Background: an optimization exercise with open tools, aiming at small area. Do not read the settings as production practice.
RTL that was checked went through simulation tests only; none was proved equivalent to the original.
Some runs may be left out. An edit can pass the tests and still lose a function that they never use.
Function not checked in runs 2 and 4: the RTL went through the layout flow alone.
Power figures rest on the tool's default switching activity, not on a simulated workload.

### Sequential cells grouped by signal name, run 1

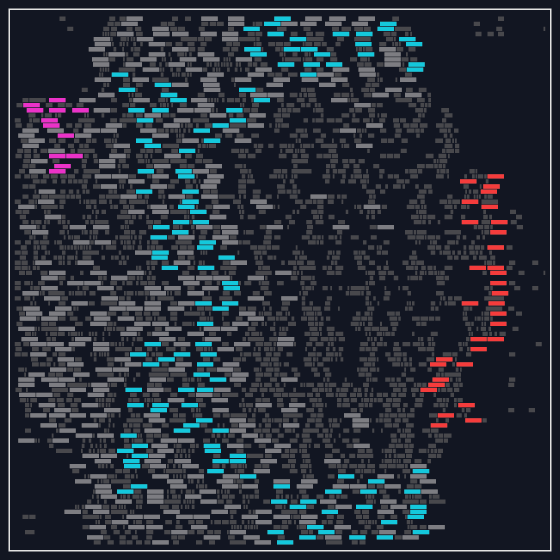
### The routed nets, run 1

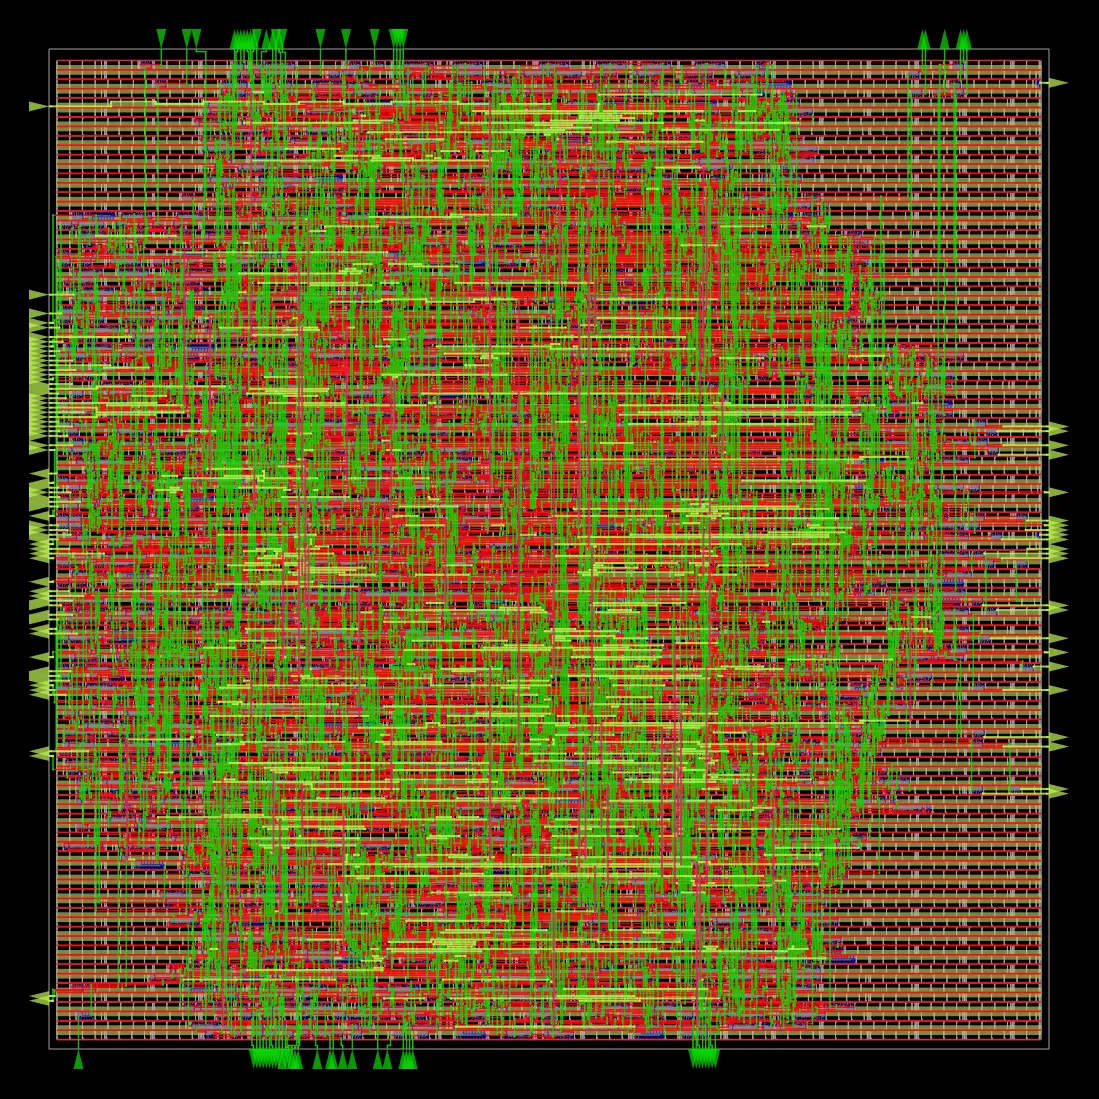
### Pin map, run 1

Bar = 100 um. Pins as bars across the die edge, other pins in grey.
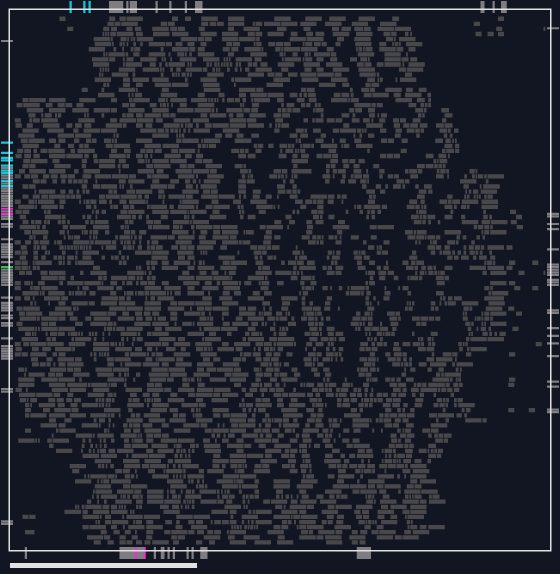
### Routed metal, one colour a layer, run 1

Only two layers are drawn.
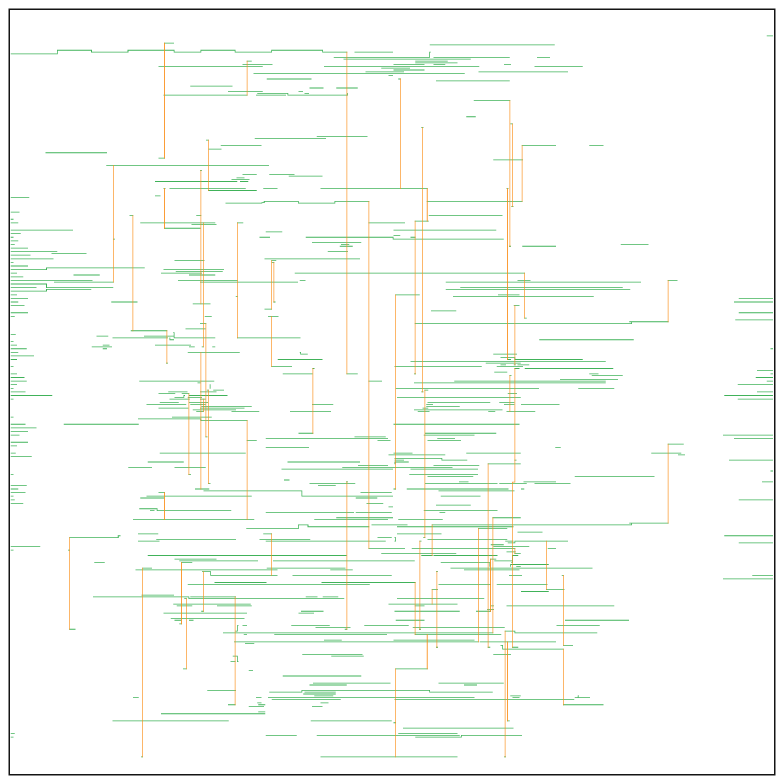
===== design.v =====
module pwm_compare #(
	parameter int unsigned CNT_WIDTH = 32
	)
	(
	input	logic							enable,
	input		logic	[CNT_WIDTH-1:0]	cnt,
	input		logic	[CNT_WIDTH-1:0]	period_cycles_eff,
	input		logic	[CNT_WIDTH-1:0]	duty_cycles,
	output	logic							pwm_o);
	logic	[CNT_WIDTH-1:0] duty_eff;
	assign duty_eff = (duty_cycles >= period_cycles_eff) ? period_cycles_eff : duty_cycles;
	assign pwm_o = (!enable) ? 1'b0 : (cnt < duty_eff);
endmodule
module pwm_timebase #(
	parameter	int	unsigned					CNT_WIDTH					=	32,
	parameter	logic		[CNT_WIDTH-1:0]	DEFAULT_PERIOD_CYCLES	=	5_000,
	parameter	int								RST_CNT_WHEN_DISABLED	=	1'b1
	)
	(
	input		logic clk,
	input		logic rst_n,
	input		logic	enable,
	input		logic	[CNT_WIDTH-1:0]	period_cycles,
	output		logic	[CNT_WIDTH-1:0]	cnt,
	output		logic					period_start,
	output		logic					period_end,
	output		logic	[CNT_WIDTH-1:0]	period_cycles_eff
	);
	logic [CNT_WIDTH-1:0] period_cycles_candidate;
	assign period_cycles_candidate		=	(period_cycles == '0)			? DEFAULT_PERIOD_CYCLES		:	period_cycles;
	assign period_cycles_eff			=	(period_cycles_candidate < CNT_WIDTH'(2)) ? CNT_WIDTH'(2)	:	period_cycles_candidate;
	assign period_start	=	enable && (cnt == 0);
	assign period_end	= 	enable && (cnt == (period_cycles_eff - CNT_WIDTH'(1)));
	always_ff @(posedge clk or negedge rst_n)
	begin
		if(!rst_n)
			cnt	<= '0;
		else
		begin
			if(!enable)
				begin
					if(RST_CNT_WHEN_DISABLED)
						cnt <= '0;
					else
						cnt <= cnt;
				end
			else
				begin
					if(cnt >= (period_cycles_eff - CNT_WIDTH'(1)))
						cnt <= '0;
					else
						cnt <= cnt + 1'b1;
				end
		end
	end
endmodule
module pwm_core_ip #(
    parameter int unsigned CNT_WIDTH                =   32,
    parameter int unsigned CHANNELS                 =   4,
    parameter int unsigned DEFAULT_PERIOD_CYCLES    =   32'd5_000)
(
   input    logic               clk,
   input    logic               rst_n,
   input    logic               enable,
   input    logic   [CHANNELS-1:0]  ch_enable_i,
   input    logic   [CNT_WIDTH-1:0] period_cycles_i,
   input    logic   [CHANNELS-1:0][CNT_WIDTH-1:0] duty_cycles_i,
   output   logic   [CNT_WIDTH-1:0] cnt,
   output   logic                   period_end,
   output   logic   [CHANNELS-1:0]  pwm_o);
logic   [CNT_WIDTH-1:0] period_active;
logic   [CNT_WIDTH-1:0] period_cycles_eff;
logic   [CHANNELS-1:0]  ch_enable_eff;
assign  period_active   = (period_cycles_i == '0)
                        ? CNT_WIDTH'(DEFAULT_PERIOD_CYCLES)
                        : period_cycles_i;
assign  ch_enable_eff   =   {CHANNELS{enable}}  & ch_enable_i;
pwm_timebase    #(
        .CNT_WIDTH(CNT_WIDTH),
        .DEFAULT_PERIOD_CYCLES(CNT_WIDTH'(DEFAULT_PERIOD_CYCLES)),
        .RST_CNT_WHEN_DISABLED(1)
    )
    u_timebase(
        .clk(clk),
        .rst_n(rst_n),
        .enable(enable),
        .period_cycles(period_active),
        .cnt(cnt),
        .period_start(),
        .period_end(period_end),
        .period_cycles_eff(period_cycles_eff)
    );
genvar  i;
generate
    for(i=0; i<CHANNELS; i++)
    begin   :   g_pwm_compare
        pwm_compare     #(
            .CNT_WIDTH(CNT_WIDTH)
        )
        u_pwmcompare(
            .enable(ch_enable_eff[i]),
            .cnt(cnt),
            .period_cycles_eff(period_cycles_eff),
            .duty_cycles(duty_cycles_i[i]),
            .pwm_o(pwm_o[i])
        );
    end
endgenerate
endmodule
module pwm_hbridge_adapter (
    input   logic   direction_i,
    input   logic   brake_i,
    input   logic   coast_i,
    input   logic   pwm_i,
    output  logic   pwm_o,
    output  logic   in1_o,
    output  logic   in2_o);
    always_comb
    begin
        pwm_o = pwm_i;
        in1_o = direction_i;
        in2_o = ~direction_i;
        if(brake_i)
        begin
            pwm_o = 1'b1;
            in1_o = 1'b1;
            in2_o = 1'b1;
        end
        else if(coast_i)
        begin
            pwm_o = 1'b1;
            in1_o = 1'b0;
            in2_o = 1'b0;
        end
    end
endmodule
module pwm_regs_common #(
    parameter   int unsigned    ADDR_W      =   12,
    parameter   int unsigned    DATA_W      =   32,
    parameter   int unsigned    CNT_W       =   32,
    parameter   int unsigned    CHANNELS    =   4,
    parameter   bit APPLY_ON_PERIOD_END =   1'b1)
(
    input   logic                       clk,
    input   logic                       rst_n,
    input   logic                       req_valid,
    output  logic                       req_ready,
    input   logic                       req_write,       
    input   logic   [ADDR_W-1:0]        req_addr,        
    input   logic   [DATA_W-1:0]        req_wdata,
    input   logic   [(DATA_W/8)-1:0]    req_wstrb,
    output  logic                       rsp_valid,
    input   logic                       rsp_ready,
    output  logic   [DATA_W-1:0]        rsp_rdata,
    output  logic                       rsp_err,         
    input   logic                       period_end_i,    
    input   logic   [CNT_W-1:0]         cnt_i,           
    output  logic                       enable_o,
    output  logic   [CHANNELS-1:0]      ch_enable_o,
    output  logic   [CNT_W-1:0]         period_cycles_o,
    output  logic   [CHANNELS-1:0][CNT_W-1:0] duty_cycles_o,
    output logic apply_commit_o);
    initial 
    begin
        if (CHANNELS > DATA_W)
        begin
            $error("pwm_regs_common: CHANNELS (%0d) must be <= DATA_W (%0d)", CHANNELS, DATA_W);
        end
    end
    localparam  logic   [ADDR_W-1:0]    REG_CTRL        =   'h00;
    localparam  logic   [ADDR_W-1:0]    REG_PERIOD      =   'h04;
    localparam  logic   [ADDR_W-1:0]    REG_APPLY       =   'h08;
    localparam  logic   [ADDR_W-1:0]    REG_CH_ENABLE   =   'h0C;
    localparam  logic   [ADDR_W-1:0]    REG_STATUS      =   'h10;
    localparam  logic   [ADDR_W-1:0]    REG_CNT         =   'h14;
    localparam  logic   [ADDR_W-1:0]    REG_DUTY_BASE   =   'h20;
	logic   [DATA_W-1:0]    ctrl_shadow;
    logic   [CNT_W-1:0]     period_shadow;
    logic   [CNT_W-1:0]     duty_shadow[CHANNELS];
    logic   [CHANNELS-1:0]  ch_enable_shadow;
	logic   [DATA_W-1:0]    ctrl_active;
    logic   [CNT_W-1:0]     period_active;
    logic   [CNT_W-1:0]     duty_active[CHANNELS];
    logic   [CHANNELS-1:0]  ch_enable_active;
    logic                   apply_pulse;          
    logic                   apply_pending;        
    logic                   safe_to_delay_apply;  
    logic                   apply_commit_now;     
    logic                   req_fire;
    logic   [DATA_W-1:0]    rdata_next;
    logic                   err_next;
    logic                   rsp_fire;
    logic           duty_addr_hit;  
    int unsigned    duty_idx;        
    assign  rsp_fire    =   rsp_valid && rsp_ready;
    assign  req_ready   =   (!rsp_valid) || (rsp_fire);
    assign  req_fire    =   req_valid && req_ready;
    logic   [DATA_W-1:0]    ch_enable_merged;
    function automatic logic [DATA_W-1:0] merge_wstrb(
        input   logic   [DATA_W-1:0]        old_val,
        input   logic   [DATA_W-1:0]        new_val,
        input   logic   [(DATA_W/8)-1:0]    strb);
        logic [DATA_W-1:0] write_mask;
        begin
            write_mask = {
                {8{strb[3]}},
                {8{strb[2]}},
                {8{strb[1]}},
                {8{strb[0]}}
            };
            merge_wstrb = (old_val & ~write_mask) | (new_val & write_mask);
        end
    endfunction
    always_comb
    begin
        duty_addr_hit   =   1'b0;
        duty_idx        =   0;
        if( (req_addr >= REG_DUTY_BASE) &&
            (req_addr <  (REG_DUTY_BASE + CHANNELS*4)) &&
            (req_addr[1:0]  ==  2'b00))
        begin
            duty_addr_hit   =   1'b1;
            duty_idx        =   (req_addr   -   REG_DUTY_BASE) >> 2;
        end
    end
    always_comb 
	begin
        rdata_next = '0;
        err_next   = 1'b0;
        if(duty_addr_hit)
        begin
            rdata_next  =   duty_shadow[duty_idx];
        end
        else
        begin
            unique case (req_addr)
                REG_CTRL:
                begin
                    rdata_next = ctrl_shadow;  
                end
                REG_PERIOD:
                begin
                    rdata_next = period_shadow;
                end
                REG_CH_ENABLE:
                begin
                    rdata_next  =   '0;  
                    rdata_next[CHANNELS-1:0]    =   ch_enable_shadow;
                end
                REG_APPLY:
                begin
                    rdata_next = '0;
                end
                REG_STATUS:
                begin
                    rdata_next[0] = period_end_i;
                    rdata_next[1] = apply_pending;
                    rdata_next[2] = ctrl_active[0];  
                end
                REG_CNT:
                begin
                    rdata_next = cnt_i;
                end
                default:
                begin
                    rdata_next = '0;
                    err_next   = 1'b1;
                end
            endcase
        end
    end
    always_comb
	begin
        apply_pulse = 1'b0;
        if(req_fire && req_write && (req_addr == REG_APPLY))
		begin
            if(req_wstrb[0] && req_wdata[0])
                apply_pulse = 1'b1;
        end
    end
    always_comb
	begin
        safe_to_delay_apply = ctrl_active[0] && (period_active != '0);
        apply_commit_now = 1'b0;
        if(APPLY_ON_PERIOD_END)
		begin
            if(apply_pulse || apply_pending)
			begin
                if(!safe_to_delay_apply)
                    apply_commit_now = 1'b1;    
                else if(period_end_i)
                    apply_commit_now = 1'b1;    
            end
        end
        else
		begin
            apply_commit_now = apply_pulse;     
        end
    end
    always_comb
    begin
        ch_enable_merged    = merge_wstrb(
            {{(DATA_W-CHANNELS){1'b0}},ch_enable_shadow},
            req_wdata,
            req_wstrb);
    end
    integer k;
    always_ff @(posedge clk or negedge rst_n)
	begin
        if(!rst_n)
		begin
            ctrl_shadow		    <=  '0;
            ch_enable_shadow    <=  '0;
            period_shadow	    <=  '0;
            for(k=0; k<CHANNELS; k++)
            begin
                duty_shadow[k]  <=  '0;
                duty_active[k]  <=  '0;
            end
            ctrl_active		    <=  '0;
            ch_enable_active    <=  '0;
            period_active	    <=  '0;
            apply_pending	<=  1'b0;
            rsp_valid		<=  1'b0;
            rsp_rdata		<=  '0;
            rsp_err			<=  1'b0;
        end
        else
		begin
            if (rsp_fire)
            begin
                rsp_valid <= 1'b0;
            end
            if(apply_commit_now)
			begin
                ctrl_active		    <=  ctrl_shadow;
                ch_enable_active    <=  ch_enable_shadow;
                period_active	    <=  period_shadow;
                for(k=0;k<CHANNELS;k++)
                begin
                    duty_active[k] <= duty_shadow[k];
                end
                apply_pending	    <=  1'b0;
            end
            else if(apply_pulse && APPLY_ON_PERIOD_END && safe_to_delay_apply)
            begin
                apply_pending   <=   1'b1;
            end
            if (req_fire)
			begin
                rsp_valid <= 1'b1;
                rsp_err   <= err_next;
                rsp_rdata <= rdata_next;
                if (req_write)
				begin
                    if(duty_addr_hit)
                    begin
                        duty_shadow[duty_idx]   <=  merge_wstrb(
                            duty_shadow[duty_idx],
                            req_wdata,
                            req_wstrb);
                    end
                    else
                    begin
                        unique case (req_addr)
                            REG_CTRL:
                            begin
                                ctrl_shadow <= merge_wstrb(ctrl_shadow, req_wdata, req_wstrb);
                            end
                            REG_PERIOD:
                            begin
                                period_shadow <= merge_wstrb(period_shadow, req_wdata, req_wstrb);
                            end
                            REG_CH_ENABLE:
                            begin
                                ch_enable_shadow    <=  ch_enable_merged[CHANNELS-1:0];
                            end
                            REG_APPLY:
                            begin
                            end
                            default:
                            begin
                            end
                        endcase
                    end
                end
            end
        end
    end
    assign  enable_o            =   ctrl_active[0];  
    assign  ch_enable_o         =   ch_enable_active;
    assign  period_cycles_o     =   period_active;
    assign apply_commit_o       =   apply_commit_now;
    genvar idx;
    generate
        for(idx=0; idx<CHANNELS;idx++) begin : g_duty_out
            assign  duty_cycles_o[idx]  =   duty_active[idx];
        end
    endgenerate
endmodule
module pwm_regs_hbridge_ext #(
    parameter int unsigned ADDR_W   = 12,
    parameter int unsigned DATA_W   = 32,
    parameter int unsigned CHANNELS = 4)
    (
    input  logic                    clk,
    input  logic                    rst_n,
    input  logic                    wr_en,
    input  logic [ADDR_W-1:0]       addr,
    input  logic [DATA_W-1:0]       wdata,
    input  logic [(DATA_W/8)-1:0]   wstrb,
    input  logic                    apply_commit_i,
    output logic                    reg_hit_o,
    output logic [DATA_W-1:0]       rdata_o,
    output logic [CHANNELS-1:0]     dir_mask_o,
    output logic [CHANNELS-1:0]     brake_mask_o,
    output logic [CHANNELS-1:0]     coast_mask_o);
        initial
        begin
            if (CHANNELS > DATA_W) begin
                $error("pwm_regs_hbridge_ext: CHANNELS (%0d) must be <= DATA_W (%0d)",
                    CHANNELS, DATA_W);
        end
    end
    localparam logic [ADDR_W-1:0] REG_DIR_MASK   = 'h40;
    localparam logic [ADDR_W-1:0] REG_BRAKE_MASK = 'h44;
    localparam logic [ADDR_W-1:0] REG_COAST_MASK = 'h48;
    logic [CHANNELS-1:0] dir_shadow;
    logic [CHANNELS-1:0] brake_shadow;
    logic [CHANNELS-1:0] coast_shadow;
    logic [CHANNELS-1:0] dir_active;
    logic [CHANNELS-1:0] brake_active;
    logic [CHANNELS-1:0] coast_active;
    logic [DATA_W-1:0] dir_merged;
    logic [DATA_W-1:0] brake_merged;
    logic [DATA_W-1:0] coast_merged;
    function automatic logic [DATA_W-1:0] merge_wstrb(
        input logic [DATA_W-1:0]        old_val,
        input logic [DATA_W-1:0]        new_val,
        input logic [(DATA_W/8)-1:0]    strb
    );
        logic [DATA_W-1:0] write_mask;
        begin
            write_mask = {
                {8{strb[3]}},
                {8{strb[2]}},
                {8{strb[1]}},
                {8{strb[0]}}
            };
            merge_wstrb = (old_val & ~write_mask) | (new_val & write_mask);
        end
    endfunction
    always_comb
    begin
        dir_merged = merge_wstrb(
            {{(DATA_W-CHANNELS){1'b0}}, dir_shadow},
            wdata,
            wstrb
        );
        brake_merged = merge_wstrb(
            {{(DATA_W-CHANNELS){1'b0}}, brake_shadow},
            wdata,
            wstrb
        );
        coast_merged = merge_wstrb(
            {{(DATA_W-CHANNELS){1'b0}}, coast_shadow},
            wdata,
            wstrb
        );
    end
    always_comb
    begin
        reg_hit_o = 1'b0;
        rdata_o   = '0;
        unique case (addr)
            REG_DIR_MASK:
            begin
                reg_hit_o = 1'b1;
                rdata_o   = '0;
                rdata_o[CHANNELS-1:0] = dir_shadow;
            end
            REG_BRAKE_MASK:
            begin
                reg_hit_o = 1'b1;
                rdata_o   = '0;
                rdata_o[CHANNELS-1:0] = brake_shadow;
            end
            REG_COAST_MASK:
            begin
                reg_hit_o = 1'b1;
                rdata_o   = '0;
                rdata_o[CHANNELS-1:0] = coast_shadow;
            end
            default:
            begin
                reg_hit_o = 1'b0;
                rdata_o   = '0;
            end
        endcase
    end
    always_ff @(posedge clk or negedge rst_n)
    begin
        if (!rst_n)
        begin
            dir_shadow   <= '0;
            brake_shadow <= '0;
            coast_shadow <= '0;
            dir_active   <= '0;
            brake_active <= '0;
            coast_active <= '0;
        end
        else
        begin
            if (apply_commit_i)
            begin
                dir_active   <= dir_shadow;
                brake_active <= brake_shadow;
                coast_active <= coast_shadow;
            end
            if (wr_en && reg_hit_o)
            begin
                unique case (addr)
                    REG_DIR_MASK:
                    begin
                        dir_shadow <= dir_merged[CHANNELS-1:0];
                    end
                    REG_BRAKE_MASK:
                    begin
                        brake_shadow <= brake_merged[CHANNELS-1:0];
                    end
                    REG_COAST_MASK:
                    begin
                        coast_shadow <= coast_merged[CHANNELS-1:0];
                    end
                    default:
                    begin
                    end
                endcase
            end
        end
    end
    assign  dir_mask_o      =   dir_active;
    assign  brake_mask_o    =   brake_active;
    assign  coast_mask_o    =   coast_active;
endmodule
module pwm_subsystem_motor #(
    parameter int unsigned ADDR_W       = 12,
    parameter int unsigned DATA_W       = 32,
    parameter int unsigned CNT_W        = 32,
    parameter int unsigned CHANNELS     = 4,
    parameter bit APPLY_ON_PERIOD_END   = 1'b1)
    (
    input   logic                       clk,
    input   logic                       rst_n,
    input   logic                       req_valid,
    output  logic                       req_ready,
    input   logic                       req_write,
    input   logic   [ADDR_W-1:0]        req_addr,
    input   logic   [DATA_W-1:0]        req_wdata,
    input   logic   [(DATA_W/8)-1:0]    req_wstrb,
    output  logic                       rsp_valid,
    input   logic                       rsp_ready,
    output  logic   [DATA_W-1:0]        rsp_rdata,
    output  logic                       rsp_err,
    output  logic   [CNT_W-1:0]         cnt,
    output  logic                       period_end,
    output  logic   [CHANNELS-1:0]      pwm_o,
    output  logic   [CHANNELS-1:0]      in1_o,
    output  logic   [CHANNELS-1:0]      in2_o
);
    logic                               enable;
    logic   [CHANNELS-1:0]              ch_enable;
    logic   [CNT_W-1:0]                 period_cycles;
    logic   [CHANNELS-1:0][CNT_W-1:0]   duty_cycles;
    logic                               apply_commit;
    logic   [CHANNELS-1:0]              dir_mask;
    logic   [CHANNELS-1:0]              brake_mask;
    logic   [CHANNELS-1:0]              coast_mask;
    logic   [CHANNELS-1:0]              pwm_raw;
    logic                               common_req_valid;
    logic                               common_req_ready;
    logic                               common_rsp_valid;
    logic                               common_rsp_ready;
    logic   [DATA_W-1:0]                common_rsp_rdata;
    logic                               common_rsp_err;
    logic                               ext_wr_en;
    logic                               ext_reg_hit;
    logic   [DATA_W-1:0]                ext_rdata;
    logic                               pending_common;
    logic                               ext_rsp_valid_reg;
    logic   [DATA_W-1:0]                ext_rsp_rdata_reg;
    logic                               ext_rsp_err_reg;
    logic                               idle;
    logic                               route_to_ext;
    logic                               req_fire;
    assign  idle         = !pending_common && !ext_rsp_valid_reg;
    assign route_to_ext = ext_reg_hit;
    assign req_ready = idle && (route_to_ext ? 1'b1 : common_req_ready);
    assign req_fire  = req_valid && req_ready;
    assign common_req_valid = req_valid && idle && !route_to_ext;
    assign common_rsp_ready = pending_common && rsp_ready;
    assign ext_wr_en = req_fire && route_to_ext && req_write;
    pwm_regs_common #(
        .ADDR_W(ADDR_W),
        .DATA_W(DATA_W),
        .CNT_W(CNT_W),
        .CHANNELS(CHANNELS),
        .APPLY_ON_PERIOD_END(APPLY_ON_PERIOD_END))
    u_pwm_regs_common(
        .clk(clk),
        .rst_n(rst_n),
        .req_valid(common_req_valid),
        .req_ready(common_req_ready),
        .req_write(req_write),
        .req_addr(req_addr),
        .req_wdata(req_wdata),
        .req_wstrb(req_wstrb),
        .rsp_valid(common_rsp_valid),
        .rsp_ready(common_rsp_ready),
        .rsp_rdata(common_rsp_rdata),
        .rsp_err(common_rsp_err),
        .period_end_i(period_end),
        .cnt_i(cnt),
        .enable_o(enable),
        .ch_enable_o(ch_enable),
        .period_cycles_o(period_cycles),
        .duty_cycles_o(duty_cycles),
        .apply_commit_o(apply_commit)
    );
    pwm_regs_hbridge_ext #(
        .ADDR_W(ADDR_W),
        .DATA_W(DATA_W),
        .CHANNELS(CHANNELS))
    u_pwm_regs_hbridge_ext(
        .clk(clk),
        .rst_n(rst_n),
        .wr_en(ext_wr_en),
        .addr(req_addr),
        .wdata(req_wdata),
        .wstrb(req_wstrb),
        .apply_commit_i(apply_commit),
        .reg_hit_o(ext_reg_hit),
        .rdata_o(ext_rdata),
        .dir_mask_o(dir_mask),
        .brake_mask_o(brake_mask),
        .coast_mask_o(coast_mask)
    );
    pwm_core_ip #(
        .CNT_WIDTH(CNT_W),
        .CHANNELS(CHANNELS)
    ) u_pwm_core_ip (
        .clk(clk),
        .rst_n(rst_n),
        .enable(enable),
        .ch_enable_i(ch_enable),
        .period_cycles_i(period_cycles),
        .duty_cycles_i(duty_cycles),
        .cnt(cnt),
        .period_end(period_end),
        .pwm_o(pwm_raw)
    );
    genvar i;
    generate
        for (i = 0; i < CHANNELS; i++)
        begin : g_hbridge
            pwm_hbridge_adapter u_pwm_hbridge_adapter
            (
                .direction_i(dir_mask[i]),
                .brake_i(brake_mask[i]),
                .coast_i(coast_mask[i]),
                .pwm_i(pwm_raw[i]),
                .pwm_o(pwm_o[i]),
                .in1_o(in1_o[i]),
                .in2_o(in2_o[i])
            );
        end
    endgenerate
    always_ff @(posedge clk or negedge rst_n)
    begin
        if (!rst_n)
        begin
            pending_common      <= 1'b0;
            ext_rsp_valid_reg   <= 1'b0;
            ext_rsp_rdata_reg   <= '0;
            ext_rsp_err_reg     <= 1'b0;
        end
        else
        begin
            if (ext_rsp_valid_reg && rsp_ready && !pending_common)
            begin
                ext_rsp_valid_reg <= 1'b0;
            end
            if (req_fire && !route_to_ext)
            begin
                pending_common <= 1'b1;
            end
            else if (pending_common && common_rsp_valid && rsp_ready)
            begin
                pending_common <= 1'b0;
            end
            if (req_fire && route_to_ext)
            begin
                ext_rsp_valid_reg <= 1'b1;
                ext_rsp_rdata_reg <= ext_rdata;
                ext_rsp_err_reg   <= 1'b0;
            end
        end
    end
    assign rsp_valid = pending_common ? common_rsp_valid : ext_rsp_valid_reg;
    assign rsp_rdata = pending_common ? common_rsp_rdata : ext_rsp_rdata_reg;
    assign rsp_err   = pending_common ? common_rsp_err   : ext_rsp_err_reg;
endmodule
module  axi_lite_pwm_motor    #(
    parameter   int unsigned    AXI_ADDR_W              =   12,
    parameter   int unsigned    AXI_DATA_W              =   32,
    parameter   int unsigned    CNT_W                   =   32,
    parameter   int unsigned    CHANNELS                =   4,
    parameter   bit             APPLY_ON_PERIOD_END     =   1'b1)
    (
    input   logic                   clk,
    input   logic                   rst_n,
    input   logic   [AXI_ADDR_W-1:0]            s_axil_awaddr,
    input   logic                               s_axil_awvalid,
    output  logic                               s_axil_awready,
    input   logic   [AXI_DATA_W-1:0]            s_axil_wdata,
    input   logic   [(AXI_DATA_W/8)-1:0]        s_axil_wstrb,
    input   logic                               s_axil_wvalid,
    output  logic                               s_axil_wready,
    output  logic   [1:0]                       s_axil_bresp,
    output  logic                               s_axil_bvalid,
    input   logic                               s_axil_bready,
    input   logic   [AXI_ADDR_W-1:0]            s_axil_araddr,
    input   logic                               s_axil_arvalid,
    output  logic                               s_axil_arready,
    output  logic   [AXI_DATA_W-1:0]            s_axil_rdata,
    output  logic   [1:0]                       s_axil_rresp,
    output  logic                               s_axil_rvalid,
    input   logic                               s_axil_rready,
    output  logic   [CNT_W-1:0]                 cnt,
    output  logic                               period_end,
    output  logic   [CHANNELS-1:0]              pwm_o,
    output  logic   [CHANNELS-1:0]              in1_o,
    output  logic   [CHANNELS-1:0]              in2_o);
    localparam  logic   [1:0]   AXI_RESP_OKAY       =   2'b00;
    localparam  logic   [1:0]   AXI_RESP_SLVERR     =   2'b10;
    logic                           req_valid;
    logic                           req_ready;
    logic                           req_write;
    logic   [AXI_ADDR_W-1:0]        req_addr;
    logic   [AXI_DATA_W-1:0]        req_wdata;
    logic   [(AXI_DATA_W/8)-1:0]    req_wstrb;
    logic                           rsp_valid;
    logic                           rsp_ready;
    logic   [AXI_DATA_W-1:0]        rsp_rdata;
    logic                           rsp_err;   
    typedef enum logic  [3:0]
    {
        IDLE,
        WR_WAIT_DATA,
        WR_WAIT_ADDR,
        WR_ISSUE,
        WR_WAIT_RSP,
        WR_SEND_B,
        RD_ISSUE,
        RD_WAIT_RSP,
        RD_SEND_R
    }   state_t;
    state_t current_state, next_state;
    logic   [AXI_ADDR_W-1:0]        awaddr_reg;
    logic   [AXI_DATA_W-1:0]        wdata_reg;
    logic   [(AXI_DATA_W/8)-1:0]    wstrb_reg;
    logic   [AXI_ADDR_W-1:0]        araddr_reg;
    logic   [1:0]                   bresp_reg;
    logic   [AXI_DATA_W-1:0]        rdata_reg;
    logic   [1:0]                   rresp_reg;
    logic aw_fire, w_fire, ar_fire, b_fire, r_fire;
    assign  aw_fire =   s_axil_awvalid  &&  s_axil_awready;
    assign  w_fire  =   s_axil_wvalid   &&  s_axil_wready;
    assign  ar_fire =   s_axil_arvalid  &&  s_axil_arready;
    assign  b_fire  =   s_axil_bvalid   &&  s_axil_bready;
    assign  r_fire  =   s_axil_rvalid   &&  s_axil_rready;
    logic   req_fire,   rsp_fire;
    assign  req_fire    =   req_valid   &&  req_ready;
    assign  rsp_fire    =   rsp_valid   &&  rsp_ready;
    pwm_subsystem_motor #(
        .ADDR_W(AXI_ADDR_W),
        .DATA_W(AXI_DATA_W),
        .CNT_W(CNT_W),
        .CHANNELS(CHANNELS),
        .APPLY_ON_PERIOD_END(APPLY_ON_PERIOD_END))
        u_pwm_subsystem (
        .clk(clk),
        .rst_n(rst_n),
        .req_valid(req_valid),
        .req_ready(req_ready),
        .req_write(req_write),
        .req_addr(req_addr),
        .req_wdata(req_wdata),
        .req_wstrb(req_wstrb),
        .rsp_valid(rsp_valid),
        .rsp_ready(rsp_ready),
        .rsp_rdata(rsp_rdata),
        .rsp_err(rsp_err),
        .cnt(cnt),
        .period_end(period_end),
        .pwm_o(pwm_o),
        .in1_o(in1_o),
        .in2_o(in2_o));  
    always_ff   @(posedge clk or negedge rst_n)
    begin
        if(!rst_n)
            current_state   <=  IDLE;
        else
            current_state   <=  next_state;
    end
    always_ff   @(posedge   clk or  negedge rst_n)
    begin
        if(!rst_n)
        begin
            awaddr_reg  <=  '0;
            wdata_reg   <=  '0;
            wstrb_reg   <=  '0;
            araddr_reg  <=  '0;
            bresp_reg   <=  AXI_RESP_OKAY;
            rdata_reg   <=  '0;
            rresp_reg   <=  AXI_RESP_OKAY;
        end
        else
        begin
            if(aw_fire)
            begin
                awaddr_reg  <=  s_axil_awaddr;
            end
            if(w_fire)
            begin
                wdata_reg   <=  s_axil_wdata;
                wstrb_reg   <=  s_axil_wstrb;
            end
            if(ar_fire)
            begin
                araddr_reg  <=  s_axil_araddr;
            end
            if((current_state   ==  WR_WAIT_RSP) && rsp_fire)
            begin
                bresp_reg   <=  rsp_err ?   AXI_RESP_SLVERR :   AXI_RESP_OKAY;
            end
            if((current_state   ==  RD_WAIT_RSP)    &&  rsp_fire)
            begin
                rdata_reg   <=  rsp_rdata;
                rresp_reg   <=  rsp_err ?   AXI_RESP_SLVERR :   AXI_RESP_OKAY;
            end
        end
    end
    always_comb
    begin
        next_state  =   current_state;
        unique  case    (current_state)
            IDLE:
            begin
                if(aw_fire  && w_fire)
                    next_state  =   WR_ISSUE;
                else if(aw_fire)
                    next_state  =   WR_WAIT_DATA;
                else if(w_fire)
                    next_state  =   WR_WAIT_ADDR;
                else if(ar_fire)
                    next_state  =   RD_ISSUE;
            end
            WR_WAIT_DATA:
            begin
                if(w_fire)
                    next_state  =   WR_ISSUE;
            end
            WR_WAIT_ADDR:
            begin
                if(aw_fire)
                    next_state  =   WR_ISSUE;
            end
            WR_ISSUE:
            begin
                if(req_fire)
                    next_state  =   WR_WAIT_RSP;
            end
            WR_WAIT_RSP:
            begin
                if(rsp_fire)
                    next_state  =   WR_SEND_B;
            end
            WR_SEND_B:
            begin
                if(b_fire)
                    next_state  =   IDLE;
            end
            RD_ISSUE:
            begin
                if(req_fire)
                    next_state  =   RD_WAIT_RSP;
            end
            RD_WAIT_RSP:
            begin
                if(rsp_fire)
                    next_state  =   RD_SEND_R;
            end
            RD_SEND_R:
            begin
                if(r_fire)
                    next_state  =   IDLE;
            end
            default:
            begin
                next_state  =   IDLE;
            end
        endcase
    end
    always_comb
    begin
        s_axil_awready  =   1'b0;
        s_axil_wready   =   1'b0;
        s_axil_arready  =   1'b0;
        s_axil_bvalid   =   1'b0;
        s_axil_bresp    =   bresp_reg;
        s_axil_rvalid   =   1'b0;
        s_axil_rdata    =   rdata_reg;
        s_axil_rresp    =   rresp_reg;
        req_valid       =   1'b0;
        req_write       =   1'b0;
        req_addr        =   '0;
        req_wdata       =   '0;
        req_wstrb       =   '0;
        rsp_ready       =   1'b0;
        unique case (current_state)
            IDLE: 
            begin
                s_axil_awready  =   1'b1;
                s_axil_wready   =   1'b1;
                s_axil_arready  =   1'b1;
            end
            WR_WAIT_DATA:
            begin
                s_axil_wready   =   1'b1;
            end
            WR_WAIT_ADDR:
            begin
                s_axil_awready  =   1'b1;
            end
            WR_ISSUE:
            begin
                req_valid   =   1'b1;
                req_write   =   1'b1;
                req_addr    =   awaddr_reg;
                req_wdata   =   wdata_reg;
                req_wstrb   =   wstrb_reg;
            end
            WR_WAIT_RSP:
            begin
                rsp_ready   =   1'b1;
            end
            WR_SEND_B:
            begin
                s_axil_bvalid   =   1'b1;
                s_axil_bresp    =   bresp_reg;
            end
            RD_ISSUE:
            begin
                req_valid   =   1'b1;
                req_write   =   1'b0;
                req_addr    =   araddr_reg;
            end
            RD_WAIT_RSP:
            begin
                rsp_ready   =   1'b1;
            end
            RD_SEND_R:
            begin
                s_axil_rvalid   =   1'b1;
                s_axil_rdata    =   rdata_reg;
                s_axil_rresp    =   rresp_reg;
            end
            default:
            begin
            end
        endcase
    end
endmodule

===== run.sh =====
#!/bin/bash
# synth_recipe.tcl (not shown) runs the flow's synth.tcl, then flattens the netlist and writes it again
# the make line also repeats each setting of config.mk as NAME=value (left out here)
make -C /OpenROAD-flow-scripts/flow DESIGN_CONFIG=/design/flow/config.mk WORK_HOME=/design/flow/orfs CLKGATE_MAP_FILE= SYNTH_SCRIPT=/design/flow/synth_recipe.tcl finish

===== config.mk =====
export PLATFORM = sky130hd
export DESIGN_NAME = axi_lite_pwm_motor
export DESIGN_NICKNAME = axi_lite_pwm_motor
export VERILOG_FILES = /design/flow/design.v
export SDC_FILE = /design/flow/constraint.sdc
export NUM_CORES = 4
export LEC_CHECK = 0
export CAP_MARGIN = 20
export CORE_MARGIN = 2
export CORE_UTILIZATION = 40
export SLEW_MARGIN = 20

===== constraint.sdc =====
create_clock -name core_clock -period 12.0 [get_ports {clk}]
set_input_delay 2.4000 -clock core_clock [delete_from_list [all_inputs] [get_ports {clk}]]
set_output_delay 2.4000 -clock core_clock [all_outputs]
set_load 0.01 [all_outputs]

==> results.txt, run 1 <==
- Final hold viol count: 0
- IO Count: 153
- Hpwl dp: 84500 um
- Pre-CTS setup slack: 1.59 ns
- Final net count: 3429
- YS warnings: 8
- Netlist Area Pre-Place: 32500 um^2
- Initial DRC count: 2700
- Max capacitance violation total: 0
- Post-Synthesis Cells: 2992
- Hold-fix buffers at CTS: 0
- Top cell type's share of synthesized area: 42.8%
- Hold WC Path Type: flip-flop to flip-flop
- Drt pass-1 iters: 9
- CP arrival: 8.76 ns
- Die ar.: 83500 um^2
- I/O Buffers: 150
- Async S/R FF share, synth: 100%
- Remaining antenna violation count after routing: 0
- Final setup viols: 0
- Largest net degree at the start of global routing: 167
- Post-synth top cells: dfrtp_1 (556), nand2_1 (326), ha_1 (286), mux2_2 (286), mux2i_1 (129)
- Max Clock Skew: 0.0247 ns
- Die X: 289 um
- CP Class: flip-flop to output port
- Fraction of layout cells with a size suffix above 1: 15.6%
- Critical Path Start Type: flip-flop
- Power Density: 132 nW/um^2
- Achievable Freq: 89.6 MHz
- Non-filler instance count after layout: 4180
- Library cells used by synthesis: 86
- Starting Density: 40.4%
- Post-CTS Resized: 0
- Inserted Clock Buffers: 61
- Routed via count: 25300
- Setup TNS: 0 ns
- Crit path capture type: output port
- Leakage: 17.9 nW
- RSZ-0062 raised after global routing: false
- Grt ovf: 0
- Count leader, synth: dfrtp_1
- Top cells by area, synth: dfrtp_1 (43%), ha_1 (11%), mux2_2 (9.9%)
- Worst-case clock buffer depth: 3
- Area after DPL: 34900 um^2
- Post-layout min period: 11.16 ns
- Routed Wire Length: 113000 um
- CTS Sinks: 556
- Hold WS: 0.470 ns
- Initial antenna violation count: 0
- Synthesized area per cell: 10.9 um^2
- Final instance area: 37000 um^2
- Total setup buffers inserted after CTS: 0
- Run status: timing/DRC/antenna clean
- First-pass GRT wire length: 170000 um
- Die height: 289 um
- Syn-to-layout area delta: 14.0%
- Ys flop type: dfrtp_1
- Relative slew margins: 25.8%
- Worst Slack Setup Final: 0.841 ns
- DRC: 0
- CTS root buffer: clkbuf_16
- Cell total after placement: 4072
- Vias per cell: 6.04
- CTS tree: done
- VDD IR max: 0.154 mV
- Gr usage total: 27.1%
- # rows: 104
- Fin. max-slew vios: 0
- Min-delay src: rdata_reg[13]
- Vias in the first global route: 25500
- Final RePlAce weighted congestion: 0.965
- Htree depth: 2
- Clk latency of the worst-skew pair: 0.66 ns
- Area leader, netlist: dfrtp_1
- Sequential share of the synthesized area: 42.8%
- WP data required: 9.60 ns
- Clk slew on worst S/H paths: 0.06 ns
- Synth Register Bits: 556
- Slew @ Worst Pin: 1.10 ns
- Fin crit share: 93.0%
- Core region area: 80400 um^2
- Number of enable flip-flop cells after synthesis: 0
- Crit-path max FO: 18
-- 'Sequential cells grouped by signal name' (at the start) --
- magenta: `araddr_reg` (sequential cells 12; where upper left)
- cyan: `u_pwm_subsystem.u_pwm_regs_common.duty_shadow` (sequential cells 128)
- red: `u_pwm_subsystem.u_pwm_core_ip.u_timebase.cnt` (sequential cells 32)

-- 'The routed nets' (at the start) --
highest routed layer: met4
WL/cell: 27.1 um

-- 'Pin map' (at the start) --
- cyan: `s_axil_araddr` (pins 12; direction input; edge 9 left, 3 top)
- green: `s_axil_rready` (pins 1; direction input; edge left)
- magenta: `s_axil_wstrb` (pins 4; direction input; edge 2 left, 2 bottom)

-- 'Routed metal, one colour a layer' (at the start) --
- green: M3 (wire length 8290 um)
- orange: M4 (wire length 2340 um)

## run 1: cell type report
class	instances	area, um^2
inverters	55	206
diodes	1	2.50
repair buffers	194	1850
clock buffers	88	1820
multi-input cells	2208	17600
well taps	1060	1330
fillers	7422	43400
clock inverters	18	262
flip-flops and latches	556	13900
## run 1: metrics by stage
| stage | power [mW] | util (%) |
|---|---|---|
| 4_1_cts | 4.91 | 46.0 |
| 5_1_grt | 5.07 | 46.0 |
| 2_1_floorplan | 2.60 | - |
| 3_3_place_gp | 2.93 | 43.4 |
| 6_report | 4.89 | 46.0 |
| 3_5_place_dp | 2.95 | 43.4 |
## run 1: cell usage in the layout, fill, tap and decap left out, types with 14 or more instances in the layout
cell type / n
nand3_1: 61
xnor2_1: 41
nand4_1: 56
nor4_1: 15
clkbuf_8: 17
dfrtp_1: 556
a31oi_1: 40
clkbuf_16: 62
a22oi_1: 26
mux2i_1: 129
a21o_1: 61
mux2_2: 286
a221o_1: 25
and4_1: 20
nor2b_1: 14
nor3_1: 76
clkdlybuf4s50_1: 149
xor2_1: 16
or2_2: 14
inv_1: 55
o21ai_0: 118
buf_4: 41
nor2_1: 108
ha_1: 286
nand2_1: 326
o22a_1: 21
a21oi_1: 116
and2_1: 15
mux2_1: 120
## run 1: where the power goes
part / internal, mW / total, mW / switching [mW]
clock network: 1.14 / 1.96 / 0.819
logic: 0.288 / 0.821 / 0.533
registers: 1.99 / 2.11 / 0.123
## run 1: logic make-up (layout without fill, tap and decap cells)
logic type	Yosys count	count (layout)	synth area share, %
and+or+nand+nor	781	781	11.7
adders and majority gates	286	286	11.0
xor gates and xnor gates	57	57	1.54
other	1	3	0.0115
buffers and inverters	229	355	3.34
DFF	556	556	42.8
muxes	545	545	18.5
AOI/OAI and AO/OA	537	537	11.0
## run 1: critical path: stages, from the launching register on
cell	delay (ns)
dfrtp_1	0.54
nor4_1	0.66
nand4_1	0.42
o41ai_2	0.87
inv_1	0.27
ha_1	0.33
nand2b_1	0.14
a2111o_1	0.42
a21oi_1	0.31
o211ai_1	0.31
a21oi_4	0.82
buf_4	0.45
mux2i_1	0.30
ha_1	0.29
a21o_1	0.17
a21o_1	0.17
a21oi_1	0.12
o21ai_0	0.08
o2111ai_1	0.22
nand4_1	0.17
a221oi_1	0.41
clkdlybuf4s50_1	0.62
## run 1: metal layers
| layer | vias up | track usage [%] | routed length (um) |
|---|---|---|---|
| met4 | 0 | 6.22 | 2340 |
| met5 | - | 0 | 0 |
| met2 | 927 | 41.2 | 49600 |
| li1 | 11200 | - | - |
| met1 | 13000 | 40.4 | 52900 |
| met3 | 147 | 4.32 | 8290 |
## run 1: final timing paths
check | end | slack, ns | depth (start not counted)
min reg2reg | rdata_reg[13] | 0.47 | 2
min in group asynchronous | rdata_reg[25] | 1.83 | 1
max reg2reg | flip-flop | 3.20 | 18
max | pwm_o[3] | 0.84 | 21
min | rdata_reg[13] | 0.47 | 2
max in group asynchronous | asynchronous set/reset pin | 7.81 | 3
### Routing congestion, run 1

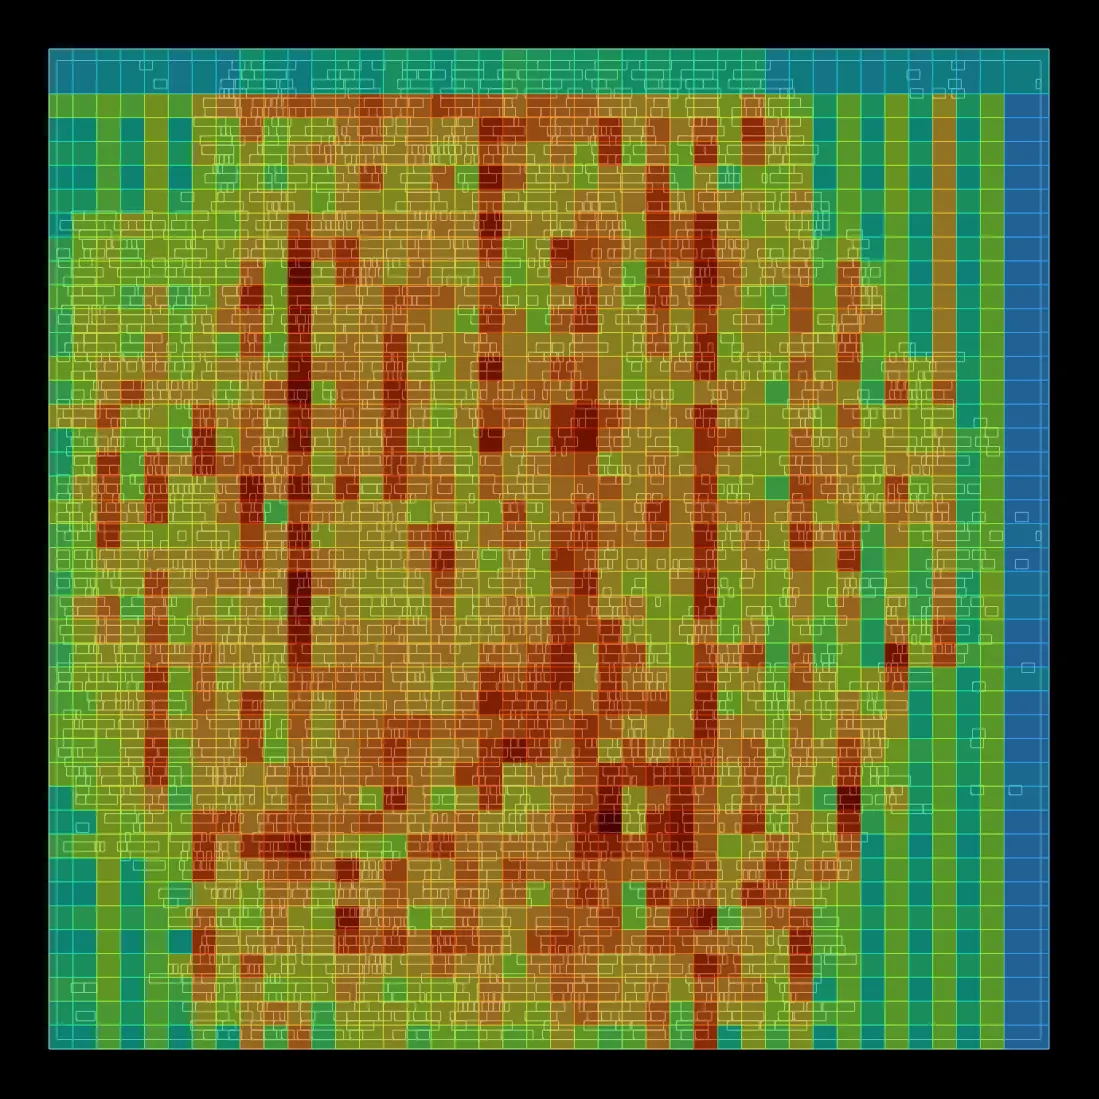

## Run 2: files that changed since run 1, shown whole
==> design.v <==
module axi_lite_pwm_motor #(
    parameter int unsigned AXI_ADDR_W          = 12,
    parameter int unsigned AXI_DATA_W          = 32,
    parameter int unsigned CNT_W               = 32,
    parameter int unsigned CHANNELS            = 4,
    parameter bit          APPLY_ON_PERIOD_END = 1'b1)
    (
    input   logic                           clk,
    input   logic                           rst_n,
    input   logic   [AXI_ADDR_W-1:0]        s_axil_awaddr,
    input   logic                           s_axil_awvalid,
    output  logic                           s_axil_awready,
    input   logic   [AXI_DATA_W-1:0]        s_axil_wdata,
    input   logic   [(AXI_DATA_W/8)-1:0]    s_axil_wstrb,
    input   logic                           s_axil_wvalid,
    output  logic                           s_axil_wready,
    output  logic   [1:0]                   s_axil_bresp,
    output  logic                           s_axil_bvalid,
    input   logic                           s_axil_bready,
    input   logic   [AXI_ADDR_W-1:0]        s_axil_araddr,
    input   logic                           s_axil_arvalid,
    output  logic                           s_axil_arready,
    output  logic   [AXI_DATA_W-1:0]        s_axil_rdata,
    output  logic   [1:0]                   s_axil_rresp,
    output  logic                           s_axil_rvalid,
    input   logic                           s_axil_rready,
    output  logic   [CNT_W-1:0]             cnt,
    output  logic                           period_end,
    output  logic   [CHANNELS-1:0]          pwm_o,
    output  logic   [CHANNELS-1:0]          in1_o,
    output  logic   [CHANNELS-1:0]          in2_o);
    typedef enum logic [3:0] {
        IDLE      = 4'd0,
        WAIT_DATA = 4'd1,
        WAIT_ADDR = 4'd2,
        WR_ISSUE  = 4'd3,
        WR_RSP    = 4'd4,
        WR_B      = 4'd5,
        RD_ISSUE  = 4'd6,
        RD_RSP    = 4'd7,
        RD_R      = 4'd8
    } state_t;
    state_t state, state_d;
    logic [4:0]  widx;
    logic [31:0] dreg;
    logic [3:0]  sreg;
    function automatic logic [4:0] enc_addr(input logic [11:0] a);
        if (a[11:7] == 5'd0 && a[1:0] == 2'd0)
            enc_addr = a[6:2];
        else
            enc_addr = 5'd7;
    endfunction
    logic [31:0] ctrl_sh, period_sh;
    logic [31:0] duty_sh [4];
    logic [3:0]  chen_sh, dir_sh, brake_sh, coast_sh;
    logic        en_a;
    logic [31:0] period_a;
    logic [31:0] duty_a [4];
    logic [3:0]  chen_a, dir_a, brake_a, coast_a;
    logic        pending;
    logic sel_ctrl, sel_period, sel_apply, sel_chen, sel_status, sel_cnt;
    logic sel_dir, sel_brake, sel_coast;
    logic [3:0] sel_duty;
    logic err;
    always_comb begin
        sel_ctrl   = (widx == 5'd0);
        sel_period = (widx == 5'd1);
        sel_apply  = (widx == 5'd2);
        sel_chen   = (widx == 5'd3);
        sel_status = (widx == 5'd4);
        sel_cnt    = (widx == 5'd5);
        for (int i = 0; i < 4; i++)
            sel_duty[i] = (widx == 5'(8 + i));
        sel_dir    = (widx == 5'd16);
        sel_brake  = (widx == 5'd17);
        sel_coast  = (widx == 5'd18);
        err = !(sel_ctrl | sel_period | sel_apply | sel_chen | sel_status | sel_cnt |
                (|sel_duty) | sel_dir | sel_brake | sel_coast);
    end
    logic wr, rd;
    assign wr = (state == WR_ISSUE);
    assign rd = (state == RD_ISSUE);
    function automatic logic lt32(input logic [31:0] a, input logic [31:0] b);
        logic c;
        c = 1'b0;
        for (int i = 0; i < 32; i++)
            c = (~a[i] & b[i]) | ((~a[i] | b[i]) & c);
        lt32 = c;
    endfunction
    function automatic logic lt13(input logic [12:0] a, input logic [12:0] b);
        logic c;
        c = 1'b0;
        for (int i = 0; i < 13; i++)
            c = (~a[i] & b[i]) | ((~a[i] | b[i]) & c);
        lt13 = c;
    endfunction
    logic        pzero, phigh;
    logic [31:0] peff;       
    logic [31:0] cnt_inc;
    logic        at_end, over, wrap;
    assign phigh   = (period_a[31:13] != 19'd0);
    assign pzero   = !phigh && (period_a[12:0] == 13'd0);
    assign peff    = pzero ? 32'd5000 : ((period_a == 32'd1) ? 32'd2 : period_a);
    assign cnt_inc = cnt + 32'd1;
    assign at_end  = (cnt_inc == peff);
    assign over    = !phigh && !lt13(cnt[12:0], peff[12:0]);    
    assign wrap    = at_end || over;
    assign period_end = en_a && at_end;
    logic apply_pulse, safe, commit;
    assign apply_pulse = wr && sel_apply && sreg[0] && dreg[0];
    assign safe        = en_a && !pzero;
    assign commit      = (apply_pulse || pending) && (!safe || period_end);
    always_ff @(posedge clk or negedge rst_n) begin
        if (!rst_n)
            cnt <= '0;
        else if (!en_a || wrap)
            cnt <= '0;
        else
            cnt <= cnt_inc;
    end
    always_comb begin
        state_d = state;
        case (state)
            IDLE:
                if (s_axil_awvalid && s_axil_wvalid) state_d = WR_ISSUE;
                else if (s_axil_awvalid)             state_d = WAIT_DATA;
                else if (s_axil_wvalid)              state_d = WAIT_ADDR;
                else if (s_axil_arvalid)             state_d = RD_ISSUE;
            WAIT_DATA: if (s_axil_wvalid)  state_d = WR_ISSUE;
            WAIT_ADDR: if (s_axil_awvalid) state_d = WR_ISSUE;
            WR_ISSUE:  state_d = WR_RSP;
            WR_RSP:    state_d = WR_B;
            WR_B:      if (s_axil_bready) state_d = IDLE;
            RD_ISSUE:  state_d = RD_RSP;
            RD_RSP:    state_d = RD_R;
            RD_R:      if (s_axil_rready) state_d = IDLE;
            default:   state_d = IDLE;
        endcase
    end
    always_ff @(posedge clk or negedge rst_n) begin
        if (!rst_n)
            state <= IDLE;
        else
            state <= state_d;
    end
    assign s_axil_awready = (state == IDLE) || (state == WAIT_ADDR);
    assign s_axil_wready  = (state == IDLE) || (state == WAIT_DATA);
    assign s_axil_arready = (state == IDLE);
    assign s_axil_bvalid  = (state == WR_B);
    assign s_axil_rvalid  = (state == RD_R);
    assign s_axil_bresp   = {err, 1'b0};
    assign s_axil_rresp   = {err, 1'b0};
    assign s_axil_rdata   = dreg;
    logic [31:0] rmux;
    always_comb begin
        rmux = '0;
        for (int b = 0; b < 32; b++) begin
            rmux[b] = (sel_ctrl & ctrl_sh[b]) | (sel_period & period_sh[b]) | (sel_cnt & cnt[b]) |
                      (sel_duty[0] & duty_sh[0][b]) | (sel_duty[1] & duty_sh[1][b]) |
                      (sel_duty[2] & duty_sh[2][b]) | (sel_duty[3] & duty_sh[3][b]);
        end
        for (int b = 0; b < 4; b++) begin
            rmux[b] = rmux[b] | (sel_chen & chen_sh[b]) | (sel_dir & dir_sh[b]) |
                      (sel_brake & brake_sh[b]) | (sel_coast & coast_sh[b]);
        end
        rmux[0] = rmux[0] | (sel_status & period_end);
        rmux[1] = rmux[1] | (sel_status & pending);
        rmux[2] = rmux[2] | (sel_status & en_a);
    end
    always_ff @(posedge clk) begin
        if (s_axil_awready)
            widx <= s_axil_awvalid ? enc_addr(s_axil_awaddr) : enc_addr(s_axil_araddr);
        if (s_axil_wready) begin
            dreg <= s_axil_wdata;
            sreg <= s_axil_wstrb;
        end else if (rd) begin
            dreg <= rmux;
        end
    end
    function automatic logic [31:0] merge(input logic [31:0] o, input logic [31:0] n, input logic [3:0] s);
        for (int b = 0; b < 4; b++)
            merge[8*b +: 8] = s[b] ? n[8*b +: 8] : o[8*b +: 8];
    endfunction
    always_ff @(posedge clk or negedge rst_n) begin
        if (!rst_n) begin
            ctrl_sh   <= '0;
            period_sh <= '0;
            chen_sh   <= '0;
            dir_sh    <= '0;
            brake_sh  <= '0;
            coast_sh  <= '0;
            for (int i = 0; i < 4; i++)
                duty_sh[i] <= '0;
        end else if (wr) begin
            if (sel_ctrl)   ctrl_sh   <= merge(ctrl_sh, dreg, sreg);
            if (sel_period) period_sh <= merge(period_sh, dreg, sreg);
            if (sel_chen && sreg[0])  chen_sh  <= dreg[3:0];
            if (sel_dir && sreg[0])   dir_sh   <= dreg[3:0];
            if (sel_brake && sreg[0]) brake_sh <= dreg[3:0];
            if (sel_coast && sreg[0]) coast_sh <= dreg[3:0];
            for (int i = 0; i < 4; i++)
                if (sel_duty[i]) duty_sh[i] <= merge(duty_sh[i], dreg, sreg);
        end
    end
    always_ff @(posedge clk or negedge rst_n) begin
        if (!rst_n) begin
            en_a    <= 1'b0;
            dir_a   <= '0;
            brake_a <= '0;
            coast_a <= '0;
            pending <= 1'b0;
        end else begin
            if (commit) begin
                en_a    <= ctrl_sh[0];
                dir_a   <= dir_sh;
                brake_a <= brake_sh;
                coast_a <= coast_sh;
                pending <= 1'b0;
            end else if (apply_pulse && safe) begin
                pending <= 1'b1;
            end
        end
    end
    always_ff @(posedge clk) begin
        if (commit) begin
            period_a <= period_sh;
            chen_a   <= chen_sh;
            for (int i = 0; i < 4; i++)
                duty_a[i] <= duty_sh[i];
        end
    end
    always_comb begin
        for (int i = 0; i < 4; i++) begin
            logic raw;
            raw      = en_a && chen_a[i] && !over && lt32(cnt, duty_a[i]);
            pwm_o[i] = brake_a[i] | coast_a[i] | raw;
            in1_o[i] = brake_a[i] | (!coast_a[i] & dir_a[i]);
            in2_o[i] = brake_a[i] | (!coast_a[i] & !dir_a[i]);
        end
    end
endmodule
==> config.mk <==
export PLATFORM = sky130hd
export DESIGN_NAME = axi_lite_pwm_motor
export DESIGN_NICKNAME = axi_lite_pwm_motor
export VERILOG_FILES = /design/flow/design.v
export SDC_FILE = /design/flow/constraint.sdc
export NUM_CORES = 4
export LEC_CHECK = 0
export ABC_AREA = 1
export CAP_MARGIN = 20
export CORE_MARGIN = 2
export CORE_UTILIZATION = 40
export CTS_BUF_LIST = sky130_fd_sc_hd__clkbuf_4
export SLEW_MARGIN = 20
### Routing congestion, run 2

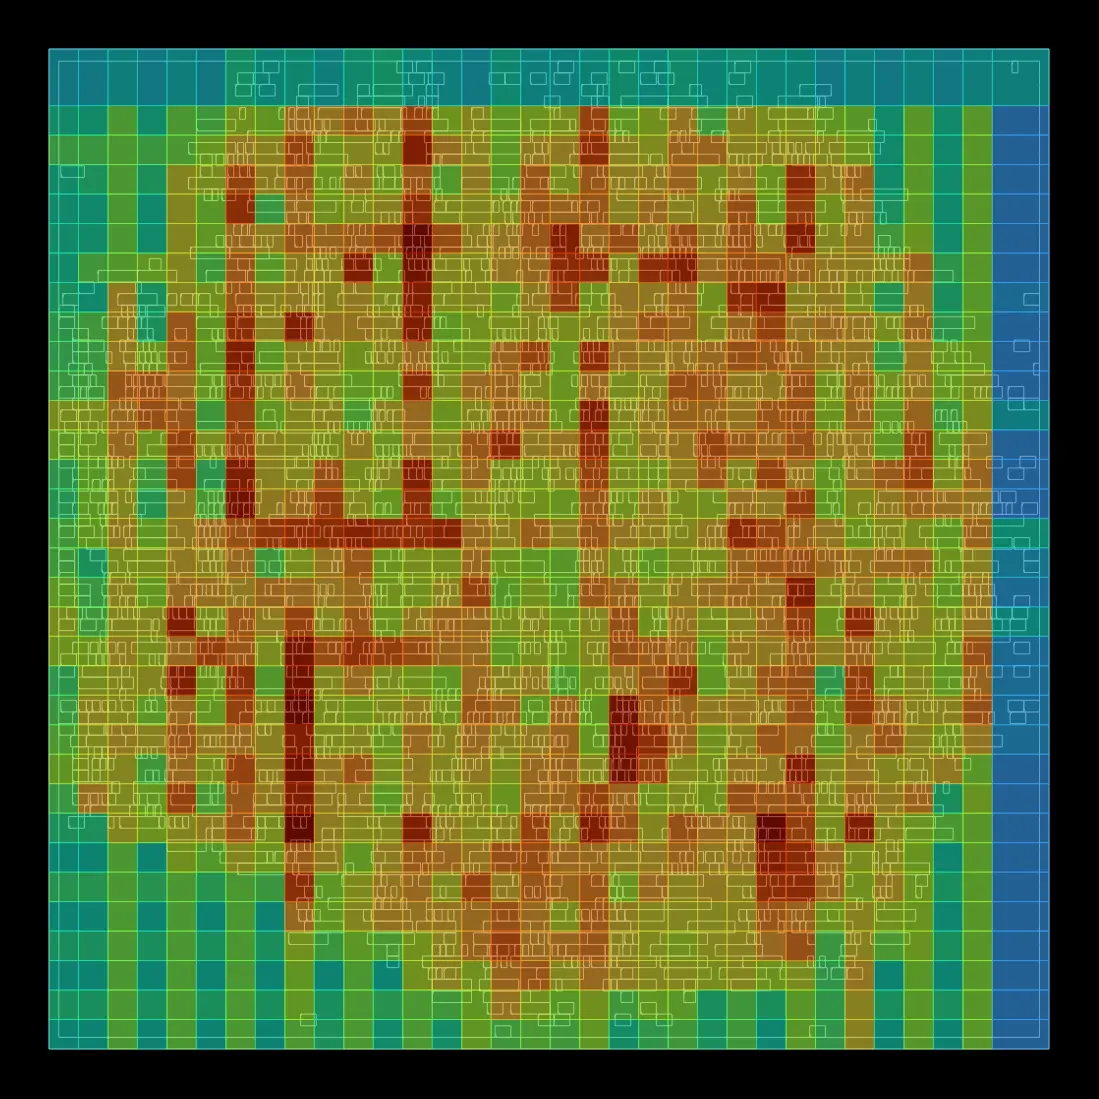
GR Util met1: 32.8%
GR Layer Usage met3: 4.55%
gr usage total: 23.7%
M2 GR Usage: 37.4%

### Routed metal, one colour a layer, run 2

Only two layers are drawn.
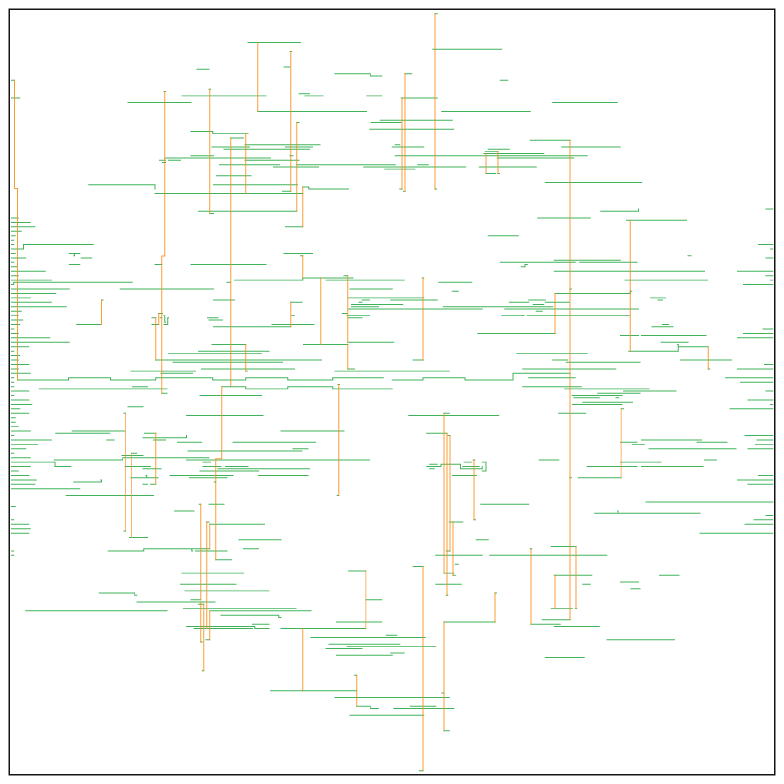
- orange: M4 (wire length 1550 um)
- green: M3 (wire length 4740 um)

==> run 2 against run 1 <==
- still clean
- combinational power shrank about 20%
- sequential cell count shrank 93
- area after synthesis down 35%
- global-route usage fell by 3.4 points
==> results.txt, run 2 <==
- Relative slew margins: 33.0% (+7.2 points)
- Xor/xnor cell area share of the yosys netlist: 1.61% (+0.076 points)
- Drt pass-1 iters: 5 (-4)
- Async S/R FF share, synth: 55.7% (-44 points)
- Largest net degree at the start of global routing: 121 (-28%)
- Post-CTS Resized: 0 (unchanged)
- Count leader, synth: nand2_1
- CP arrival: 5.41 ns (-3.35 ns)
- # rows: 84 (-19%)
- Top cells by area, synth: dfrtp_1 (30%), edfxtp_1 (29%), nand2_1 (11%)
- Inserted Clock Buffers: 120 (+97%)
- Max Clock Skew: 0.0464 ns (+0.0217 ns)
- Max capacitance violation total: 0 (unchanged)
- Run status: timing/DRC/antenna clean
- IO Count: 153 (unchanged)
- Clock share of power: 37.2% (-2.8 points)
- Die height: 234 um (-19%)
- Syn-to-layout area delta: 18.4%
- Post-Synthesis Cells: 2268 (-24%)
- Synth Register Bits: 463 (-17%)
- Final hold viol count: 0 (unchanged)
- Core region area: 52400 um^2 (-35%)
- Reg-to-reg endpoint: period_a[12]
- Grt ovf: 0 (unchanged)
- Post-layout min period: 7.81 ns (-3.35 ns)
- Most common cell after layout, fill and taps aside: nand2_1
- Final setup viols: 0 (unchanged)
- I/O Buffers: 150 (unchanged)
- CTS tree: done
- Achievable Freq: 128 MHz (+43%)
- Grt peak-use layer: met2
- VDD IR max: 0.136 mV (-12%)
- Compound-Gate Fraction of Synth Area: 13.6% (+2.5 points)
- Netlist Area Pre-Place: 21200 um^2 (-35%)
- YS warnings: 3 (-5)
- Post-synth top cells: nand2_1 (637), o21ai_0 (272), dfrtp_1 (258), inv_1 (221), edfxtp_1 (205)
- Htree depth: 3 (+1)
- Vias in the first global route: 17200 (-33%)
- Slowest CP cell: clkdlybuf4s50_1
- CP Class: flip-flop to output port
- Hold WS: 0.442 ns (-0.0283 ns)
- Die ar.: 54800 um^2 (-34%)
- R2R depth: 26 (+8)
- DRC: 0 (unchanged)
- Crit path max-delay family: simple AND/OR/NAND/NOR gates
- Setup TNS: 0 ns (unchanged)
- Cell count along the critical path: 21 (unchanged)
- Fin crit share: 65.1% (-28 points)
- Top cell type's share of synthesized area: 30.5% (-12 points)
- Initial DRC count: 1420 (-47%)
- R2R Setup Slk: 5.87 ns (+2.67 ns)
- Starting Density: 40.4% (about the same)
- Sw frac: 29.2% (-0.97 points)
- Slowest cell delay on critical path: 0.60 ns (-0.27 ns)
- Fraction of layout cells with a size suffix above 1: 12.2% (-3.4 points)
- Ys flop type: dfrtp_1
- Slew @ Worst Pin: 1.00 ns (-0.0976 ns)
- Library cells used by synthesis: 54 (-37%)
- Commonest non-fill, non-tap cells in the layout: nand2_1 (636), o21ai_0 (272), dfrtp_1 (258)
- RSZ-0062 raised after global routing: false
- First-pass GRT wire length: 98800 um (-42%)
- Power Density: 158 nW/um^2 (+20%)
- Clk latency of the worst-skew pair: 0.89 ns (+0.23 ns)
- WL/cell: 19.6 um (-28%)
- Crit path capture type: output port
- Initial antenna violation count: 1 (+1)
- Logic pwr share: 16.6% (-0.2 points)
- Area share of fa/ha/maj cells after synthesis: 0.118% (-11 points)
- Largest family of logic cells by synthesized area: simple AND/OR/NAND/NOR gates
- Leakage: 10.6 nW (-41%)
- Number of enable flip-flop cells after synthesis: 205 (+205)
- Area leader, netlist: dfrtp_1
- P_sw: 1.16 mW (-21%)
- Remaining antenna violation count after routing: 0 (unchanged)
- CTS root buffer: clkbuf_4
- Fin. max-slew vios: 0 (unchanged)
- Hpwl dp: 42700 um (-49%)
- CP endpoint: period_end
- Mux share of post-synthesis cell area: 0% (-19 points)
- Hold-fix buffers at CTS: 0 (unchanged)
- Pint: 2.81 mW (-18%)
- Final RePlAce weighted congestion: 0.890 (-7.8%)
-- run 2: cell count changes after synthesis, sizes merged, moves of 173 or more --
cell / delta
inv: +173
ha: -284
nand2: +313
dfrtp: -298
edfxtp: +205
mux2: -416
-- run 2: logic make-up (layout without fill, tap and decap cells) --
| family | after synthesis | after routing |
|---|---|---|
| simple gates | 962 | 962 |
| compound gates | 483 | 483 |
| flops | 463 | 463 |
| buf+inv | 318 | 638 |
| xor+xnor | 39 | 39 |
| fa+ha+maj | 2 | 2 |
| other cells | 1 | 3 |
-- run 2: worst min path at each step --
stage	end	startpoint	slack, ns	cells after the start
floorplan	duty_a[0][20]	duty_sh[0][20]	0.45	0
global placement	duty_a[1][17]	duty_sh[1][17]	0.45	0
detailed placement	period_a[2]	period_sh[2]	0.46	0
CTS	period_a[28]	period_sh[28]	0.44	0
global route	period_a[28]	period_sh[28]	0.47	0
finish	period_a[28]	period_sh[28]	0.44	0
-- run 2: per-stage QoR --
step           power [mW]  cell area [um^2]  cells  setup slack [ns]  utilization (%)
2_1_floorplan        2.14             21200   2269              6.56                -
3_3_place_gp         2.52             23300   3047              5.10             44.5
3_5_place_dp         2.52             23300   3047              5.05             44.5
4_1_cts              4.00             25000   3276              4.09             47.7
5_1_grt              4.14             25100   3278              3.77             47.8
6_report             3.97             25100   3278              4.19             47.8
-- run 2: cell type report --
class	count	area (um^2)
diodes	1	2.50
clock buffers	207	1550
clock inverters	22	140
fillers	4999	27400
inverters	242	916
multi-input cells	1488	7320
flip-flops and latches	463	12600
well taps	688	861
repair buffers	167	1650
-- run 2: power groups by stage --
stage / clock network [mW] / registers [mW] / logic (mW)
after floorplan: 0 / 1.88 / 0.266
after global placement: 0 / 1.86 / 0.652
after detailed placement: 0 / 1.87 / 0.655
after CTS: 1.51 / 1.84 / 0.660
after global routing: 1.59 / 1.84 / 0.715
final: 1.47 / 1.84 / 0.657
-- run 2: per-layer routing --
metal	wire length [um]	vias up
met4	1550	0
met1	28300	8443
li1	-	8193
met3	4740	122
met5	0	-
met2	29500	695
-- run 2: worst register-to-register path, stage by stage (launching register included) --
cell	delay, ns
dfrtp_1	0.50
ha_1	0.25
nand2_1	0.08
nor2_2	0.14
nand3_1	0.22
nor2_2	0.21
inv_2	0.06
nor2_2	0.14
nand4_1	0.16
nor4_1	0.33
nand3_1	0.17
nor3_1	0.24
nand2_1	0.14
nor3_2	0.22
nand3_1	0.14
xor2_1	0.17
clkinv_1	0.12
nand2_1	0.08
nand2_1	0.05
nor2_1	0.11
nand4_1	0.10
nor3_2	0.16
nand3_1	0.21
nand2_2	0.15
nand2_2	0.17
clkinv_4	0.62
buf_4	0.78
### Pin map, run 2

Bar = 50 um. Pins as bars across the die edge, other pins in grey.
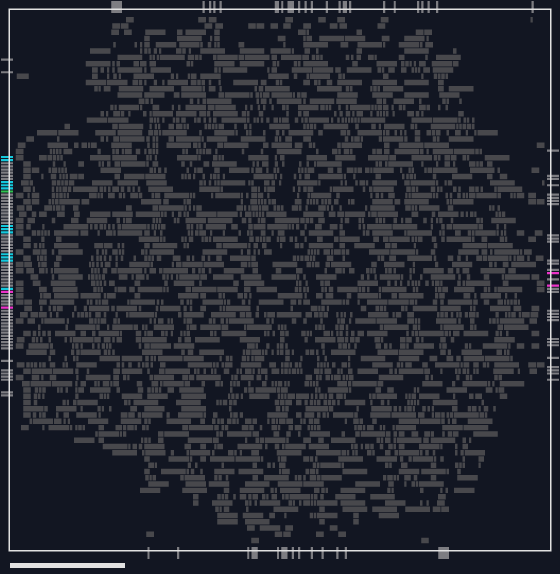

==> run 3: changes to the inputs <==
--- a/design.v
+++ b/design.v
@@ -80,31 +80,15 @@
     logic wr, rd;
     assign wr = (state == WR_ISSUE);
     assign rd = (state == RD_ISSUE);
-    function automatic logic lt32(input logic [31:0] a, input logic [31:0] b);
-        logic c;
-        c = 1'b0;
-        for (int i = 0; i < 32; i++)
-            c = (~a[i] & b[i]) | ((~a[i] | b[i]) & c);
-        lt32 = c;
-    endfunction
-    function automatic logic lt13(input logic [12:0] a, input logic [12:0] b);
-        logic c;
-        c = 1'b0;
-        for (int i = 0; i < 13; i++)
-            c = (~a[i] & b[i]) | ((~a[i] | b[i]) & c);
-        lt13 = c;
-    endfunction
-    logic        pzero, phigh;
+    logic        pzero;
     logic [31:0] peff;       
     logic [31:0] cnt_inc;
-    logic        at_end, over, wrap;
-    assign phigh   = (period_a[31:13] != 19'd0);
-    assign pzero   = !phigh && (period_a[12:0] == 13'd0);
+    logic        at_end, wrap;
+    assign pzero   = (period_a == 32'd0);
     assign peff    = pzero ? 32'd5000 : ((period_a == 32'd1) ? 32'd2 : period_a);
     assign cnt_inc = cnt + 32'd1;
     assign at_end  = (cnt_inc == peff);
-    assign over    = !phigh && !lt13(cnt[12:0], peff[12:0]);    
-    assign wrap    = at_end || over;
+    assign wrap    = (cnt_inc >= peff);
     assign period_end = en_a && at_end;
     logic apply_pulse, safe, commit;
     assign apply_pulse = wr && sel_apply && sreg[0] && dreg[0];
@@ -229,10 +213,12 @@
                 duty_a[i] <= duty_sh[i];
         end
     end
+    logic below_p;
+    assign below_p = !wrap || at_end;    
     always_comb begin
         for (int i = 0; i < 4; i++) begin
             logic raw;
-            raw      = en_a && chen_a[i] && !over && lt32(cnt, duty_a[i]);
+            raw      = en_a && chen_a[i] && below_p && (cnt < duty_a[i]);
             pwm_o[i] = brake_a[i] | coast_a[i] | raw;
             in1_o[i] = brake_a[i] | (!coast_a[i] & dir_a[i]);
             in2_o[i] = brake_a[i] | (!coast_a[i] & !dir_a[i]);
--- a/config.mk
+++ b/config.mk
@@ -5,9 +5,7 @@
 export SDC_FILE = /design/flow/constraint.sdc
 export NUM_CORES = 4
 export LEC_CHECK = 0
-export ABC_AREA = 1
 export CAP_MARGIN = 20
 export CORE_MARGIN = 2
 export CORE_UTILIZATION = 40
-export CTS_BUF_LIST = sky130_fd_sc_hd__clkbuf_4
 export SLEW_MARGIN = 20
### Pin map, run 3

Bar = 50 um. Pins as bars across the die edge, other pins in grey.
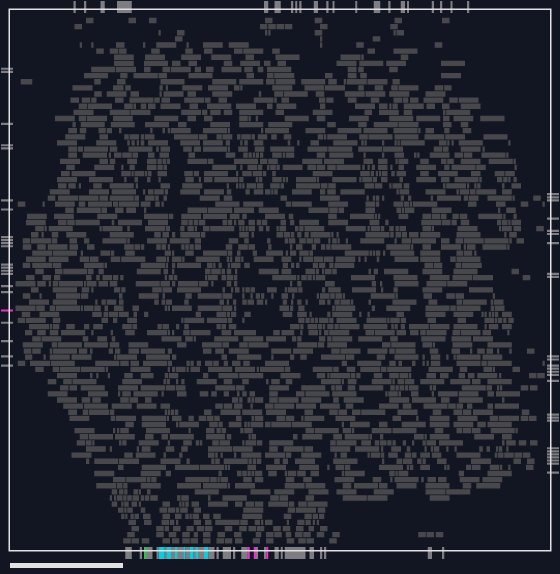
- cyan: `s_axil_araddr` (pins 12; direction input; edge bottom)
- green: `s_axil_rready` (pins 1; direction input; edge bottom)
- magenta: `s_axil_wstrb` (pins 4; direction input; edge 3 bottom, 1 left)
- all pins by edge: 70 bottom, 35 top, 26 right, 22 left
I/O Buffers: 150
die height: 240 um
Die X: 240 um

### Routing congestion, run 3

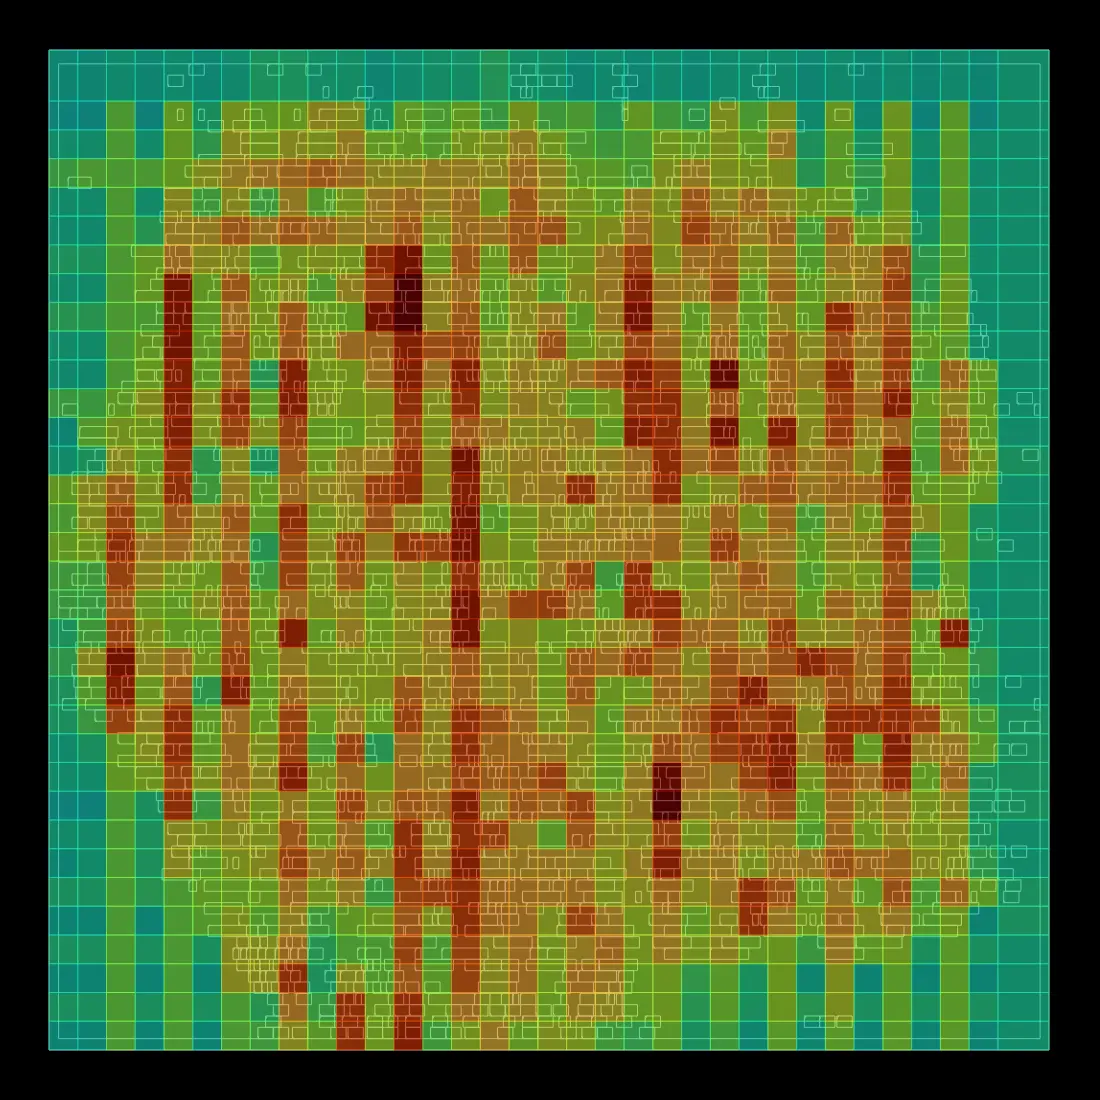
WL/cell: 23.6 um
GR Layer Usage met3: 3.47%
gr usage total: 22.6%
Final Core Density: 47.8%
M2 GR Usage: 38.6%

==> run 3 against run 2 <==
- clock skew is 0.022 ns lower
- worst hold slack better by 0.023 ns
- still clean
- wire length is 0.73% lower
- design area is 5.0% higher
- register-to-register slack better by 0.39 ns
- global-route usage is 1.2 points lower
- first-iteration DRC count is 13% lower
- cell count is 18% lower
- sequential share of layout area is 2.4 points lower
- setup slack worse by 0.15 ns
- non-clock buffer count is 2 higher
- largest cell class unchanged
==> results.txt, run 3 <==
- Post-CTS Resized: 0 (unchanged)
- CTS root buffer: clkbuf_16
- Area leader, netlist: dfrtp_1
- Vias in the first global route: 15500 (-9.8%)
- Drt pass-1 iters: 6 (+1)
- Starting Density: 40.4% (+0.061 points)
- Routed Wire Length: 63600 um
- IO Count: 153 (unchanged)
- Leakage: 11.5 nW (+8.5%)
- Worst-case clock buffer depth: 3
- Commonest non-fill, non-tap cells in the layout: dfrtp_1 (258), mux2_2 (207), edfxtp_1 (205)
- Post-Synthesis Cells: 1738 (-23%)
- Crit-path max FO: 10
- Final RePlAce weighted congestion: 0.847 (-4.8%)
- Synthesized area per cell: 12.8 um^2
- Final net count: 2129
- Crit path capture type: output port
- Top cells by area, synth: dfrtp_1 (29%), edfxtp_1 (28%), mux2_2 (10%)
- CTS Sinks: 463
- Syn-to-layout area delta: 18.2%
- Post-layout min period: 7.96 ns (+0.146 ns)
- Grt ovf: 0 (unchanged)
- Vias per cell: 5.58
- Critical Path Start Type: flip-flop
- Remaining antenna violation count after routing: 0 (unchanged)
- Fin crit share: 66.3% (+1.2 points)
- Final instance area: 26300 um^2 (+5.0%)
- Relative slew margins: 32.5% (-0.49 points)
- Count leader, synth: dfrtp_1
- Number of enable flip-flop cells after synthesis: 205 (unchanged)
- Achievable Freq: 126 MHz (-1.8%)
- Clk latency of the worst-skew pair: 0.60 ns (-0.29 ns)
- RSZ-0062 raised after global routing: false
- CTS tree: done
- Htree depth: 2 (-1)
- Initial DRC count: 1242 (-13%)
- Clk slew on worst S/H paths: 0.06 ns
- Die ar.: 57600 um^2 (+5.1%)
- Hold path cells: 0 (unchanged)
- Area after DPL: 24600 um^2 (+5.6%)
- Library cells used by synthesis: 73 (+35%)
- Inserted Clock Buffers: 50 (-58%)
- CP Class: flip-flop to output port
- # rows: 86 (+2.4%)
- Largest net degree at the start of global routing: 95 (-21%)
- Hold WC Path Type: flip-flop to flip-flop
- Netlist Area Pre-Place: 22300 um^2 (+5.2%)
- First-pass GRT wire length: 97000 um (-1.8%)
- Hpwl dp: 43600 um (+2.1%)
- Routed via count: 15000
- Run status: timing/DRC/antenna clean
- Fraction of layout cells with a size suffix above 1: 17.1% (+4.8 points)
- Initial antenna violation count: 0 (-1)
- Setup TNS: 0 ns (unchanged)
- CP arrival: 5.56 ns (+0.15 ns)
- R2R depth: 14 (-46%)
- Core region area: 55100 um^2 (+5.0%)
- VDD IR max: 0.0954 mV (-30%)
- Worst Slack Setup Final: 4.04 ns (-0.146 ns)
- Power Density: 152 nW/um^2 (-4.2%)
- Largest regs: duty_a (128), duty_sh (128)
- Reg area: 12600 um^2 (unchanged)
- Max Clock Skew: 0.0242 ns (-0.0222 ns)
- Fin. max-slew vios: 0 (unchanged)
- Max capacitance violation total: 0 (unchanged)
- YS warnings: 3 (unchanged)
- R2R Setup Slk: 6.26 ns (+0.39 ns)
- Synth Register Bits: 463 (unchanged)
- Total setup buffers inserted after CTS: 0
- Final hold viol count: 0 (unchanged)
- Most common cell after layout, fill and taps aside: dfrtp_1
- Sequential share of the synthesized area: 56.6%
- Filler Cell Count: 4967 (-0.64%)
- Slew @ Worst Pin: 1.00 ns (-0.000417 ns)
- Top cell type's share of synthesized area: 29.0% (-1.5 points)
- Final setup viols: 0 (unchanged)
- Pre-CTS setup slack: 4.64 ns (-0.404 ns)
- Area of the multi-input gates: 8840 um^2 (+21%)
- Async S/R FF share, synth: 55.7% (unchanged)
- Post-synth top cells: dfrtp_1 (258), mux2_2 (207), edfxtp_1 (205), inv_1 (163), ha_1 (157)
- Ys flop type: dfrtp_1
- DRC: 0 (unchanged)
- Hold-fix buffers at CTS: 0 (unchanged)
- WP data required: 9.60 ns
- Antenna Cells: 0 (-1)
run 3: changes by cell type in the layout (fill, tap and decap cells not counted), sizes merged, moves of 29 or more:
cell,change
nand3,-29
a22oi,+53
inv,-66
nand2,-549
mux2,+222
nor2b,+43
o22ai,-43
a221oi,-45
nor2,-90
o21ai,-248
clkbuf,-140
ha,+155
run 3: final timing paths:
check | startpoint | to
setup / recovery | cnt[0] | pwm_o[0]
max in group asynchronous | rst_n | duty_sh[0][24]
setup reg to reg | cnt[0] | duty_a[3][14]
hold / removal | duty_sh[0][0] | duty_a[0][0]
hold reg to reg | duty_sh[0][0] | duty_a[0][0]
min in group asynchronous | rst_n | duty_sh[2][10]
run 3: logic make-up (layout without fill, tap and decap cells):
family | after synthesis | count (layout) | synth area share [%]
AO/OA/AOI/OAI | 295 | 295 | 9.69
XOR/XNOR | 30 | 30 | 1.25
adder cells (fa/ha/maj) | 157 | 157 | 8.82
buffers and inverters | 218 | 426 | 3.91
flip-flops | 463 | 463 | 56.6
multiplexers | 223 | 223 | 11.3
other | 1 | 2 | 0.0168
AND/OR/NAND/NOR | 351 | 351 | 8.42
run 3: metrics by stage:
step	power, mW	cells	hold WS (ns)
finish	3.99	2695	0.464
global route	4.14	2695	0.478
CTS	4.03	2694	0.465
detailed placement	2.47	2600	0.456
global placement	2.47	2600	0.449
floorplan	2.12	1739	0.440
run 3: routing by layer:
layer  vias up  part of all wire [%]  track usage, %
met1      7680                    42            29.3
met3       104                   5.2            3.47
met5         -                     0               0
met4         0                   2.9            7.34
li1       6834                     -               -
met2       430                    50            38.6
run 3: final cells by class:
| type | count | area share (%) |
|---|---|---|
| Sequential cell | 463 | 47.9 |
| Multi-Input combinational cell | 1058 | 33.6 |
| Timing Repair Buffer | 169 | 6.34 |
| Clock buffer | 67 | 5.15 |
| Tap cell | 748 | 3.56 |
| Inverter | 163 | 2.34 |
| Clock inverter | 27 | 1.13 |
run 3: critical path, stage by stage, from the launching register on:
cell	delay, ns
dfrtp_1	0.54
ha_1	0.27
nand2_1	0.13
nor4_1	0.71
and4_1	0.45
nand3_1	0.13
xnor2_1	0.18
ha_1	0.34
nand4_1	0.19
nor2_1	0.13
nor4b_1	0.40
nand3_1	0.14
a32oi_1	0.56
a311o_1	0.27
clkdlybuf4s50_1	0.54
run 3: power breakdown:
part           internal (mW)  switching [mW]
combinational          0.204           0.282
clock                  0.922           0.638
sequential              1.78           0.165
total                   2.91            1.09
### Sequential cells grouped by signal name, run 3

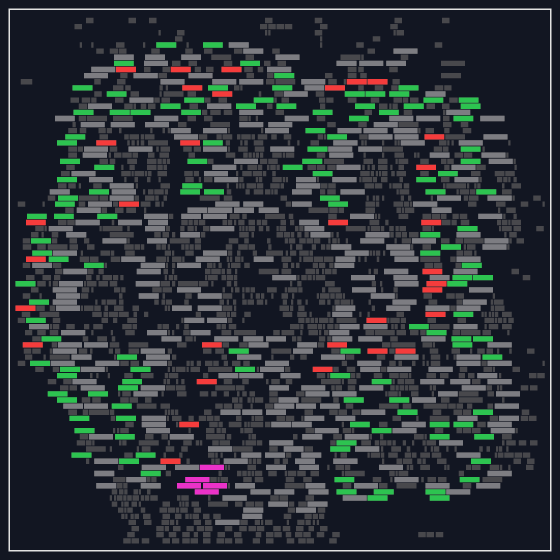

==> run 4: changes to the inputs <==
--- a/design.v
+++ b/design.v
@@ -57,6 +57,9 @@
     logic [31:0] period_a;
     logic [31:0] duty_a [4];
     logic [3:0]  chen_a, dir_a, brake_a, coast_a;
+    logic [3:0]  va_duty;
+    logic        v_ctrl;
+    logic [3:0]  v_duty;
     logic        pending;
     logic sel_ctrl, sel_period, sel_apply, sel_chen, sel_status, sel_cnt;
     logic sel_dir, sel_brake, sel_coast;
@@ -80,15 +83,31 @@
     logic wr, rd;
     assign wr = (state == WR_ISSUE);
     assign rd = (state == RD_ISSUE);
-    logic        pzero;
+    function automatic logic lt32(input logic [31:0] a, input logic [31:0] b);
+        logic c;
+        c = 1'b0;
+        for (int i = 0; i < 32; i++)
+            c = (~a[i] & b[i]) | ((~a[i] | b[i]) & c);
+        lt32 = c;
+    endfunction
+    function automatic logic lt13(input logic [12:0] a, input logic [12:0] b);
+        logic c;
+        c = 1'b0;
+        for (int i = 0; i < 13; i++)
+            c = (~a[i] & b[i]) | ((~a[i] | b[i]) & c);
+        lt13 = c;
+    endfunction
+    logic        pzero, phigh;
     logic [31:0] peff;       
     logic [31:0] cnt_inc;
-    logic        at_end, wrap;
-    assign pzero   = (period_a == 32'd0);
+    logic        at_end, over, wrap;
+    assign phigh   = (period_a[31:13] != 19'd0);
+    assign pzero   = !phigh && (period_a[12:0] == 13'd0);
     assign peff    = pzero ? 32'd5000 : ((period_a == 32'd1) ? 32'd2 : period_a);
     assign cnt_inc = cnt + 32'd1;
     assign at_end  = (cnt_inc == peff);
-    assign wrap    = (cnt_inc >= peff);
+    assign over    = !phigh && !lt13(cnt[12:0], peff[12:0]);    
+    assign wrap    = at_end || over;
     assign period_end = en_a && at_end;
     logic apply_pulse, safe, commit;
     assign apply_pulse = wr && sel_apply && sreg[0] && dreg[0];
@@ -136,12 +155,16 @@
     assign s_axil_rresp   = {err, 1'b0};
     assign s_axil_rdata   = dreg;
     logic [31:0] rmux;
+    logic        rd_ctrl;
+    logic [3:0]  rd_duty;
+    assign rd_ctrl = sel_ctrl & v_ctrl;
+    assign rd_duty = sel_duty & v_duty;
     always_comb begin
         rmux = '0;
         for (int b = 0; b < 32; b++) begin
-            rmux[b] = (sel_ctrl & ctrl_sh[b]) | (sel_period & period_sh[b]) | (sel_cnt & cnt[b]) |
-                      (sel_duty[0] & duty_sh[0][b]) | (sel_duty[1] & duty_sh[1][b]) |
-                      (sel_duty[2] & duty_sh[2][b]) | (sel_duty[3] & duty_sh[3][b]);
+            rmux[b] = (rd_ctrl & ctrl_sh[b]) | (sel_period & period_sh[b]) | (sel_cnt & cnt[b]) |
+                      (rd_duty[0] & duty_sh[0][b]) | (rd_duty[1] & duty_sh[1][b]) |
+                      (rd_duty[2] & duty_sh[2][b]) | (rd_duty[3] & duty_sh[3][b]);
         end
         for (int b = 0; b < 4; b++) begin
             rmux[b] = rmux[b] | (sel_chen & chen_sh[b]) | (sel_dir & dir_sh[b]) |
@@ -165,25 +188,40 @@
         for (int b = 0; b < 4; b++)
             merge[8*b +: 8] = s[b] ? n[8*b +: 8] : o[8*b +: 8];
     endfunction
+    logic [31:0] dm;
+    assign dm = dreg & {{8{sreg[3]}}, {8{sreg[2]}}, {8{sreg[1]}}, {8{sreg[0]}}};
     always_ff @(posedge clk or negedge rst_n) begin
         if (!rst_n) begin
-            ctrl_sh   <= '0;
+            v_ctrl <= 1'b0;
+            v_duty <= '0;
+        end else if (wr) begin
+            if (sel_ctrl) v_ctrl <= 1'b1;
+            for (int i = 0; i < 4; i++)
+                if (sel_duty[i]) v_duty[i] <= 1'b1;
+        end
+    end
+    always_ff @(posedge clk) begin
+        for (int b = 0; b < 4; b++) begin
+            if (wr && sel_ctrl && (sreg[b] || !v_ctrl))
+                ctrl_sh[8*b +: 8] <= dm[8*b +: 8];
+            for (int i = 0; i < 4; i++)
+                if (wr && sel_duty[i] && (sreg[b] || !v_duty[i]))
+                    duty_sh[i][8*b +: 8] <= dm[8*b +: 8];
+        end
+    end
+    always_ff @(posedge clk or negedge rst_n) begin
+        if (!rst_n) begin
             period_sh <= '0;
             chen_sh   <= '0;
             dir_sh    <= '0;
             brake_sh  <= '0;
             coast_sh  <= '0;
-            for (int i = 0; i < 4; i++)
-                duty_sh[i] <= '0;
         end else if (wr) begin
-            if (sel_ctrl)   ctrl_sh   <= merge(ctrl_sh, dreg, sreg);
             if (sel_period) period_sh <= merge(period_sh, dreg, sreg);
             if (sel_chen && sreg[0])  chen_sh  <= dreg[3:0];
             if (sel_dir && sreg[0])   dir_sh   <= dreg[3:0];
             if (sel_brake && sreg[0]) brake_sh <= dreg[3:0];
             if (sel_coast && sreg[0]) coast_sh <= dreg[3:0];
-            for (int i = 0; i < 4; i++)
-                if (sel_duty[i]) duty_sh[i] <= merge(duty_sh[i], dreg, sreg);
         end
     end
     always_ff @(posedge clk or negedge rst_n) begin
@@ -195,7 +233,7 @@
             pending <= 1'b0;
         end else begin
             if (commit) begin
-                en_a    <= ctrl_sh[0];
+                en_a    <= v_ctrl & ctrl_sh[0];
                 dir_a   <= dir_sh;
                 brake_a <= brake_sh;
                 coast_a <= coast_sh;
@@ -209,16 +247,15 @@
         if (commit) begin
             period_a <= period_sh;
             chen_a   <= chen_sh;
+            va_duty  <= v_duty;
             for (int i = 0; i < 4; i++)
                 duty_a[i] <= duty_sh[i];
         end
     end
-    logic below_p;
-    assign below_p = !wrap || at_end;    
     always_comb begin
         for (int i = 0; i < 4; i++) begin
             logic raw;
-            raw      = en_a && chen_a[i] && below_p && (cnt < duty_a[i]);
+            raw      = en_a && chen_a[i] && va_duty[i] && !over && lt32(cnt, duty_a[i]);
             pwm_o[i] = brake_a[i] | coast_a[i] | raw;
             in1_o[i] = brake_a[i] | (!coast_a[i] & dir_a[i]);
             in2_o[i] = brake_a[i] | (!coast_a[i] & !dir_a[i]);
==> flow/run.sh (new file) <==
#!/bin/bash
# Standard ORFS layout, with two changes to how it is built:
#  - port buffers use the smallest buffer (sky130_fd_sc_hd__buf_1)
#  - CTS builds fewer, larger sink clusters and inserts no dummy loads
# Each make run's full output goes to its own log file here.
set -euo pipefail
bash standard.sh \
  BUFFER_PORTS_ARGS="-buffer_cell sky130_fd_sc_hd__buf_1" \
  CTS_ARGS="-sink_clustering_enable -repair_clock_nets -dont_use_dummy_load -buf_list sky130_fd_sc_hd__clkbuf_16 -sink_clustering_size 30 -sink_clustering_max_diameter 100" \
  finish > flow_make.log 2>&1
==> standard.sh (new file) <==
#!/bin/bash
# synth_recipe.tcl (not shown) runs the flow's synth.tcl, then flattens the netlist and writes it again
# the make line also repeats each setting of config.mk as NAME=value (left out here)
make -C /OpenROAD-flow-scripts/flow DESIGN_CONFIG=/design/flow/config.mk WORK_HOME=/design/flow/orfs CLKGATE_MAP_FILE= SYNTH_SCRIPT=/design/flow/synth_recipe.tcl "${@:-finish}"
--- a/config.mk
+++ b/config.mk
@@ -5,6 +5,7 @@
 export SDC_FILE = /design/flow/constraint.sdc
 export NUM_CORES = 4
 export LEC_CHECK = 0
+export ABC_AREA = 1
 export CAP_MARGIN = 20
 export CORE_MARGIN = 2
 export CORE_UTILIZATION = 40
removed: run.sh
### Sequential cells grouped by signal name, run 4

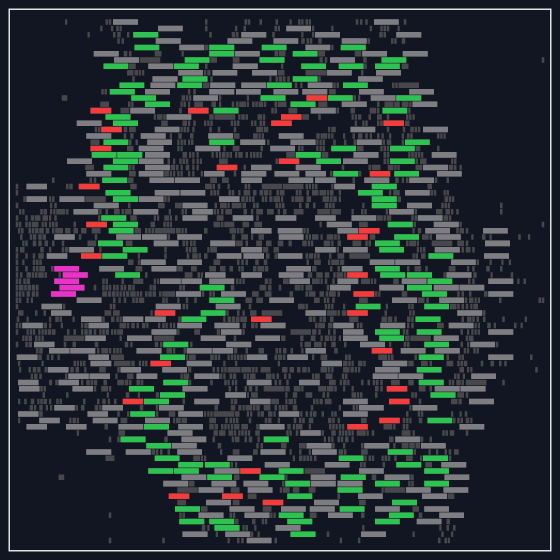
- magenta: `widx` (sequential cells 5; where middle left)
- red: `period_sh` (sequential cells 32)
- green: `duty_sh` (sequential cells 128)

### Pin map, run 4

Bar = 50 um. Pins as bars across the die edge, other pins in grey.
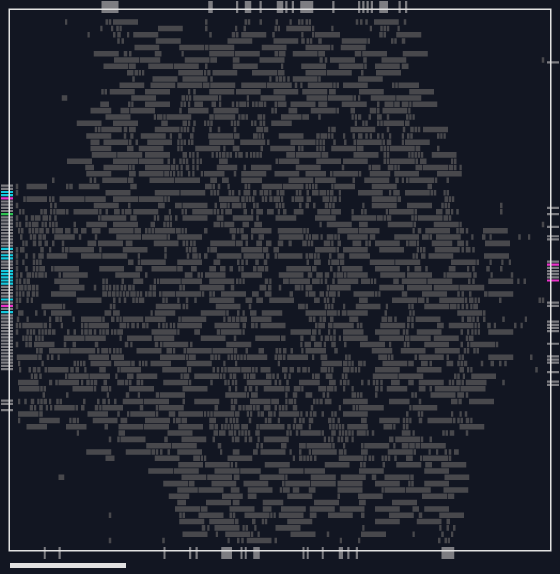
- magenta: `s_axil_wstrb` (pins 4; direction input; edge 2 left, 2 right)
- cyan: `s_axil_araddr` (pins 12; direction input; edge left)
- green: `s_axil_rready` (pins 1; direction input; edge left)
- all pins by edge: 62 left, 37 top, 28 bottom, 26 right

==> run 4 against run 3 <==
- count of clock-buffer cells in the layout down 46
- sequential share of layout area increased by 12 points
- clock skew up 0.023 ns
- fmax grew 11%
- register-to-register slack gained 0.32 ns
- die area shrank 6.3%
- still clean on timing, DRC and antenna
- cell count is 2.9% higher
- critical path depth increased by 3
- utilization is 3.4 points lower
- combinational power decreased by 6.8%
==> results.txt, run 4 <==
- Run status: timing/DRC/antenna clean
- VDD IR max: 0.124 mV (+31%)
- Critical Path Start Type: flip-flop
- Min-delay src: duty_sh[1][8]
- Routed Wire Length: 58400 um (-8.1%)
- WP data required: 9.60 ns (about the same)
- Post-CTS Resized: 0 (unchanged)
- RSZ-0062 raised after global routing: false
- WL/cell: 21.1 um (-11%)
- Hpwl dp: 39800 um (-8.7%)
- Pwr Total: 3.30 mW (-17%)
- Filler Cell Count: 4794 (-3.5%)
- Grt ovf: 0 (unchanged)
- Number of enable flip-flop cells after synthesis: 369 (+80%)
- Achievable Freq: 140 MHz (+11%)
- Crit-path max FO: 6 (-4)
- Min-Delay Endpoint: duty_a[1][8]
- Slowest cell delay on critical path: 0.82 ns (+0.11 ns)
- Clk slew on worst S/H paths: 0.11 ns (+0.05 ns)
- Fin. max-slew vios: 0 (unchanged)
- Mux share of post-synthesis cell area: 1.51% (-9.8 points)
- Compound-Gate Fraction of Synth Area: 9.55% (-0.15 points)
- Gr usage total: 21.6% (-0.94 points)
- Routed via count: 14800 (-1.8%)
- IO Count: 153 (unchanged)
- Die X: 232 um (-3.2%)
- Area share of fa/ha/maj cells after synthesis: 0.120% (-8.7 points)
- Leakage: 9.04 nW (-21%)
- Core region area: 51400 um^2 (-6.7%)
- Post-synth top cells: nand2_1 (528), edfxtp_1 (369), inv_1 (262), nor2_1 (130), dfrtp_1 (103)
- Pint: 2.35 mW (-19%)
- Top cell type's share of synthesized area: 53.1% (+24 points)
- Hold WC Path Type: flip-flop to flip-flop
- Reg area: 13700 um^2 (+8.3%)
- Top cells by area, synth: edfxtp_1 (53%), dfrtp_1 (12%), nand2_1 (9.5%)
- YS warnings: 3 (unchanged)
- Worst-case clock buffer depth: 3 (unchanged)
- Cell total after placement: 2752 (+5.8%)
- Library cells used by synthesis: 52 (-29%)
- Clk latency of the worst-skew pair: 0.57 ns (-0.03 ns)
- Remaining antenna violation count after routing: 0 (unchanged)
- Clock share of power: 24.6% (-14 points)
- Die ar.: 54000 um^2 (-6.3%)
- Max Clock Skew: 0.0476 ns (+0.0234 ns)
- Power Density: 145 nW/um^2 (-4.5%)
- Cell Chain, Critical Path: inv_1 -> nand3_1 -> or3_1 -> nor3_1 -> nor2_1 -> inv_1 -> o21bai_1 -> nor4_1 -> nand2_1 -> nor2_1 -> nand2_1 -> nor4_1 -> nand2_1 -> nor4_2 -> nand4_2 -> nor2_1 -> buf_1
- CP Class: flip-flop to output port
- Syn-to-layout area delta: 9.33%
- Synthesized area per cell: 10.7 um^2 (-17%)
- Hold path cells: 0 (unchanged)
- Worst r2r src: period_a[11]
- Post-Synthesis Cells: 1952 (+12%)
- DRC: 0 (unchanged)
- I/O Buffers: 150 (unchanged)
- Vias in the first global route: 14400 (-7.3%)
- Starting Density: 40.6% (+0.14 points)
- Fraction of layout cells with a size suffix above 1: 5.78% (-11 points)
- Reg-to-reg endpoint: period_a[21]
- Reg power frac: 61.7% (+13 points)
- CTS root buffer: clkbuf_16
- Inserted Clock Buffers: 21 (-58%)
- Non-filler instance count after layout: 2773 (+2.9%)
- Initial antenna violation count: 0 (unchanged)
- R2R Setup Slk: 6.58 ns (+0.32 ns)
- Final RePlAce weighted congestion: 0.856 (+1.1%)
- Area leader, netlist: edfxtp_1
- # rows: 83 (-3.5%)
- Area of the multi-input gates: 5970 um^2 (-32%)
- Htree depth: 1 (-1)
- Synth Register Bits: 472 (+1.9%)
- Xor/xnor cell area share of the yosys netlist: 1.72% (+0.47 points)
- Max capacitance violation total: 0 (unchanged)
- Setup TNS: 0 ns (unchanged)
- R2R depth: 17 (+3)
- Drt pass-1 iters: 5 (-1)
- Fin crit share: 59.7% (-6.6 points)
- Vias per cell: 5.33 (-4.6%)
- Largest regs: duty_a (128), duty_sh (128)
- Worst Slack Setup Final: 4.84 ns (+0.791 ns)
- First-pass GRT wire length: 88300 um (-8.9%)
- Final setup viols: 0 (unchanged)
- Total setup buffers inserted after CTS: 0 (unchanged)
- Antenna Cells: 0 (unchanged)
- Relative slew margins: 10.6% (-22 points)
- Sw frac: 28.8% (+1.6 points)
- Largest family of logic cells by synthesized area: simple AND/OR/NAND/NOR gates
- P_sw: 0.950 mW (-12%)
- Most common cell after layout, fill and taps aside: nand2_1
-- run 4: cell count changes in the layout (fill, tap and decap cells not counted), moves of 49 or more --
cell	change
o21ai_0	+57
clkdlybuf4s50_1	-149
ha_1	-155
dfrtp_1	-155
mux2_2	-179
edfxtp_1	+164
o22ai_1	+49
buf_1	+149
nor2_1	+55
inv_1	+98
nand2_1	+448
-- run 4: critical path, delay by kind of cell (launching register included) --
kind,cells,cell delay (ns)
AOI/OAI and AO/OA,1,0.09
DFF,1,0.47
and+or+nand+nor,13,3.20
buffers and inverters,3,0.45
-- run 4: power groups by stage --
stage | clock network, mW | logic (mW) | registers, mW
2_1_floorplan | 0 | 0.234 | 2.04
3_3_place_gp | 0 | 0.447 | 2.07
3_5_place_dp | 0 | 0.464 | 2.07
4_1_cts | 0.829 | 0.465 | 2.03
5_1_grt | 0.878 | 0.515 | 2.05
6_report | 0.813 | 0.453 | 2.04
-- run 4: cells by family after synthesis --
| family | after synthesis |
|---|---|
| flops | 472 |
| other cells | 1 |
| fa+ha+maj | 2 |
| compound gates | 302 |
| mux | 28 |
| xor+xnor | 41 |
| simple gates | 774 |
| buf+inv | 332 |
-- run 4: final cells by class --
class | instances | share of cell area [%]
inverters | 279 | 4.59
flip-flops and latches | 472 | 59.9
clock buffers | 21 | 2.30
multi-input cells | 1149 | 26.2
repair buffers | 172 | 3.28
well taps | 680 | 3.73
-- run 4: routing by layer --
| layer | vias up | share of wire [%] | track usage, % |
|---|---|---|---|
| li1 | 6932 | - | - |
| met1 | 7271 | 45 | 31.0 |
| met2 | 515 | 47 | 35.4 |
| met3 | 56 | 6.8 | 2.74 |
| met4 | 0 | 1.6 | 4.37 |
| met5 | - | 0 | 0 |
-- run 4: worst max path at each step --
stage	start	to	slack [ns]	cells past startpoint
after global routing	period_a[11]	period_end	4.48	17
after floorplan	cnt[1]	period_end	6.68	16
after CTS	period_a[11]	period_end	4.81	17
after detailed placement	period_a[11]	period_end	5.44	17
after global placement	period_a[11]	period_end	5.50	17
final	period_a[11]	period_end	4.84	17
### Nets reached from selected ports, run 4

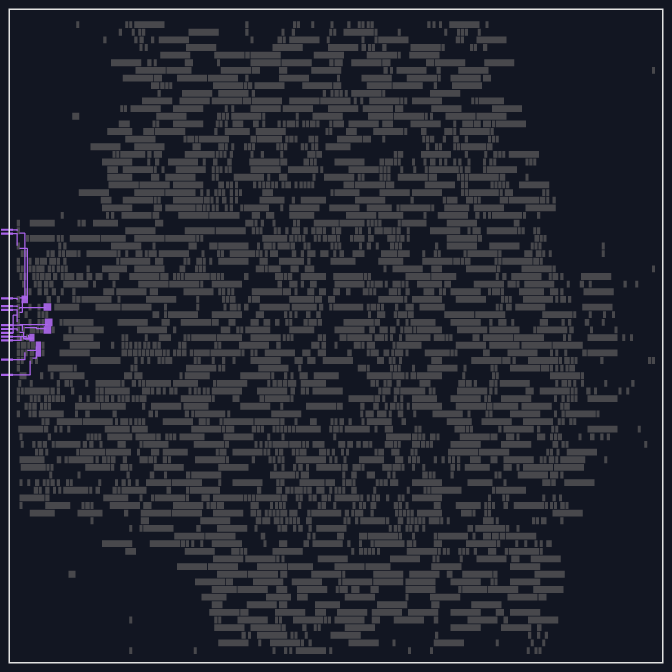

==> run 5: changes to the inputs <==
--- a/design.v
+++ b/design.v
@@ -157,39 +157,47 @@
     logic [31:0] rmux;
     logic        rd_ctrl;
     logic [3:0]  rd_duty;
-    assign rd_ctrl = sel_ctrl & v_ctrl;
-    assign rd_duty = sel_duty & v_duty;
+    logic        rd_period, rd_cnt, rd_chen, rd_dir, rd_brake, rd_coast, rd_status;
+    assign rd_ctrl   = rd & sel_ctrl & v_ctrl;
+    assign rd_duty   = {4{rd}} & sel_duty & v_duty;
+    assign rd_period = rd & sel_period;
+    assign rd_cnt    = rd & sel_cnt;
+    assign rd_chen   = rd & sel_chen;
+    assign rd_dir    = rd & sel_dir;
+    assign rd_brake  = rd & sel_brake;
+    assign rd_coast  = rd & sel_coast;
+    assign rd_status = rd & sel_status;
     always_comb begin
         rmux = '0;
         for (int b = 0; b < 32; b++) begin
-            rmux[b] = (rd_ctrl & ctrl_sh[b]) | (sel_period & period_sh[b]) | (sel_cnt & cnt[b]) |
+            rmux[b] = (rd_ctrl & ctrl_sh[b]) | (rd_period & period_sh[b]) | (rd_cnt & cnt[b]) |
                       (rd_duty[0] & duty_sh[0][b]) | (rd_duty[1] & duty_sh[1][b]) |
                       (rd_duty[2] & duty_sh[2][b]) | (rd_duty[3] & duty_sh[3][b]);
         end
         for (int b = 0; b < 4; b++) begin
-            rmux[b] = rmux[b] | (sel_chen & chen_sh[b]) | (sel_dir & dir_sh[b]) |
-                      (sel_brake & brake_sh[b]) | (sel_coast & coast_sh[b]);
-        end
-        rmux[0] = rmux[0] | (sel_status & period_end);
-        rmux[1] = rmux[1] | (sel_status & pending);
-        rmux[2] = rmux[2] | (sel_status & en_a);
-    end
+            rmux[b] = rmux[b] | (rd_chen & chen_sh[b]) | (rd_dir & dir_sh[b]) |
+                      (rd_brake & brake_sh[b]) | (rd_coast & coast_sh[b]);
+        end
+        rmux[0] = rmux[0] | (rd_status & period_end);
+        rmux[1] = rmux[1] | (rd_status & pending);
+        rmux[2] = rmux[2] | (rd_status & en_a);
+    end
+    logic [31:0] wmask;
+    assign wmask = {{8{s_axil_wstrb[3]}}, {8{s_axil_wstrb[2]}}, {8{s_axil_wstrb[1]}}, {8{s_axil_wstrb[0]}}};
     always_ff @(posedge clk) begin
         if (s_axil_awready)
             widx <= s_axil_awvalid ? enc_addr(s_axil_awaddr) : enc_addr(s_axil_araddr);
-        if (s_axil_wready) begin
-            dreg <= s_axil_wdata;
+        if (s_axil_wready)
             sreg <= s_axil_wstrb;
-        end else if (rd) begin
-            dreg <= rmux;
-        end
+        if (s_axil_wready || rd)
+            dreg <= ({32{s_axil_wready}} & s_axil_wdata & wmask) | rmux;
     end
     function automatic logic [31:0] merge(input logic [31:0] o, input logic [31:0] n, input logic [3:0] s);
         for (int b = 0; b < 4; b++)
             merge[8*b +: 8] = s[b] ? n[8*b +: 8] : o[8*b +: 8];
     endfunction
     logic [31:0] dm;
-    assign dm = dreg & {{8{sreg[3]}}, {8{sreg[2]}}, {8{sreg[1]}}, {8{sreg[0]}}};
+    assign dm = dreg;
     always_ff @(posedge clk or negedge rst_n) begin
         if (!rst_n) begin
             v_ctrl <= 1'b0;
==> flow/run.sh (replaced) <==
#!/bin/bash
# Layout flow: the standard ORFS flow (standard.sh) with these changes to
# how the layout is made (the design, constraints and registers are unchanged):
#  - synthesis maps the logic with an area-oriented ABC script (flow/abc_area.script)
#    in place of ORFS's; everything else in synthesis is the standard script
#  - port buffers use the smallest buffer (sky130_fd_sc_hd__buf_1)
#  - CTS builds fewer, larger sink clusters and inserts no dummy loads
# The make output goes to flow_make.log here; ORFS keeps each step's log in orfs/logs.
set -euo pipefail
WORK=$PWD
rm -rf "$WORK/scripts_local"
cp -r "$FLOW_HOME/scripts" "$WORK/scripts_local"
cp "$WORK/flow/abc_area.script" "$WORK/scripts_local/abc_area.script"
bash standard.sh \
  SCRIPTS_DIR="$WORK/scripts_local" \
  ABC_AREA=1 \
  BUFFER_PORTS_ARGS="-buffer_cell sky130_fd_sc_hd__buf_1" \
  CTS_ARGS="-sink_clustering_enable -repair_clock_nets -dont_use_dummy_load -buf_list sky130_fd_sc_hd__clkbuf_16 -sink_clustering_size 30 -sink_clustering_max_diameter 100" \
  finish > "$WORK/flow_make.log" 2>&1
==> flow/abc_area.script (new file) <==
strash
&get -n
&fraig -x
&put
scorr
dc2
strash
&get -n
&dch -f
&nf -R 1000
&put
topo
dnsize -c
### Nets reached from selected ports, run 5

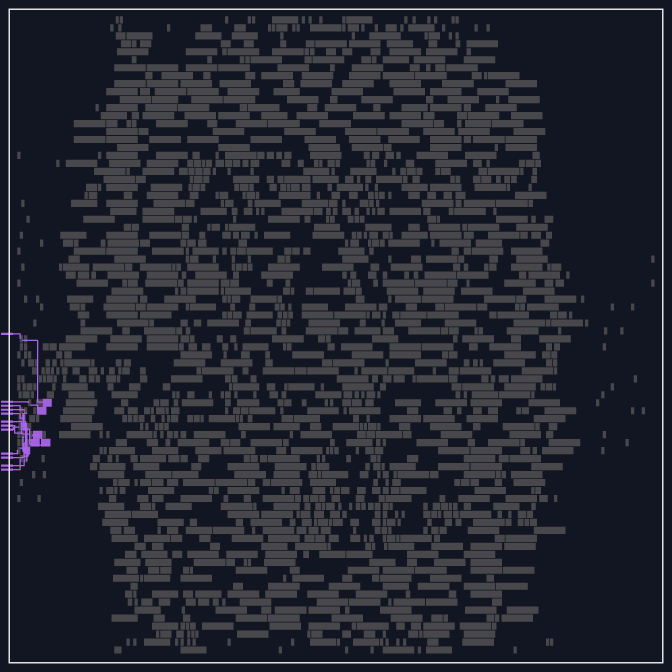
- purple: `s_axil_araddr` (direction input; edge left; end cells 7; buffers 12; wire 169 um)

==> run 5 against run 4 <==
- global-route usage shrank 0.60 points
- critical path type unchanged
- synthesized cell count shrank 34%
- via count shrank 15%
- clock skew grew 0.0036 ns
- sequential power is essentially flat
- count of clock-buffer cells in the layout shrank 2
- area after synthesis shrank 8.6%
==> results.txt, run 5 <==
- Run status: timing/DRC/antenna clean
- Final RePlAce weighted congestion: 0.871 (+1.7%)
- Hold-fix buffers at CTS: 0
- Slew @ Worst Pin: 1.11 ns
- Max capacitance violation total: 0 (unchanged)
- Sequential share of the synthesized area: 71.6%
- Setup TNS: 0 ns (unchanged)
- IO Count: 153 (unchanged)
- Number of enable flip-flop cells after synthesis: 369 (unchanged)
- Max Clock Skew: 0.0512 ns (+0.00362 ns)
- Syn-to-layout area delta: 10.5%
- Largest family of logic cells by synthesized area: compound AO/OA/AOI/OAI gates
- Starting Density: 40.3% (-0.30 points)
- Largest regs: duty_a (128), duty_sh (128)
- Crit-path max FO: 6 (unchanged)
- Post-Synthesis Cells: 1284 (-34%)
- Commonest non-fill, non-tap cells in the layout: edfxtp_1 (369), buf_1 (150), dfrtp_1 (103)
- Drt pass-1 iters: 6 (+1)
- YS warnings: 3 (unchanged)
- Largest net degree at the start of global routing: 86
- Initial DRC count: 1469
- Vias per cell: 6.00 (+13%)
- Clk latency of the worst-skew pair: 0.57 ns (about the same)
- Power Density: 149 nW/um^2 (+2.6%)
- Die X: 222 um (-4.3%)
- # rows: 80 (-3.6%)
- Synth Register Bits: 472 (unchanged)
- CTS Sinks: 472
- Top cell type's share of synthesized area: 58.1% (+5.0 points)
- Fin crit share: 73.4% (+14 points)
- Routed Wire Length: 52700 um (-9.8%)
- Inserted Clock Buffers: 19 (-9.5%)
- Post-synth top cells: edfxtp_1 (369), dfrtp_1 (103), a21oi_1 (74), nor2_1 (72), a22oi_1 (60)
- WP data required: 9.60 ns (about the same)
- Antenna Cells: 0 (unchanged)
- Slowest CP cell: dfrtp_1
- Initial antenna violation count: 0 (unchanged)
- Final setup viols: 0 (unchanged)
- M1 WL: 22800 um (-12%)
- Final net count: 1544
- Die ar.: 49400 um^2 (-8.4%)
- Synthesized area per cell: 14.8 um^2 (+39%)
- Netlist Area Pre-Place: 19100 um^2
- Hold WC Path Type: flip-flop to flip-flop
- Relative slew margins: 25.9% (+15 points)
- Xor/xnor cell area share of the yosys netlist: 2.02% (+0.30 points)
- Count leader, synth: edfxtp_1
- Achievable Freq: 114 MHz (-19%)
- Pre-CTS setup slack: 3.81 ns
- Fraction of layout cells with a size suffix above 1: 3.60% (-2.2 points)
- Routed wl met3: 3760 um (-5.6%)
- WL/cell: 25.2 um (+20%)
- First-pass GRT wire length: 78700 um (-11%)
- Routed via count: 12500 (-15%)
- Post-Synth Simple-Gate Area: 7.17%
- Ys flop type: edfxtp_1
- Filler Cell Count: 4269 (-11%)
- CTS root buffer: clkbuf_16
- Met2 WL: 25100 um (-8.8%)
- CP Class: flip-flop to output port
- Async S/R FF share, synth: 21.8%
- Hpwl dp: 36600 um (-8.2%)
- I/O Buffers: 150 (unchanged)
- Worst Slack Setup Final: 3.20 ns (-1.64 ns)
- Library cells used by synthesis: 50 (-3.8%)
- Final hold viol count: 0
- Core region area: 47300 um^2 (-7.9%)
- DRC: 0 (unchanged)
- CP arrival: 6.40 ns
- Total setup buffers inserted after CTS: 0 (unchanged)
- Post-CTS Resized: 0 (unchanged)
- RSZ-0062 raised after global routing: false
- Post-layout min period: 8.80 ns
- Most common cell after layout, fill and taps aside: edfxtp_1
- Slowest cell delay on critical path: 0.48 ns (-0.34 ns)
- Htree depth: 1 (unchanged)
- Leakage: 7.26 nW (-20%)
- Critical Path Start Type: flip-flop
- Area leader, netlist: edfxtp_1
- Gr usage total: 21.0% (-0.60 points)
- Grt ovf: 0 (unchanged)
- Remaining antenna violation count after routing: 0 (unchanged)
- Worst-case clock buffer depth: 3 (unchanged)
- Fin. max-slew vios: 0 (unchanged)
- Highest routed layer: met4
- Compound-Gate Fraction of Synth Area: 13.7% (+4.1 points)
- Mux share of post-synthesis cell area: 3.31% (+1.8 points)
- Crit path capture type: output port
- Area share of fa/ha/maj cells after synthesis: 0.971% (+0.85 points)
- CTS tree: done
- VDD IR max: 0.0969 mV (-22%)
- Clk slew on worst S/H paths: 0.12 ns (about the same)
- Vias in the first global route: 12300 (-14%)
- Top cells by area, synth: edfxtp_1 (58%), dfrtp_1 (14%), mux2_1 (3.3%)
- Die height: 222 um
### Sequential cells grouped by signal name, run 5

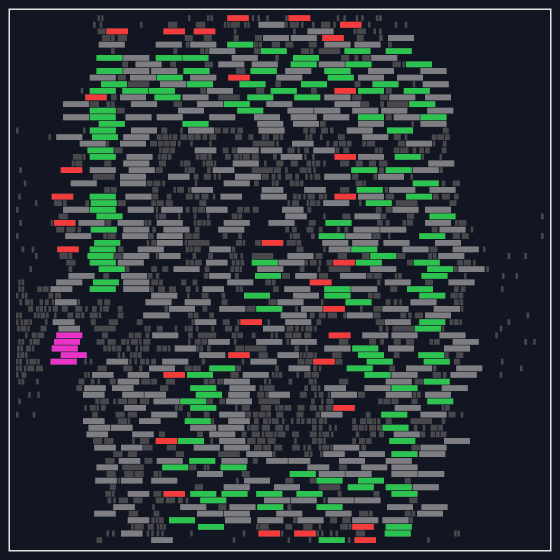
- green: `duty_sh` (sequential cells 128)
- red: `period_sh` (sequential cells 32)
- magenta: `widx` (sequential cells 5)
- not coloured: 307

run 5: changes by cell type after synthesis, moves of 50 or more:
cell	previous run	this run
a222oi_1	0	50
inv_1	262	0
mux2_1	0	56
nand2_1	528	57
nor2_1	130	72
o21ai_0	89	25
run 5: per-layer routing:
layer | vias up | GRT usage (%)
met4 | 0 | 5.06
met3 | 63 | 3.04
met1 | 6398 | 29.8
li1 | 5554 | -
met5 | - | 0
met2 | 513 | 34.4
run 5: logic make-up (layout without fill, tap and decap cells):
kind of cell | count (synthesis) | in the layout
xor gates and xnor gates | 44 | 44
DFF | 472 | 472
muxes | 56 | 56
and+or+nand+nor | 279 | 279
other | 1 | 2
AOI/OAI and AO/OA | 356 | 356
adders and majority gates | 18 | 18
buffers and inverters | 58 | 246
run 5: worst paths after layout:
check	start	endpoint	slack, ns	depth (start not counted)
setup / recovery	cnt[1]	pwm_o[2]	3.20	29
hold reg to reg	duty_sh[2][31]	duty_a[2][31]	0.45	0
max in group asynchronous	rst_n	period_sh[26]	8.72	2
min in group asynchronous	rst_n	cnt[11]	1.87	1
hold / removal	duty_sh[2][31]	duty_a[2][31]	0.45	0
setup reg to reg	period_a[21]	brake_a[1]	4.56	24
run 5: per-stage QoR:
stage               instances  util, %  hold slack (ns)  power (mW)  cell area (um^2)
floorplan                1285        -            0.425        2.20             19100
global placement         2066     43.4            0.430        2.40             20600
detailed placement       2068     43.5            0.433        2.41             20600
CTS                      2087     44.5            0.453        3.15             21100
global route             2088     44.5            0.455        3.25             21100
finish                   2088     44.5            0.450        3.13             21100
run 5: critical path, delay by kind of cell, from the launching register on:
family / cells / cell delay, ns
buffers and inverters: 2 / 0.39
adders and majority gates: 5 / 1.88
and+or+nand+nor: 1 / 0.07
DFF: 1 / 0.48
AOI/OAI and AO/OA: 21 / 3.03
run 5: layout make-up:
class,count,area [um^2],area share (%)
multi-input combinational,755,5230,24.8
timing repair buffer,173,739,3.51
inverter,54,203,0.962
clock buffer,19,475,2.26
tap,615,769,3.65
sequential,472,13700,64.8
run 5: power by group:
group / leakage [nW] / total (mW) / switching [mW] / internal (mW)
Sequential: 4.89 / 2.07 / 0.129 / 1.94
Combinational: 2.14 / 0.305 / 0.224 / 0.0817
Clock: 0.234 / 0.758 / 0.470 / 0.288
### The routed nets, run 5

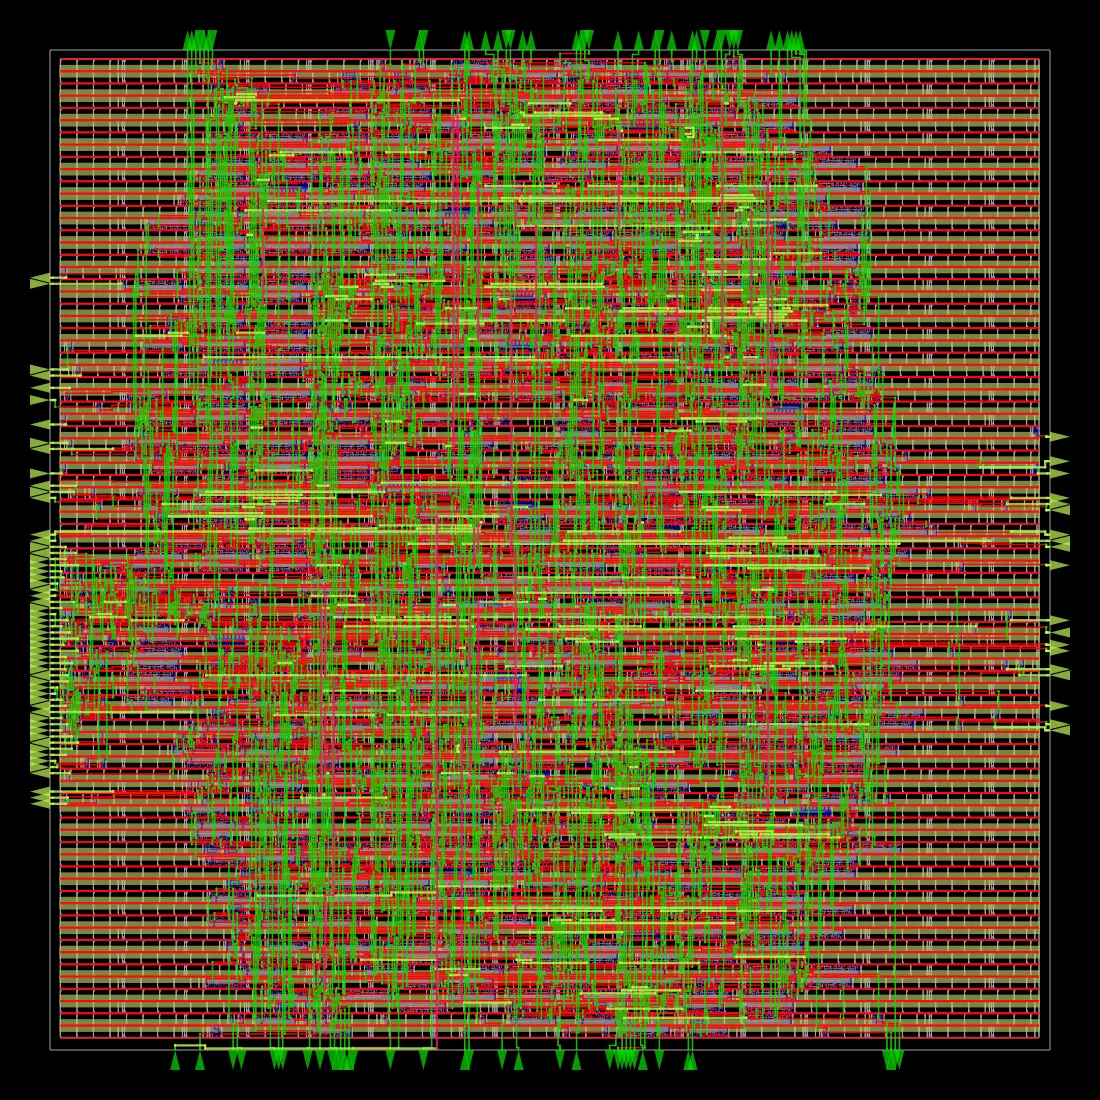

==> run 6: changes to the inputs <==
==> flow/abc_area.script (replaced) <==
strash
&get -n
&fraig -x
&put
scorr
dc2
strash
&get -n
&dc2
&dch -f
&nf -R 1000 -C 32 -F 8
&put
topo
dnsize -c
--- a/config.mk
+++ b/config.mk
@@ -6,7 +6,7 @@
 export NUM_CORES = 4
 export LEC_CHECK = 0
 export ABC_AREA = 1
-export CAP_MARGIN = 20
+export CAP_MARGIN = 0
 export CORE_MARGIN = 2
 export CORE_UTILIZATION = 40
-export SLEW_MARGIN = 20
+export SLEW_MARGIN = 0
### The routed nets, run 6

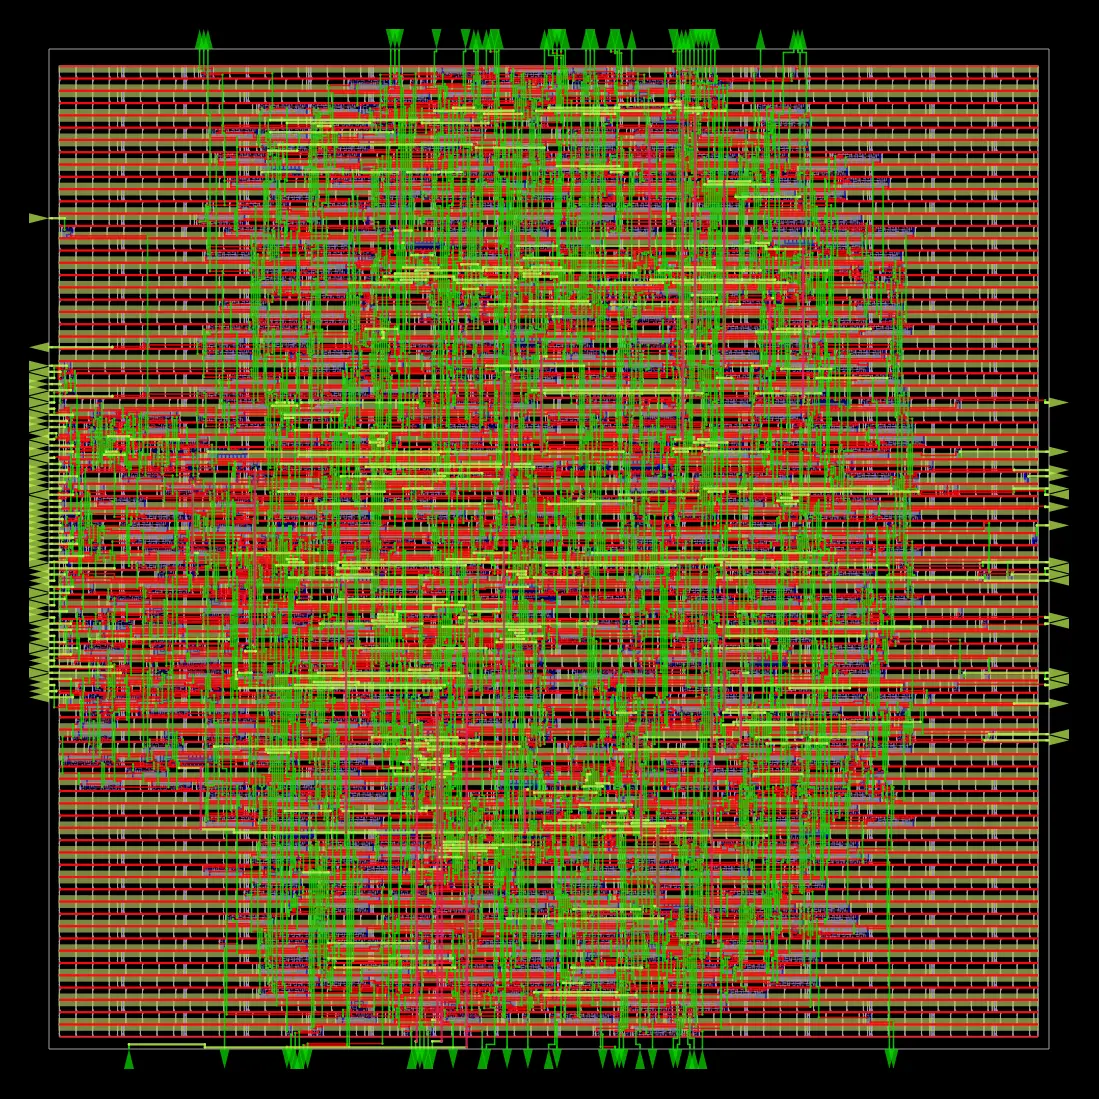
met2 WL: 25000 um
routed wl met3: 4010 um
routed via count: 12600
Routed Wire Length: 52700 um

### Nets reached from selected ports, run 6

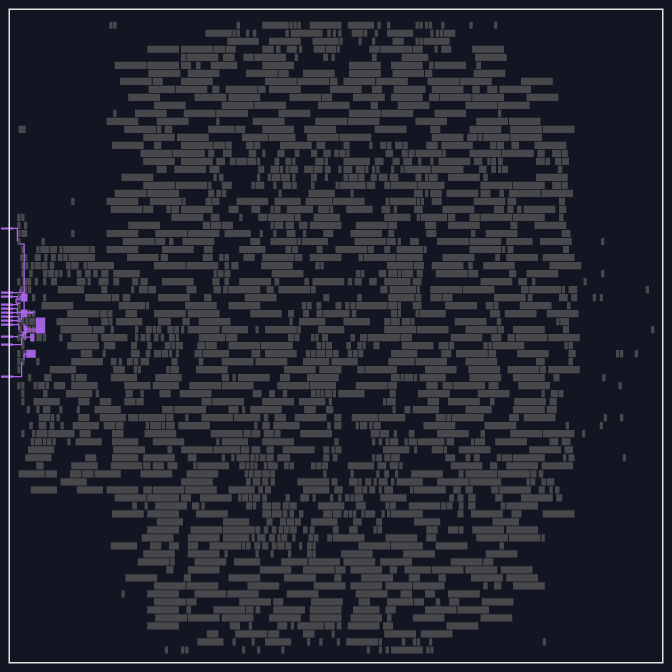
- purple: `s_axil_araddr` (direction input; edge left; end cells 7; buffers 12; wire 126 um)

==> run 6 against run 5 <==
- critical path depth fell by 4
- sequential cell count did not move
- synthesized cell count fell by 1.4%
- sequential share of layout area rose by 0.65 points
- design area fell by 0.99%
- clock power about the same
- die area is 0.81% lower
- critical path type unchanged
==> results.txt, run 6 <==
- Fin crit share: 75.3% (+1.9 points)
- Die X: 221 um (-0.41%)
- Die height: 221 um (-0.41%)
- Pwr Total: 3.13 mW (about the same)
- Core region area: 46600 um^2 (-1.7%)
- CP Class: flip-flop to output port
- Crit path buffers/inverters: 1 (-1)
- Initial DRC count: 1595 (+8.6%)
- Netlist Area Pre-Place: 18900 um^2 (-0.83%)
- Max Clock Skew: 0.0456 ns (-0.00564 ns)
- CP arrival: 6.63 ns (+0.23 ns)
- Largest regs: duty_a (128), duty_sh (128)
- Crit path capture type: output port
- M1 WL: 22700 um (-0.42%)
- RSZ-0062 raised after global routing: false
- WL/cell: 25.6 um (+1.5%)
- DRC: 0 (unchanged)
- Critical Path Start Type: flip-flop
- Post-synth top cells: edfxtp_1 (369), dfrtp_1 (103), nor2_1 (71), a222oi_1 (69)
- Vias in the first global route: 12200 (-1.4%)
- Cell count along the critical path: 25 (-14%)
- First-pass GRT wire length: 78800 um (+0.14%)
- Final setup viols: 0 (unchanged)
- VDD IR max: 0.0965 mV (-0.36%)
- Vias per cell: 6.11 (+1.8%)
- Highest routed layer: met4
- Most common cell after layout, fill and taps aside: edfxtp_1
- Initial antenna violation count: 0 (unchanged)
- Hold WC Path Type: flip-flop to flip-flop
- Starting Density: 40.6% (+0.34 points)
- Die ar.: 49000 um^2 (-0.81%)
- Drt pass-1 iters: 7 (+1)
- Post-Synthesis Cells: 1266 (-1.4%)
- Antenna Cells: 0 (unchanged)
- Max capacitance violation total: 0 (unchanged)
- # rows: 79 (-1.3%)
- CTS tree: done
- Library cells used by synthesis: 45 (-10%)
- R2R depth: 26 (+8.3%)
- Top cells by area, synth: edfxtp_1 (59%), dfrtp_1 (14%), a222oi_1 (3.7%)
- CTS Sinks: 472 (unchanged)
- Post-layout min period: 9.03 ns (+0.226 ns)
- Fin. max-slew vios: 0 (unchanged)
- Achievable Freq: 111 MHz (-2.5%)
- Setup TNS: 0 ns (unchanged)
- Post-CTS Resized: 0 (unchanged)
- WP data required: 9.60 ns (about the same)
- Run status: timing/DRC/antenna clean
- Clk slew on worst S/H paths: 0.11 ns (about the same)
- Htree depth: 1 (unchanged)
- Leakage: 7.09 nW (-2.4%)
- R2R Setup Slk: 4.27 ns (-0.29 ns)
- Ys flop type: edfxtp_1
- Reg-to-reg endpoint: duty_a[2][18]
- Hold WS: 0.436 ns (-0.0141 ns)
- Hpwl dp: 36300 um (-0.64%)
- Synth Register Bits: 472 (unchanged)
- Worst-case clock buffer depth: 3 (unchanged)
- Number of enable flip-flop cells after synthesis: 369 (unchanged)
- Relative slew margins: 5.69% (-20 points)
- Largest net degree at the start of global routing: 74 (-14%)
- Total setup buffers inserted after CTS: 0 (unchanged)
- Hold-fix buffers at CTS: 0 (unchanged)
- Commonest non-fill, non-tap cells in the layout: edfxtp_1 (369), buf_1 (149), dfrtp_1 (103)
- IO Count: 153 (unchanged)
- Gr usage total: 21.1% (+0.039 points)
- I/O Buffers: 150 (unchanged)
- YS warnings: 3 (unchanged)
- Crit path max-delay family: simple AND/OR/NAND/NOR gates
- Final net count: 1523 (-1.4%)
- Clk latency of the worst-skew pair: 0.56 ns (about the same)
- Slowest CP cell: edfxtp_1
- Syn-to-layout area delta: 10.4%
- Slowest cell delay on critical path: 0.46 ns (-0.02 ns)
- Inserted Clock Buffers: 19 (unchanged)
- Async S/R FF share, synth: 21.8% (unchanged)
- Power Density: 150 nW/um^2 (+0.98%)
- Slew @ Worst Pin: 1.41 ns (+0.303 ns)
- Crit-path max FO: 5 (-1)
- Area leader, netlist: edfxtp_1
- Fraction of layout cells with a size suffix above 1: 3.10% (-0.50 points)
- CP endpoint: period_end
- Grt ovf: 0 (unchanged)
- Sequential share of the synthesized area: 72.2% (+0.60 points)
- Count leader, synth: edfxtp_1
- CTS root buffer: clkbuf_16
- Worst r2r src: period_a[21]
- Synthesized area per cell: 14.9 um^2 (+0.58%)
- Top cell type's share of synthesized area: 58.6% (+0.48 points)
- Crit path from: period_a[21]
- Final Core Density: 44.8% (+0.31 points)
- Remaining antenna violation count after routing: 0 (unchanged)
- Final RePlAce weighted congestion: 0.942 (+8.2%)
- Final hold viol count: 0 (unchanged)
==> run 6: cell types whose count changed in the layout (fill, tap and decap cells not counted), sizes merged, moves of 8 or more <==
cell | previous run | this run
maj3 | 16 | 3
nand4 | 11 | 19
a222oi | 50 | 69
o221ai | 8 | 0
a21oi | 74 | 62
a22o | 18 | 1
a221oi | 10 | 19
o21ai | 25 | 42
xor2 | 5 | 15
==> run 6: logic make-up after synthesis <==
kind of cell	count (synthesis)	synth area share (%)
buffers and inverters	60	1.27
other	1	0.0198
adders and majority gates	5	0.291
muxes	56	3.34
xor gates and xnor gates	53	2.46
and+or+nand+nor	263	6.70
AOI/OAI and AO/OA	356	13.7
DFF	472	72.2
==> run 6: where the power goes <==
| group | switching [mW] | total [mW] | internal, mW |
|---|---|---|---|
| logic | 0.216 | 0.295 | 0.0798 |
| registers | 0.135 | 2.08 | 1.94 |
| clock network | 0.471 | 0.760 | 0.288 |
==> run 6: worst reg2reg max path: stages (launching register included) <==
cell	delay, ns
edfxtp_1	0.46
nor4_1	0.45
nand2_1	0.12
nor4_1	0.32
nand3_1	0.26
or3_1	0.42
and2_0	0.18
ha_1	0.27
a21oi_1	0.11
o21ai_0	0.12
a21oi_1	0.13
o21ai_0	0.09
a21oi_1	0.16
o21ai_0	0.10
a21oi_1	0.14
nand4_1	0.15
nor4_1	0.41
nand4_1	0.17
nor4_1	0.29
nand4_1	0.16
nor4_1	0.31
nand4_1	0.16
nor3_1	0.20
nand4_1	0.36
a31oi_4	0.31
buf_4	0.65
buf_4	0.81
==> run 6: stage by stage <==
stage | cells | instance area (um^2) | worst slack [ns]
detailed placement | 2039 | 20400 | 3.58
global route | 2059 | 20900 | 2.38
CTS | 2058 | 20900 | 2.93
global placement | 2039 | 20400 | 3.57
finish | 2059 | 20900 | 2.97
floorplan | 1267 | 18900 | 2.13
==> run 6: layer usage <==
metal / track usage [%] / up-vias
li1: - / 5510
met4: 4.80 / 0
met5: 0 / -
met3: 2.48 / 51
met2: 34.3 / 580
met1: 30.5 / 6431
==> run 6: area by class of cell <==
class,count,area (um^2)
inverters,56,210
flip-flops and latches,472,13700
multi-input cells,735,5050
repair buffers,170,717
fillers,4146,25700
clock buffers,19,475
well taps,607,759
==> run 6: worst min path at each step <==
stage                         from            end  slack [ns]  depth (start not counted)
global route         duty_sh[1][3]   duty_a[1][3]        0.46                          0
finish               duty_sh[1][3]   duty_a[1][3]        0.44                          0
CTS                  duty_sh[0][3]   duty_a[0][3]        0.44                          0
detailed placement   duty_sh[1][1]   duty_a[1][1]        0.43                          0
floorplan           duty_sh[0][10]  duty_a[0][10]        0.43                          0
global placement    duty_sh[1][13]  duty_a[1][13]        0.43                          0

[re-timing with driven ports]
In the flow no input, the clock included, has a driving cell. The finished layouts below were timed again as built, in two steps. Step 1 sets driving cells, clkbuf_16 on the clock port and buf_2 on the other inputs (assumed; they add their load-dependent delay and slew). Step 2 moves the port delays by t, midway between the first and last clock arrival at a register: inputs arrive t later, outputs are due t later. That takes back most of the time a late clock gives input paths. Slacks: no drivers / after step 1 / after step 2; pairs: no drivers / after step 1.
run	t, ns	slack for setup (ns)	worst register clock-pin slew, ns	worst slew at a driven data input, ns
run 1	0.712	0.841 / 0.772 / 1.485	0.07 / 0.07	0.08
run 2	0.918	4.190 / 4.138 / 5.056	0.08 / 0.08	0.06
run 3	0.648	4.044 / 3.986 / 4.634	0.06 / 0.06	0.05
run 4	0.599	4.836 / 4.783 / 5.382	0.12 / 0.12	0.05
run 5	0.595	3.195 / 3.140 / 3.736	0.12 / 0.12	0.04
run 6	0.585	2.969 / 2.919 / 3.505	0.12 / 0.12	0.04
After both steps every run listed still meets setup and hold.
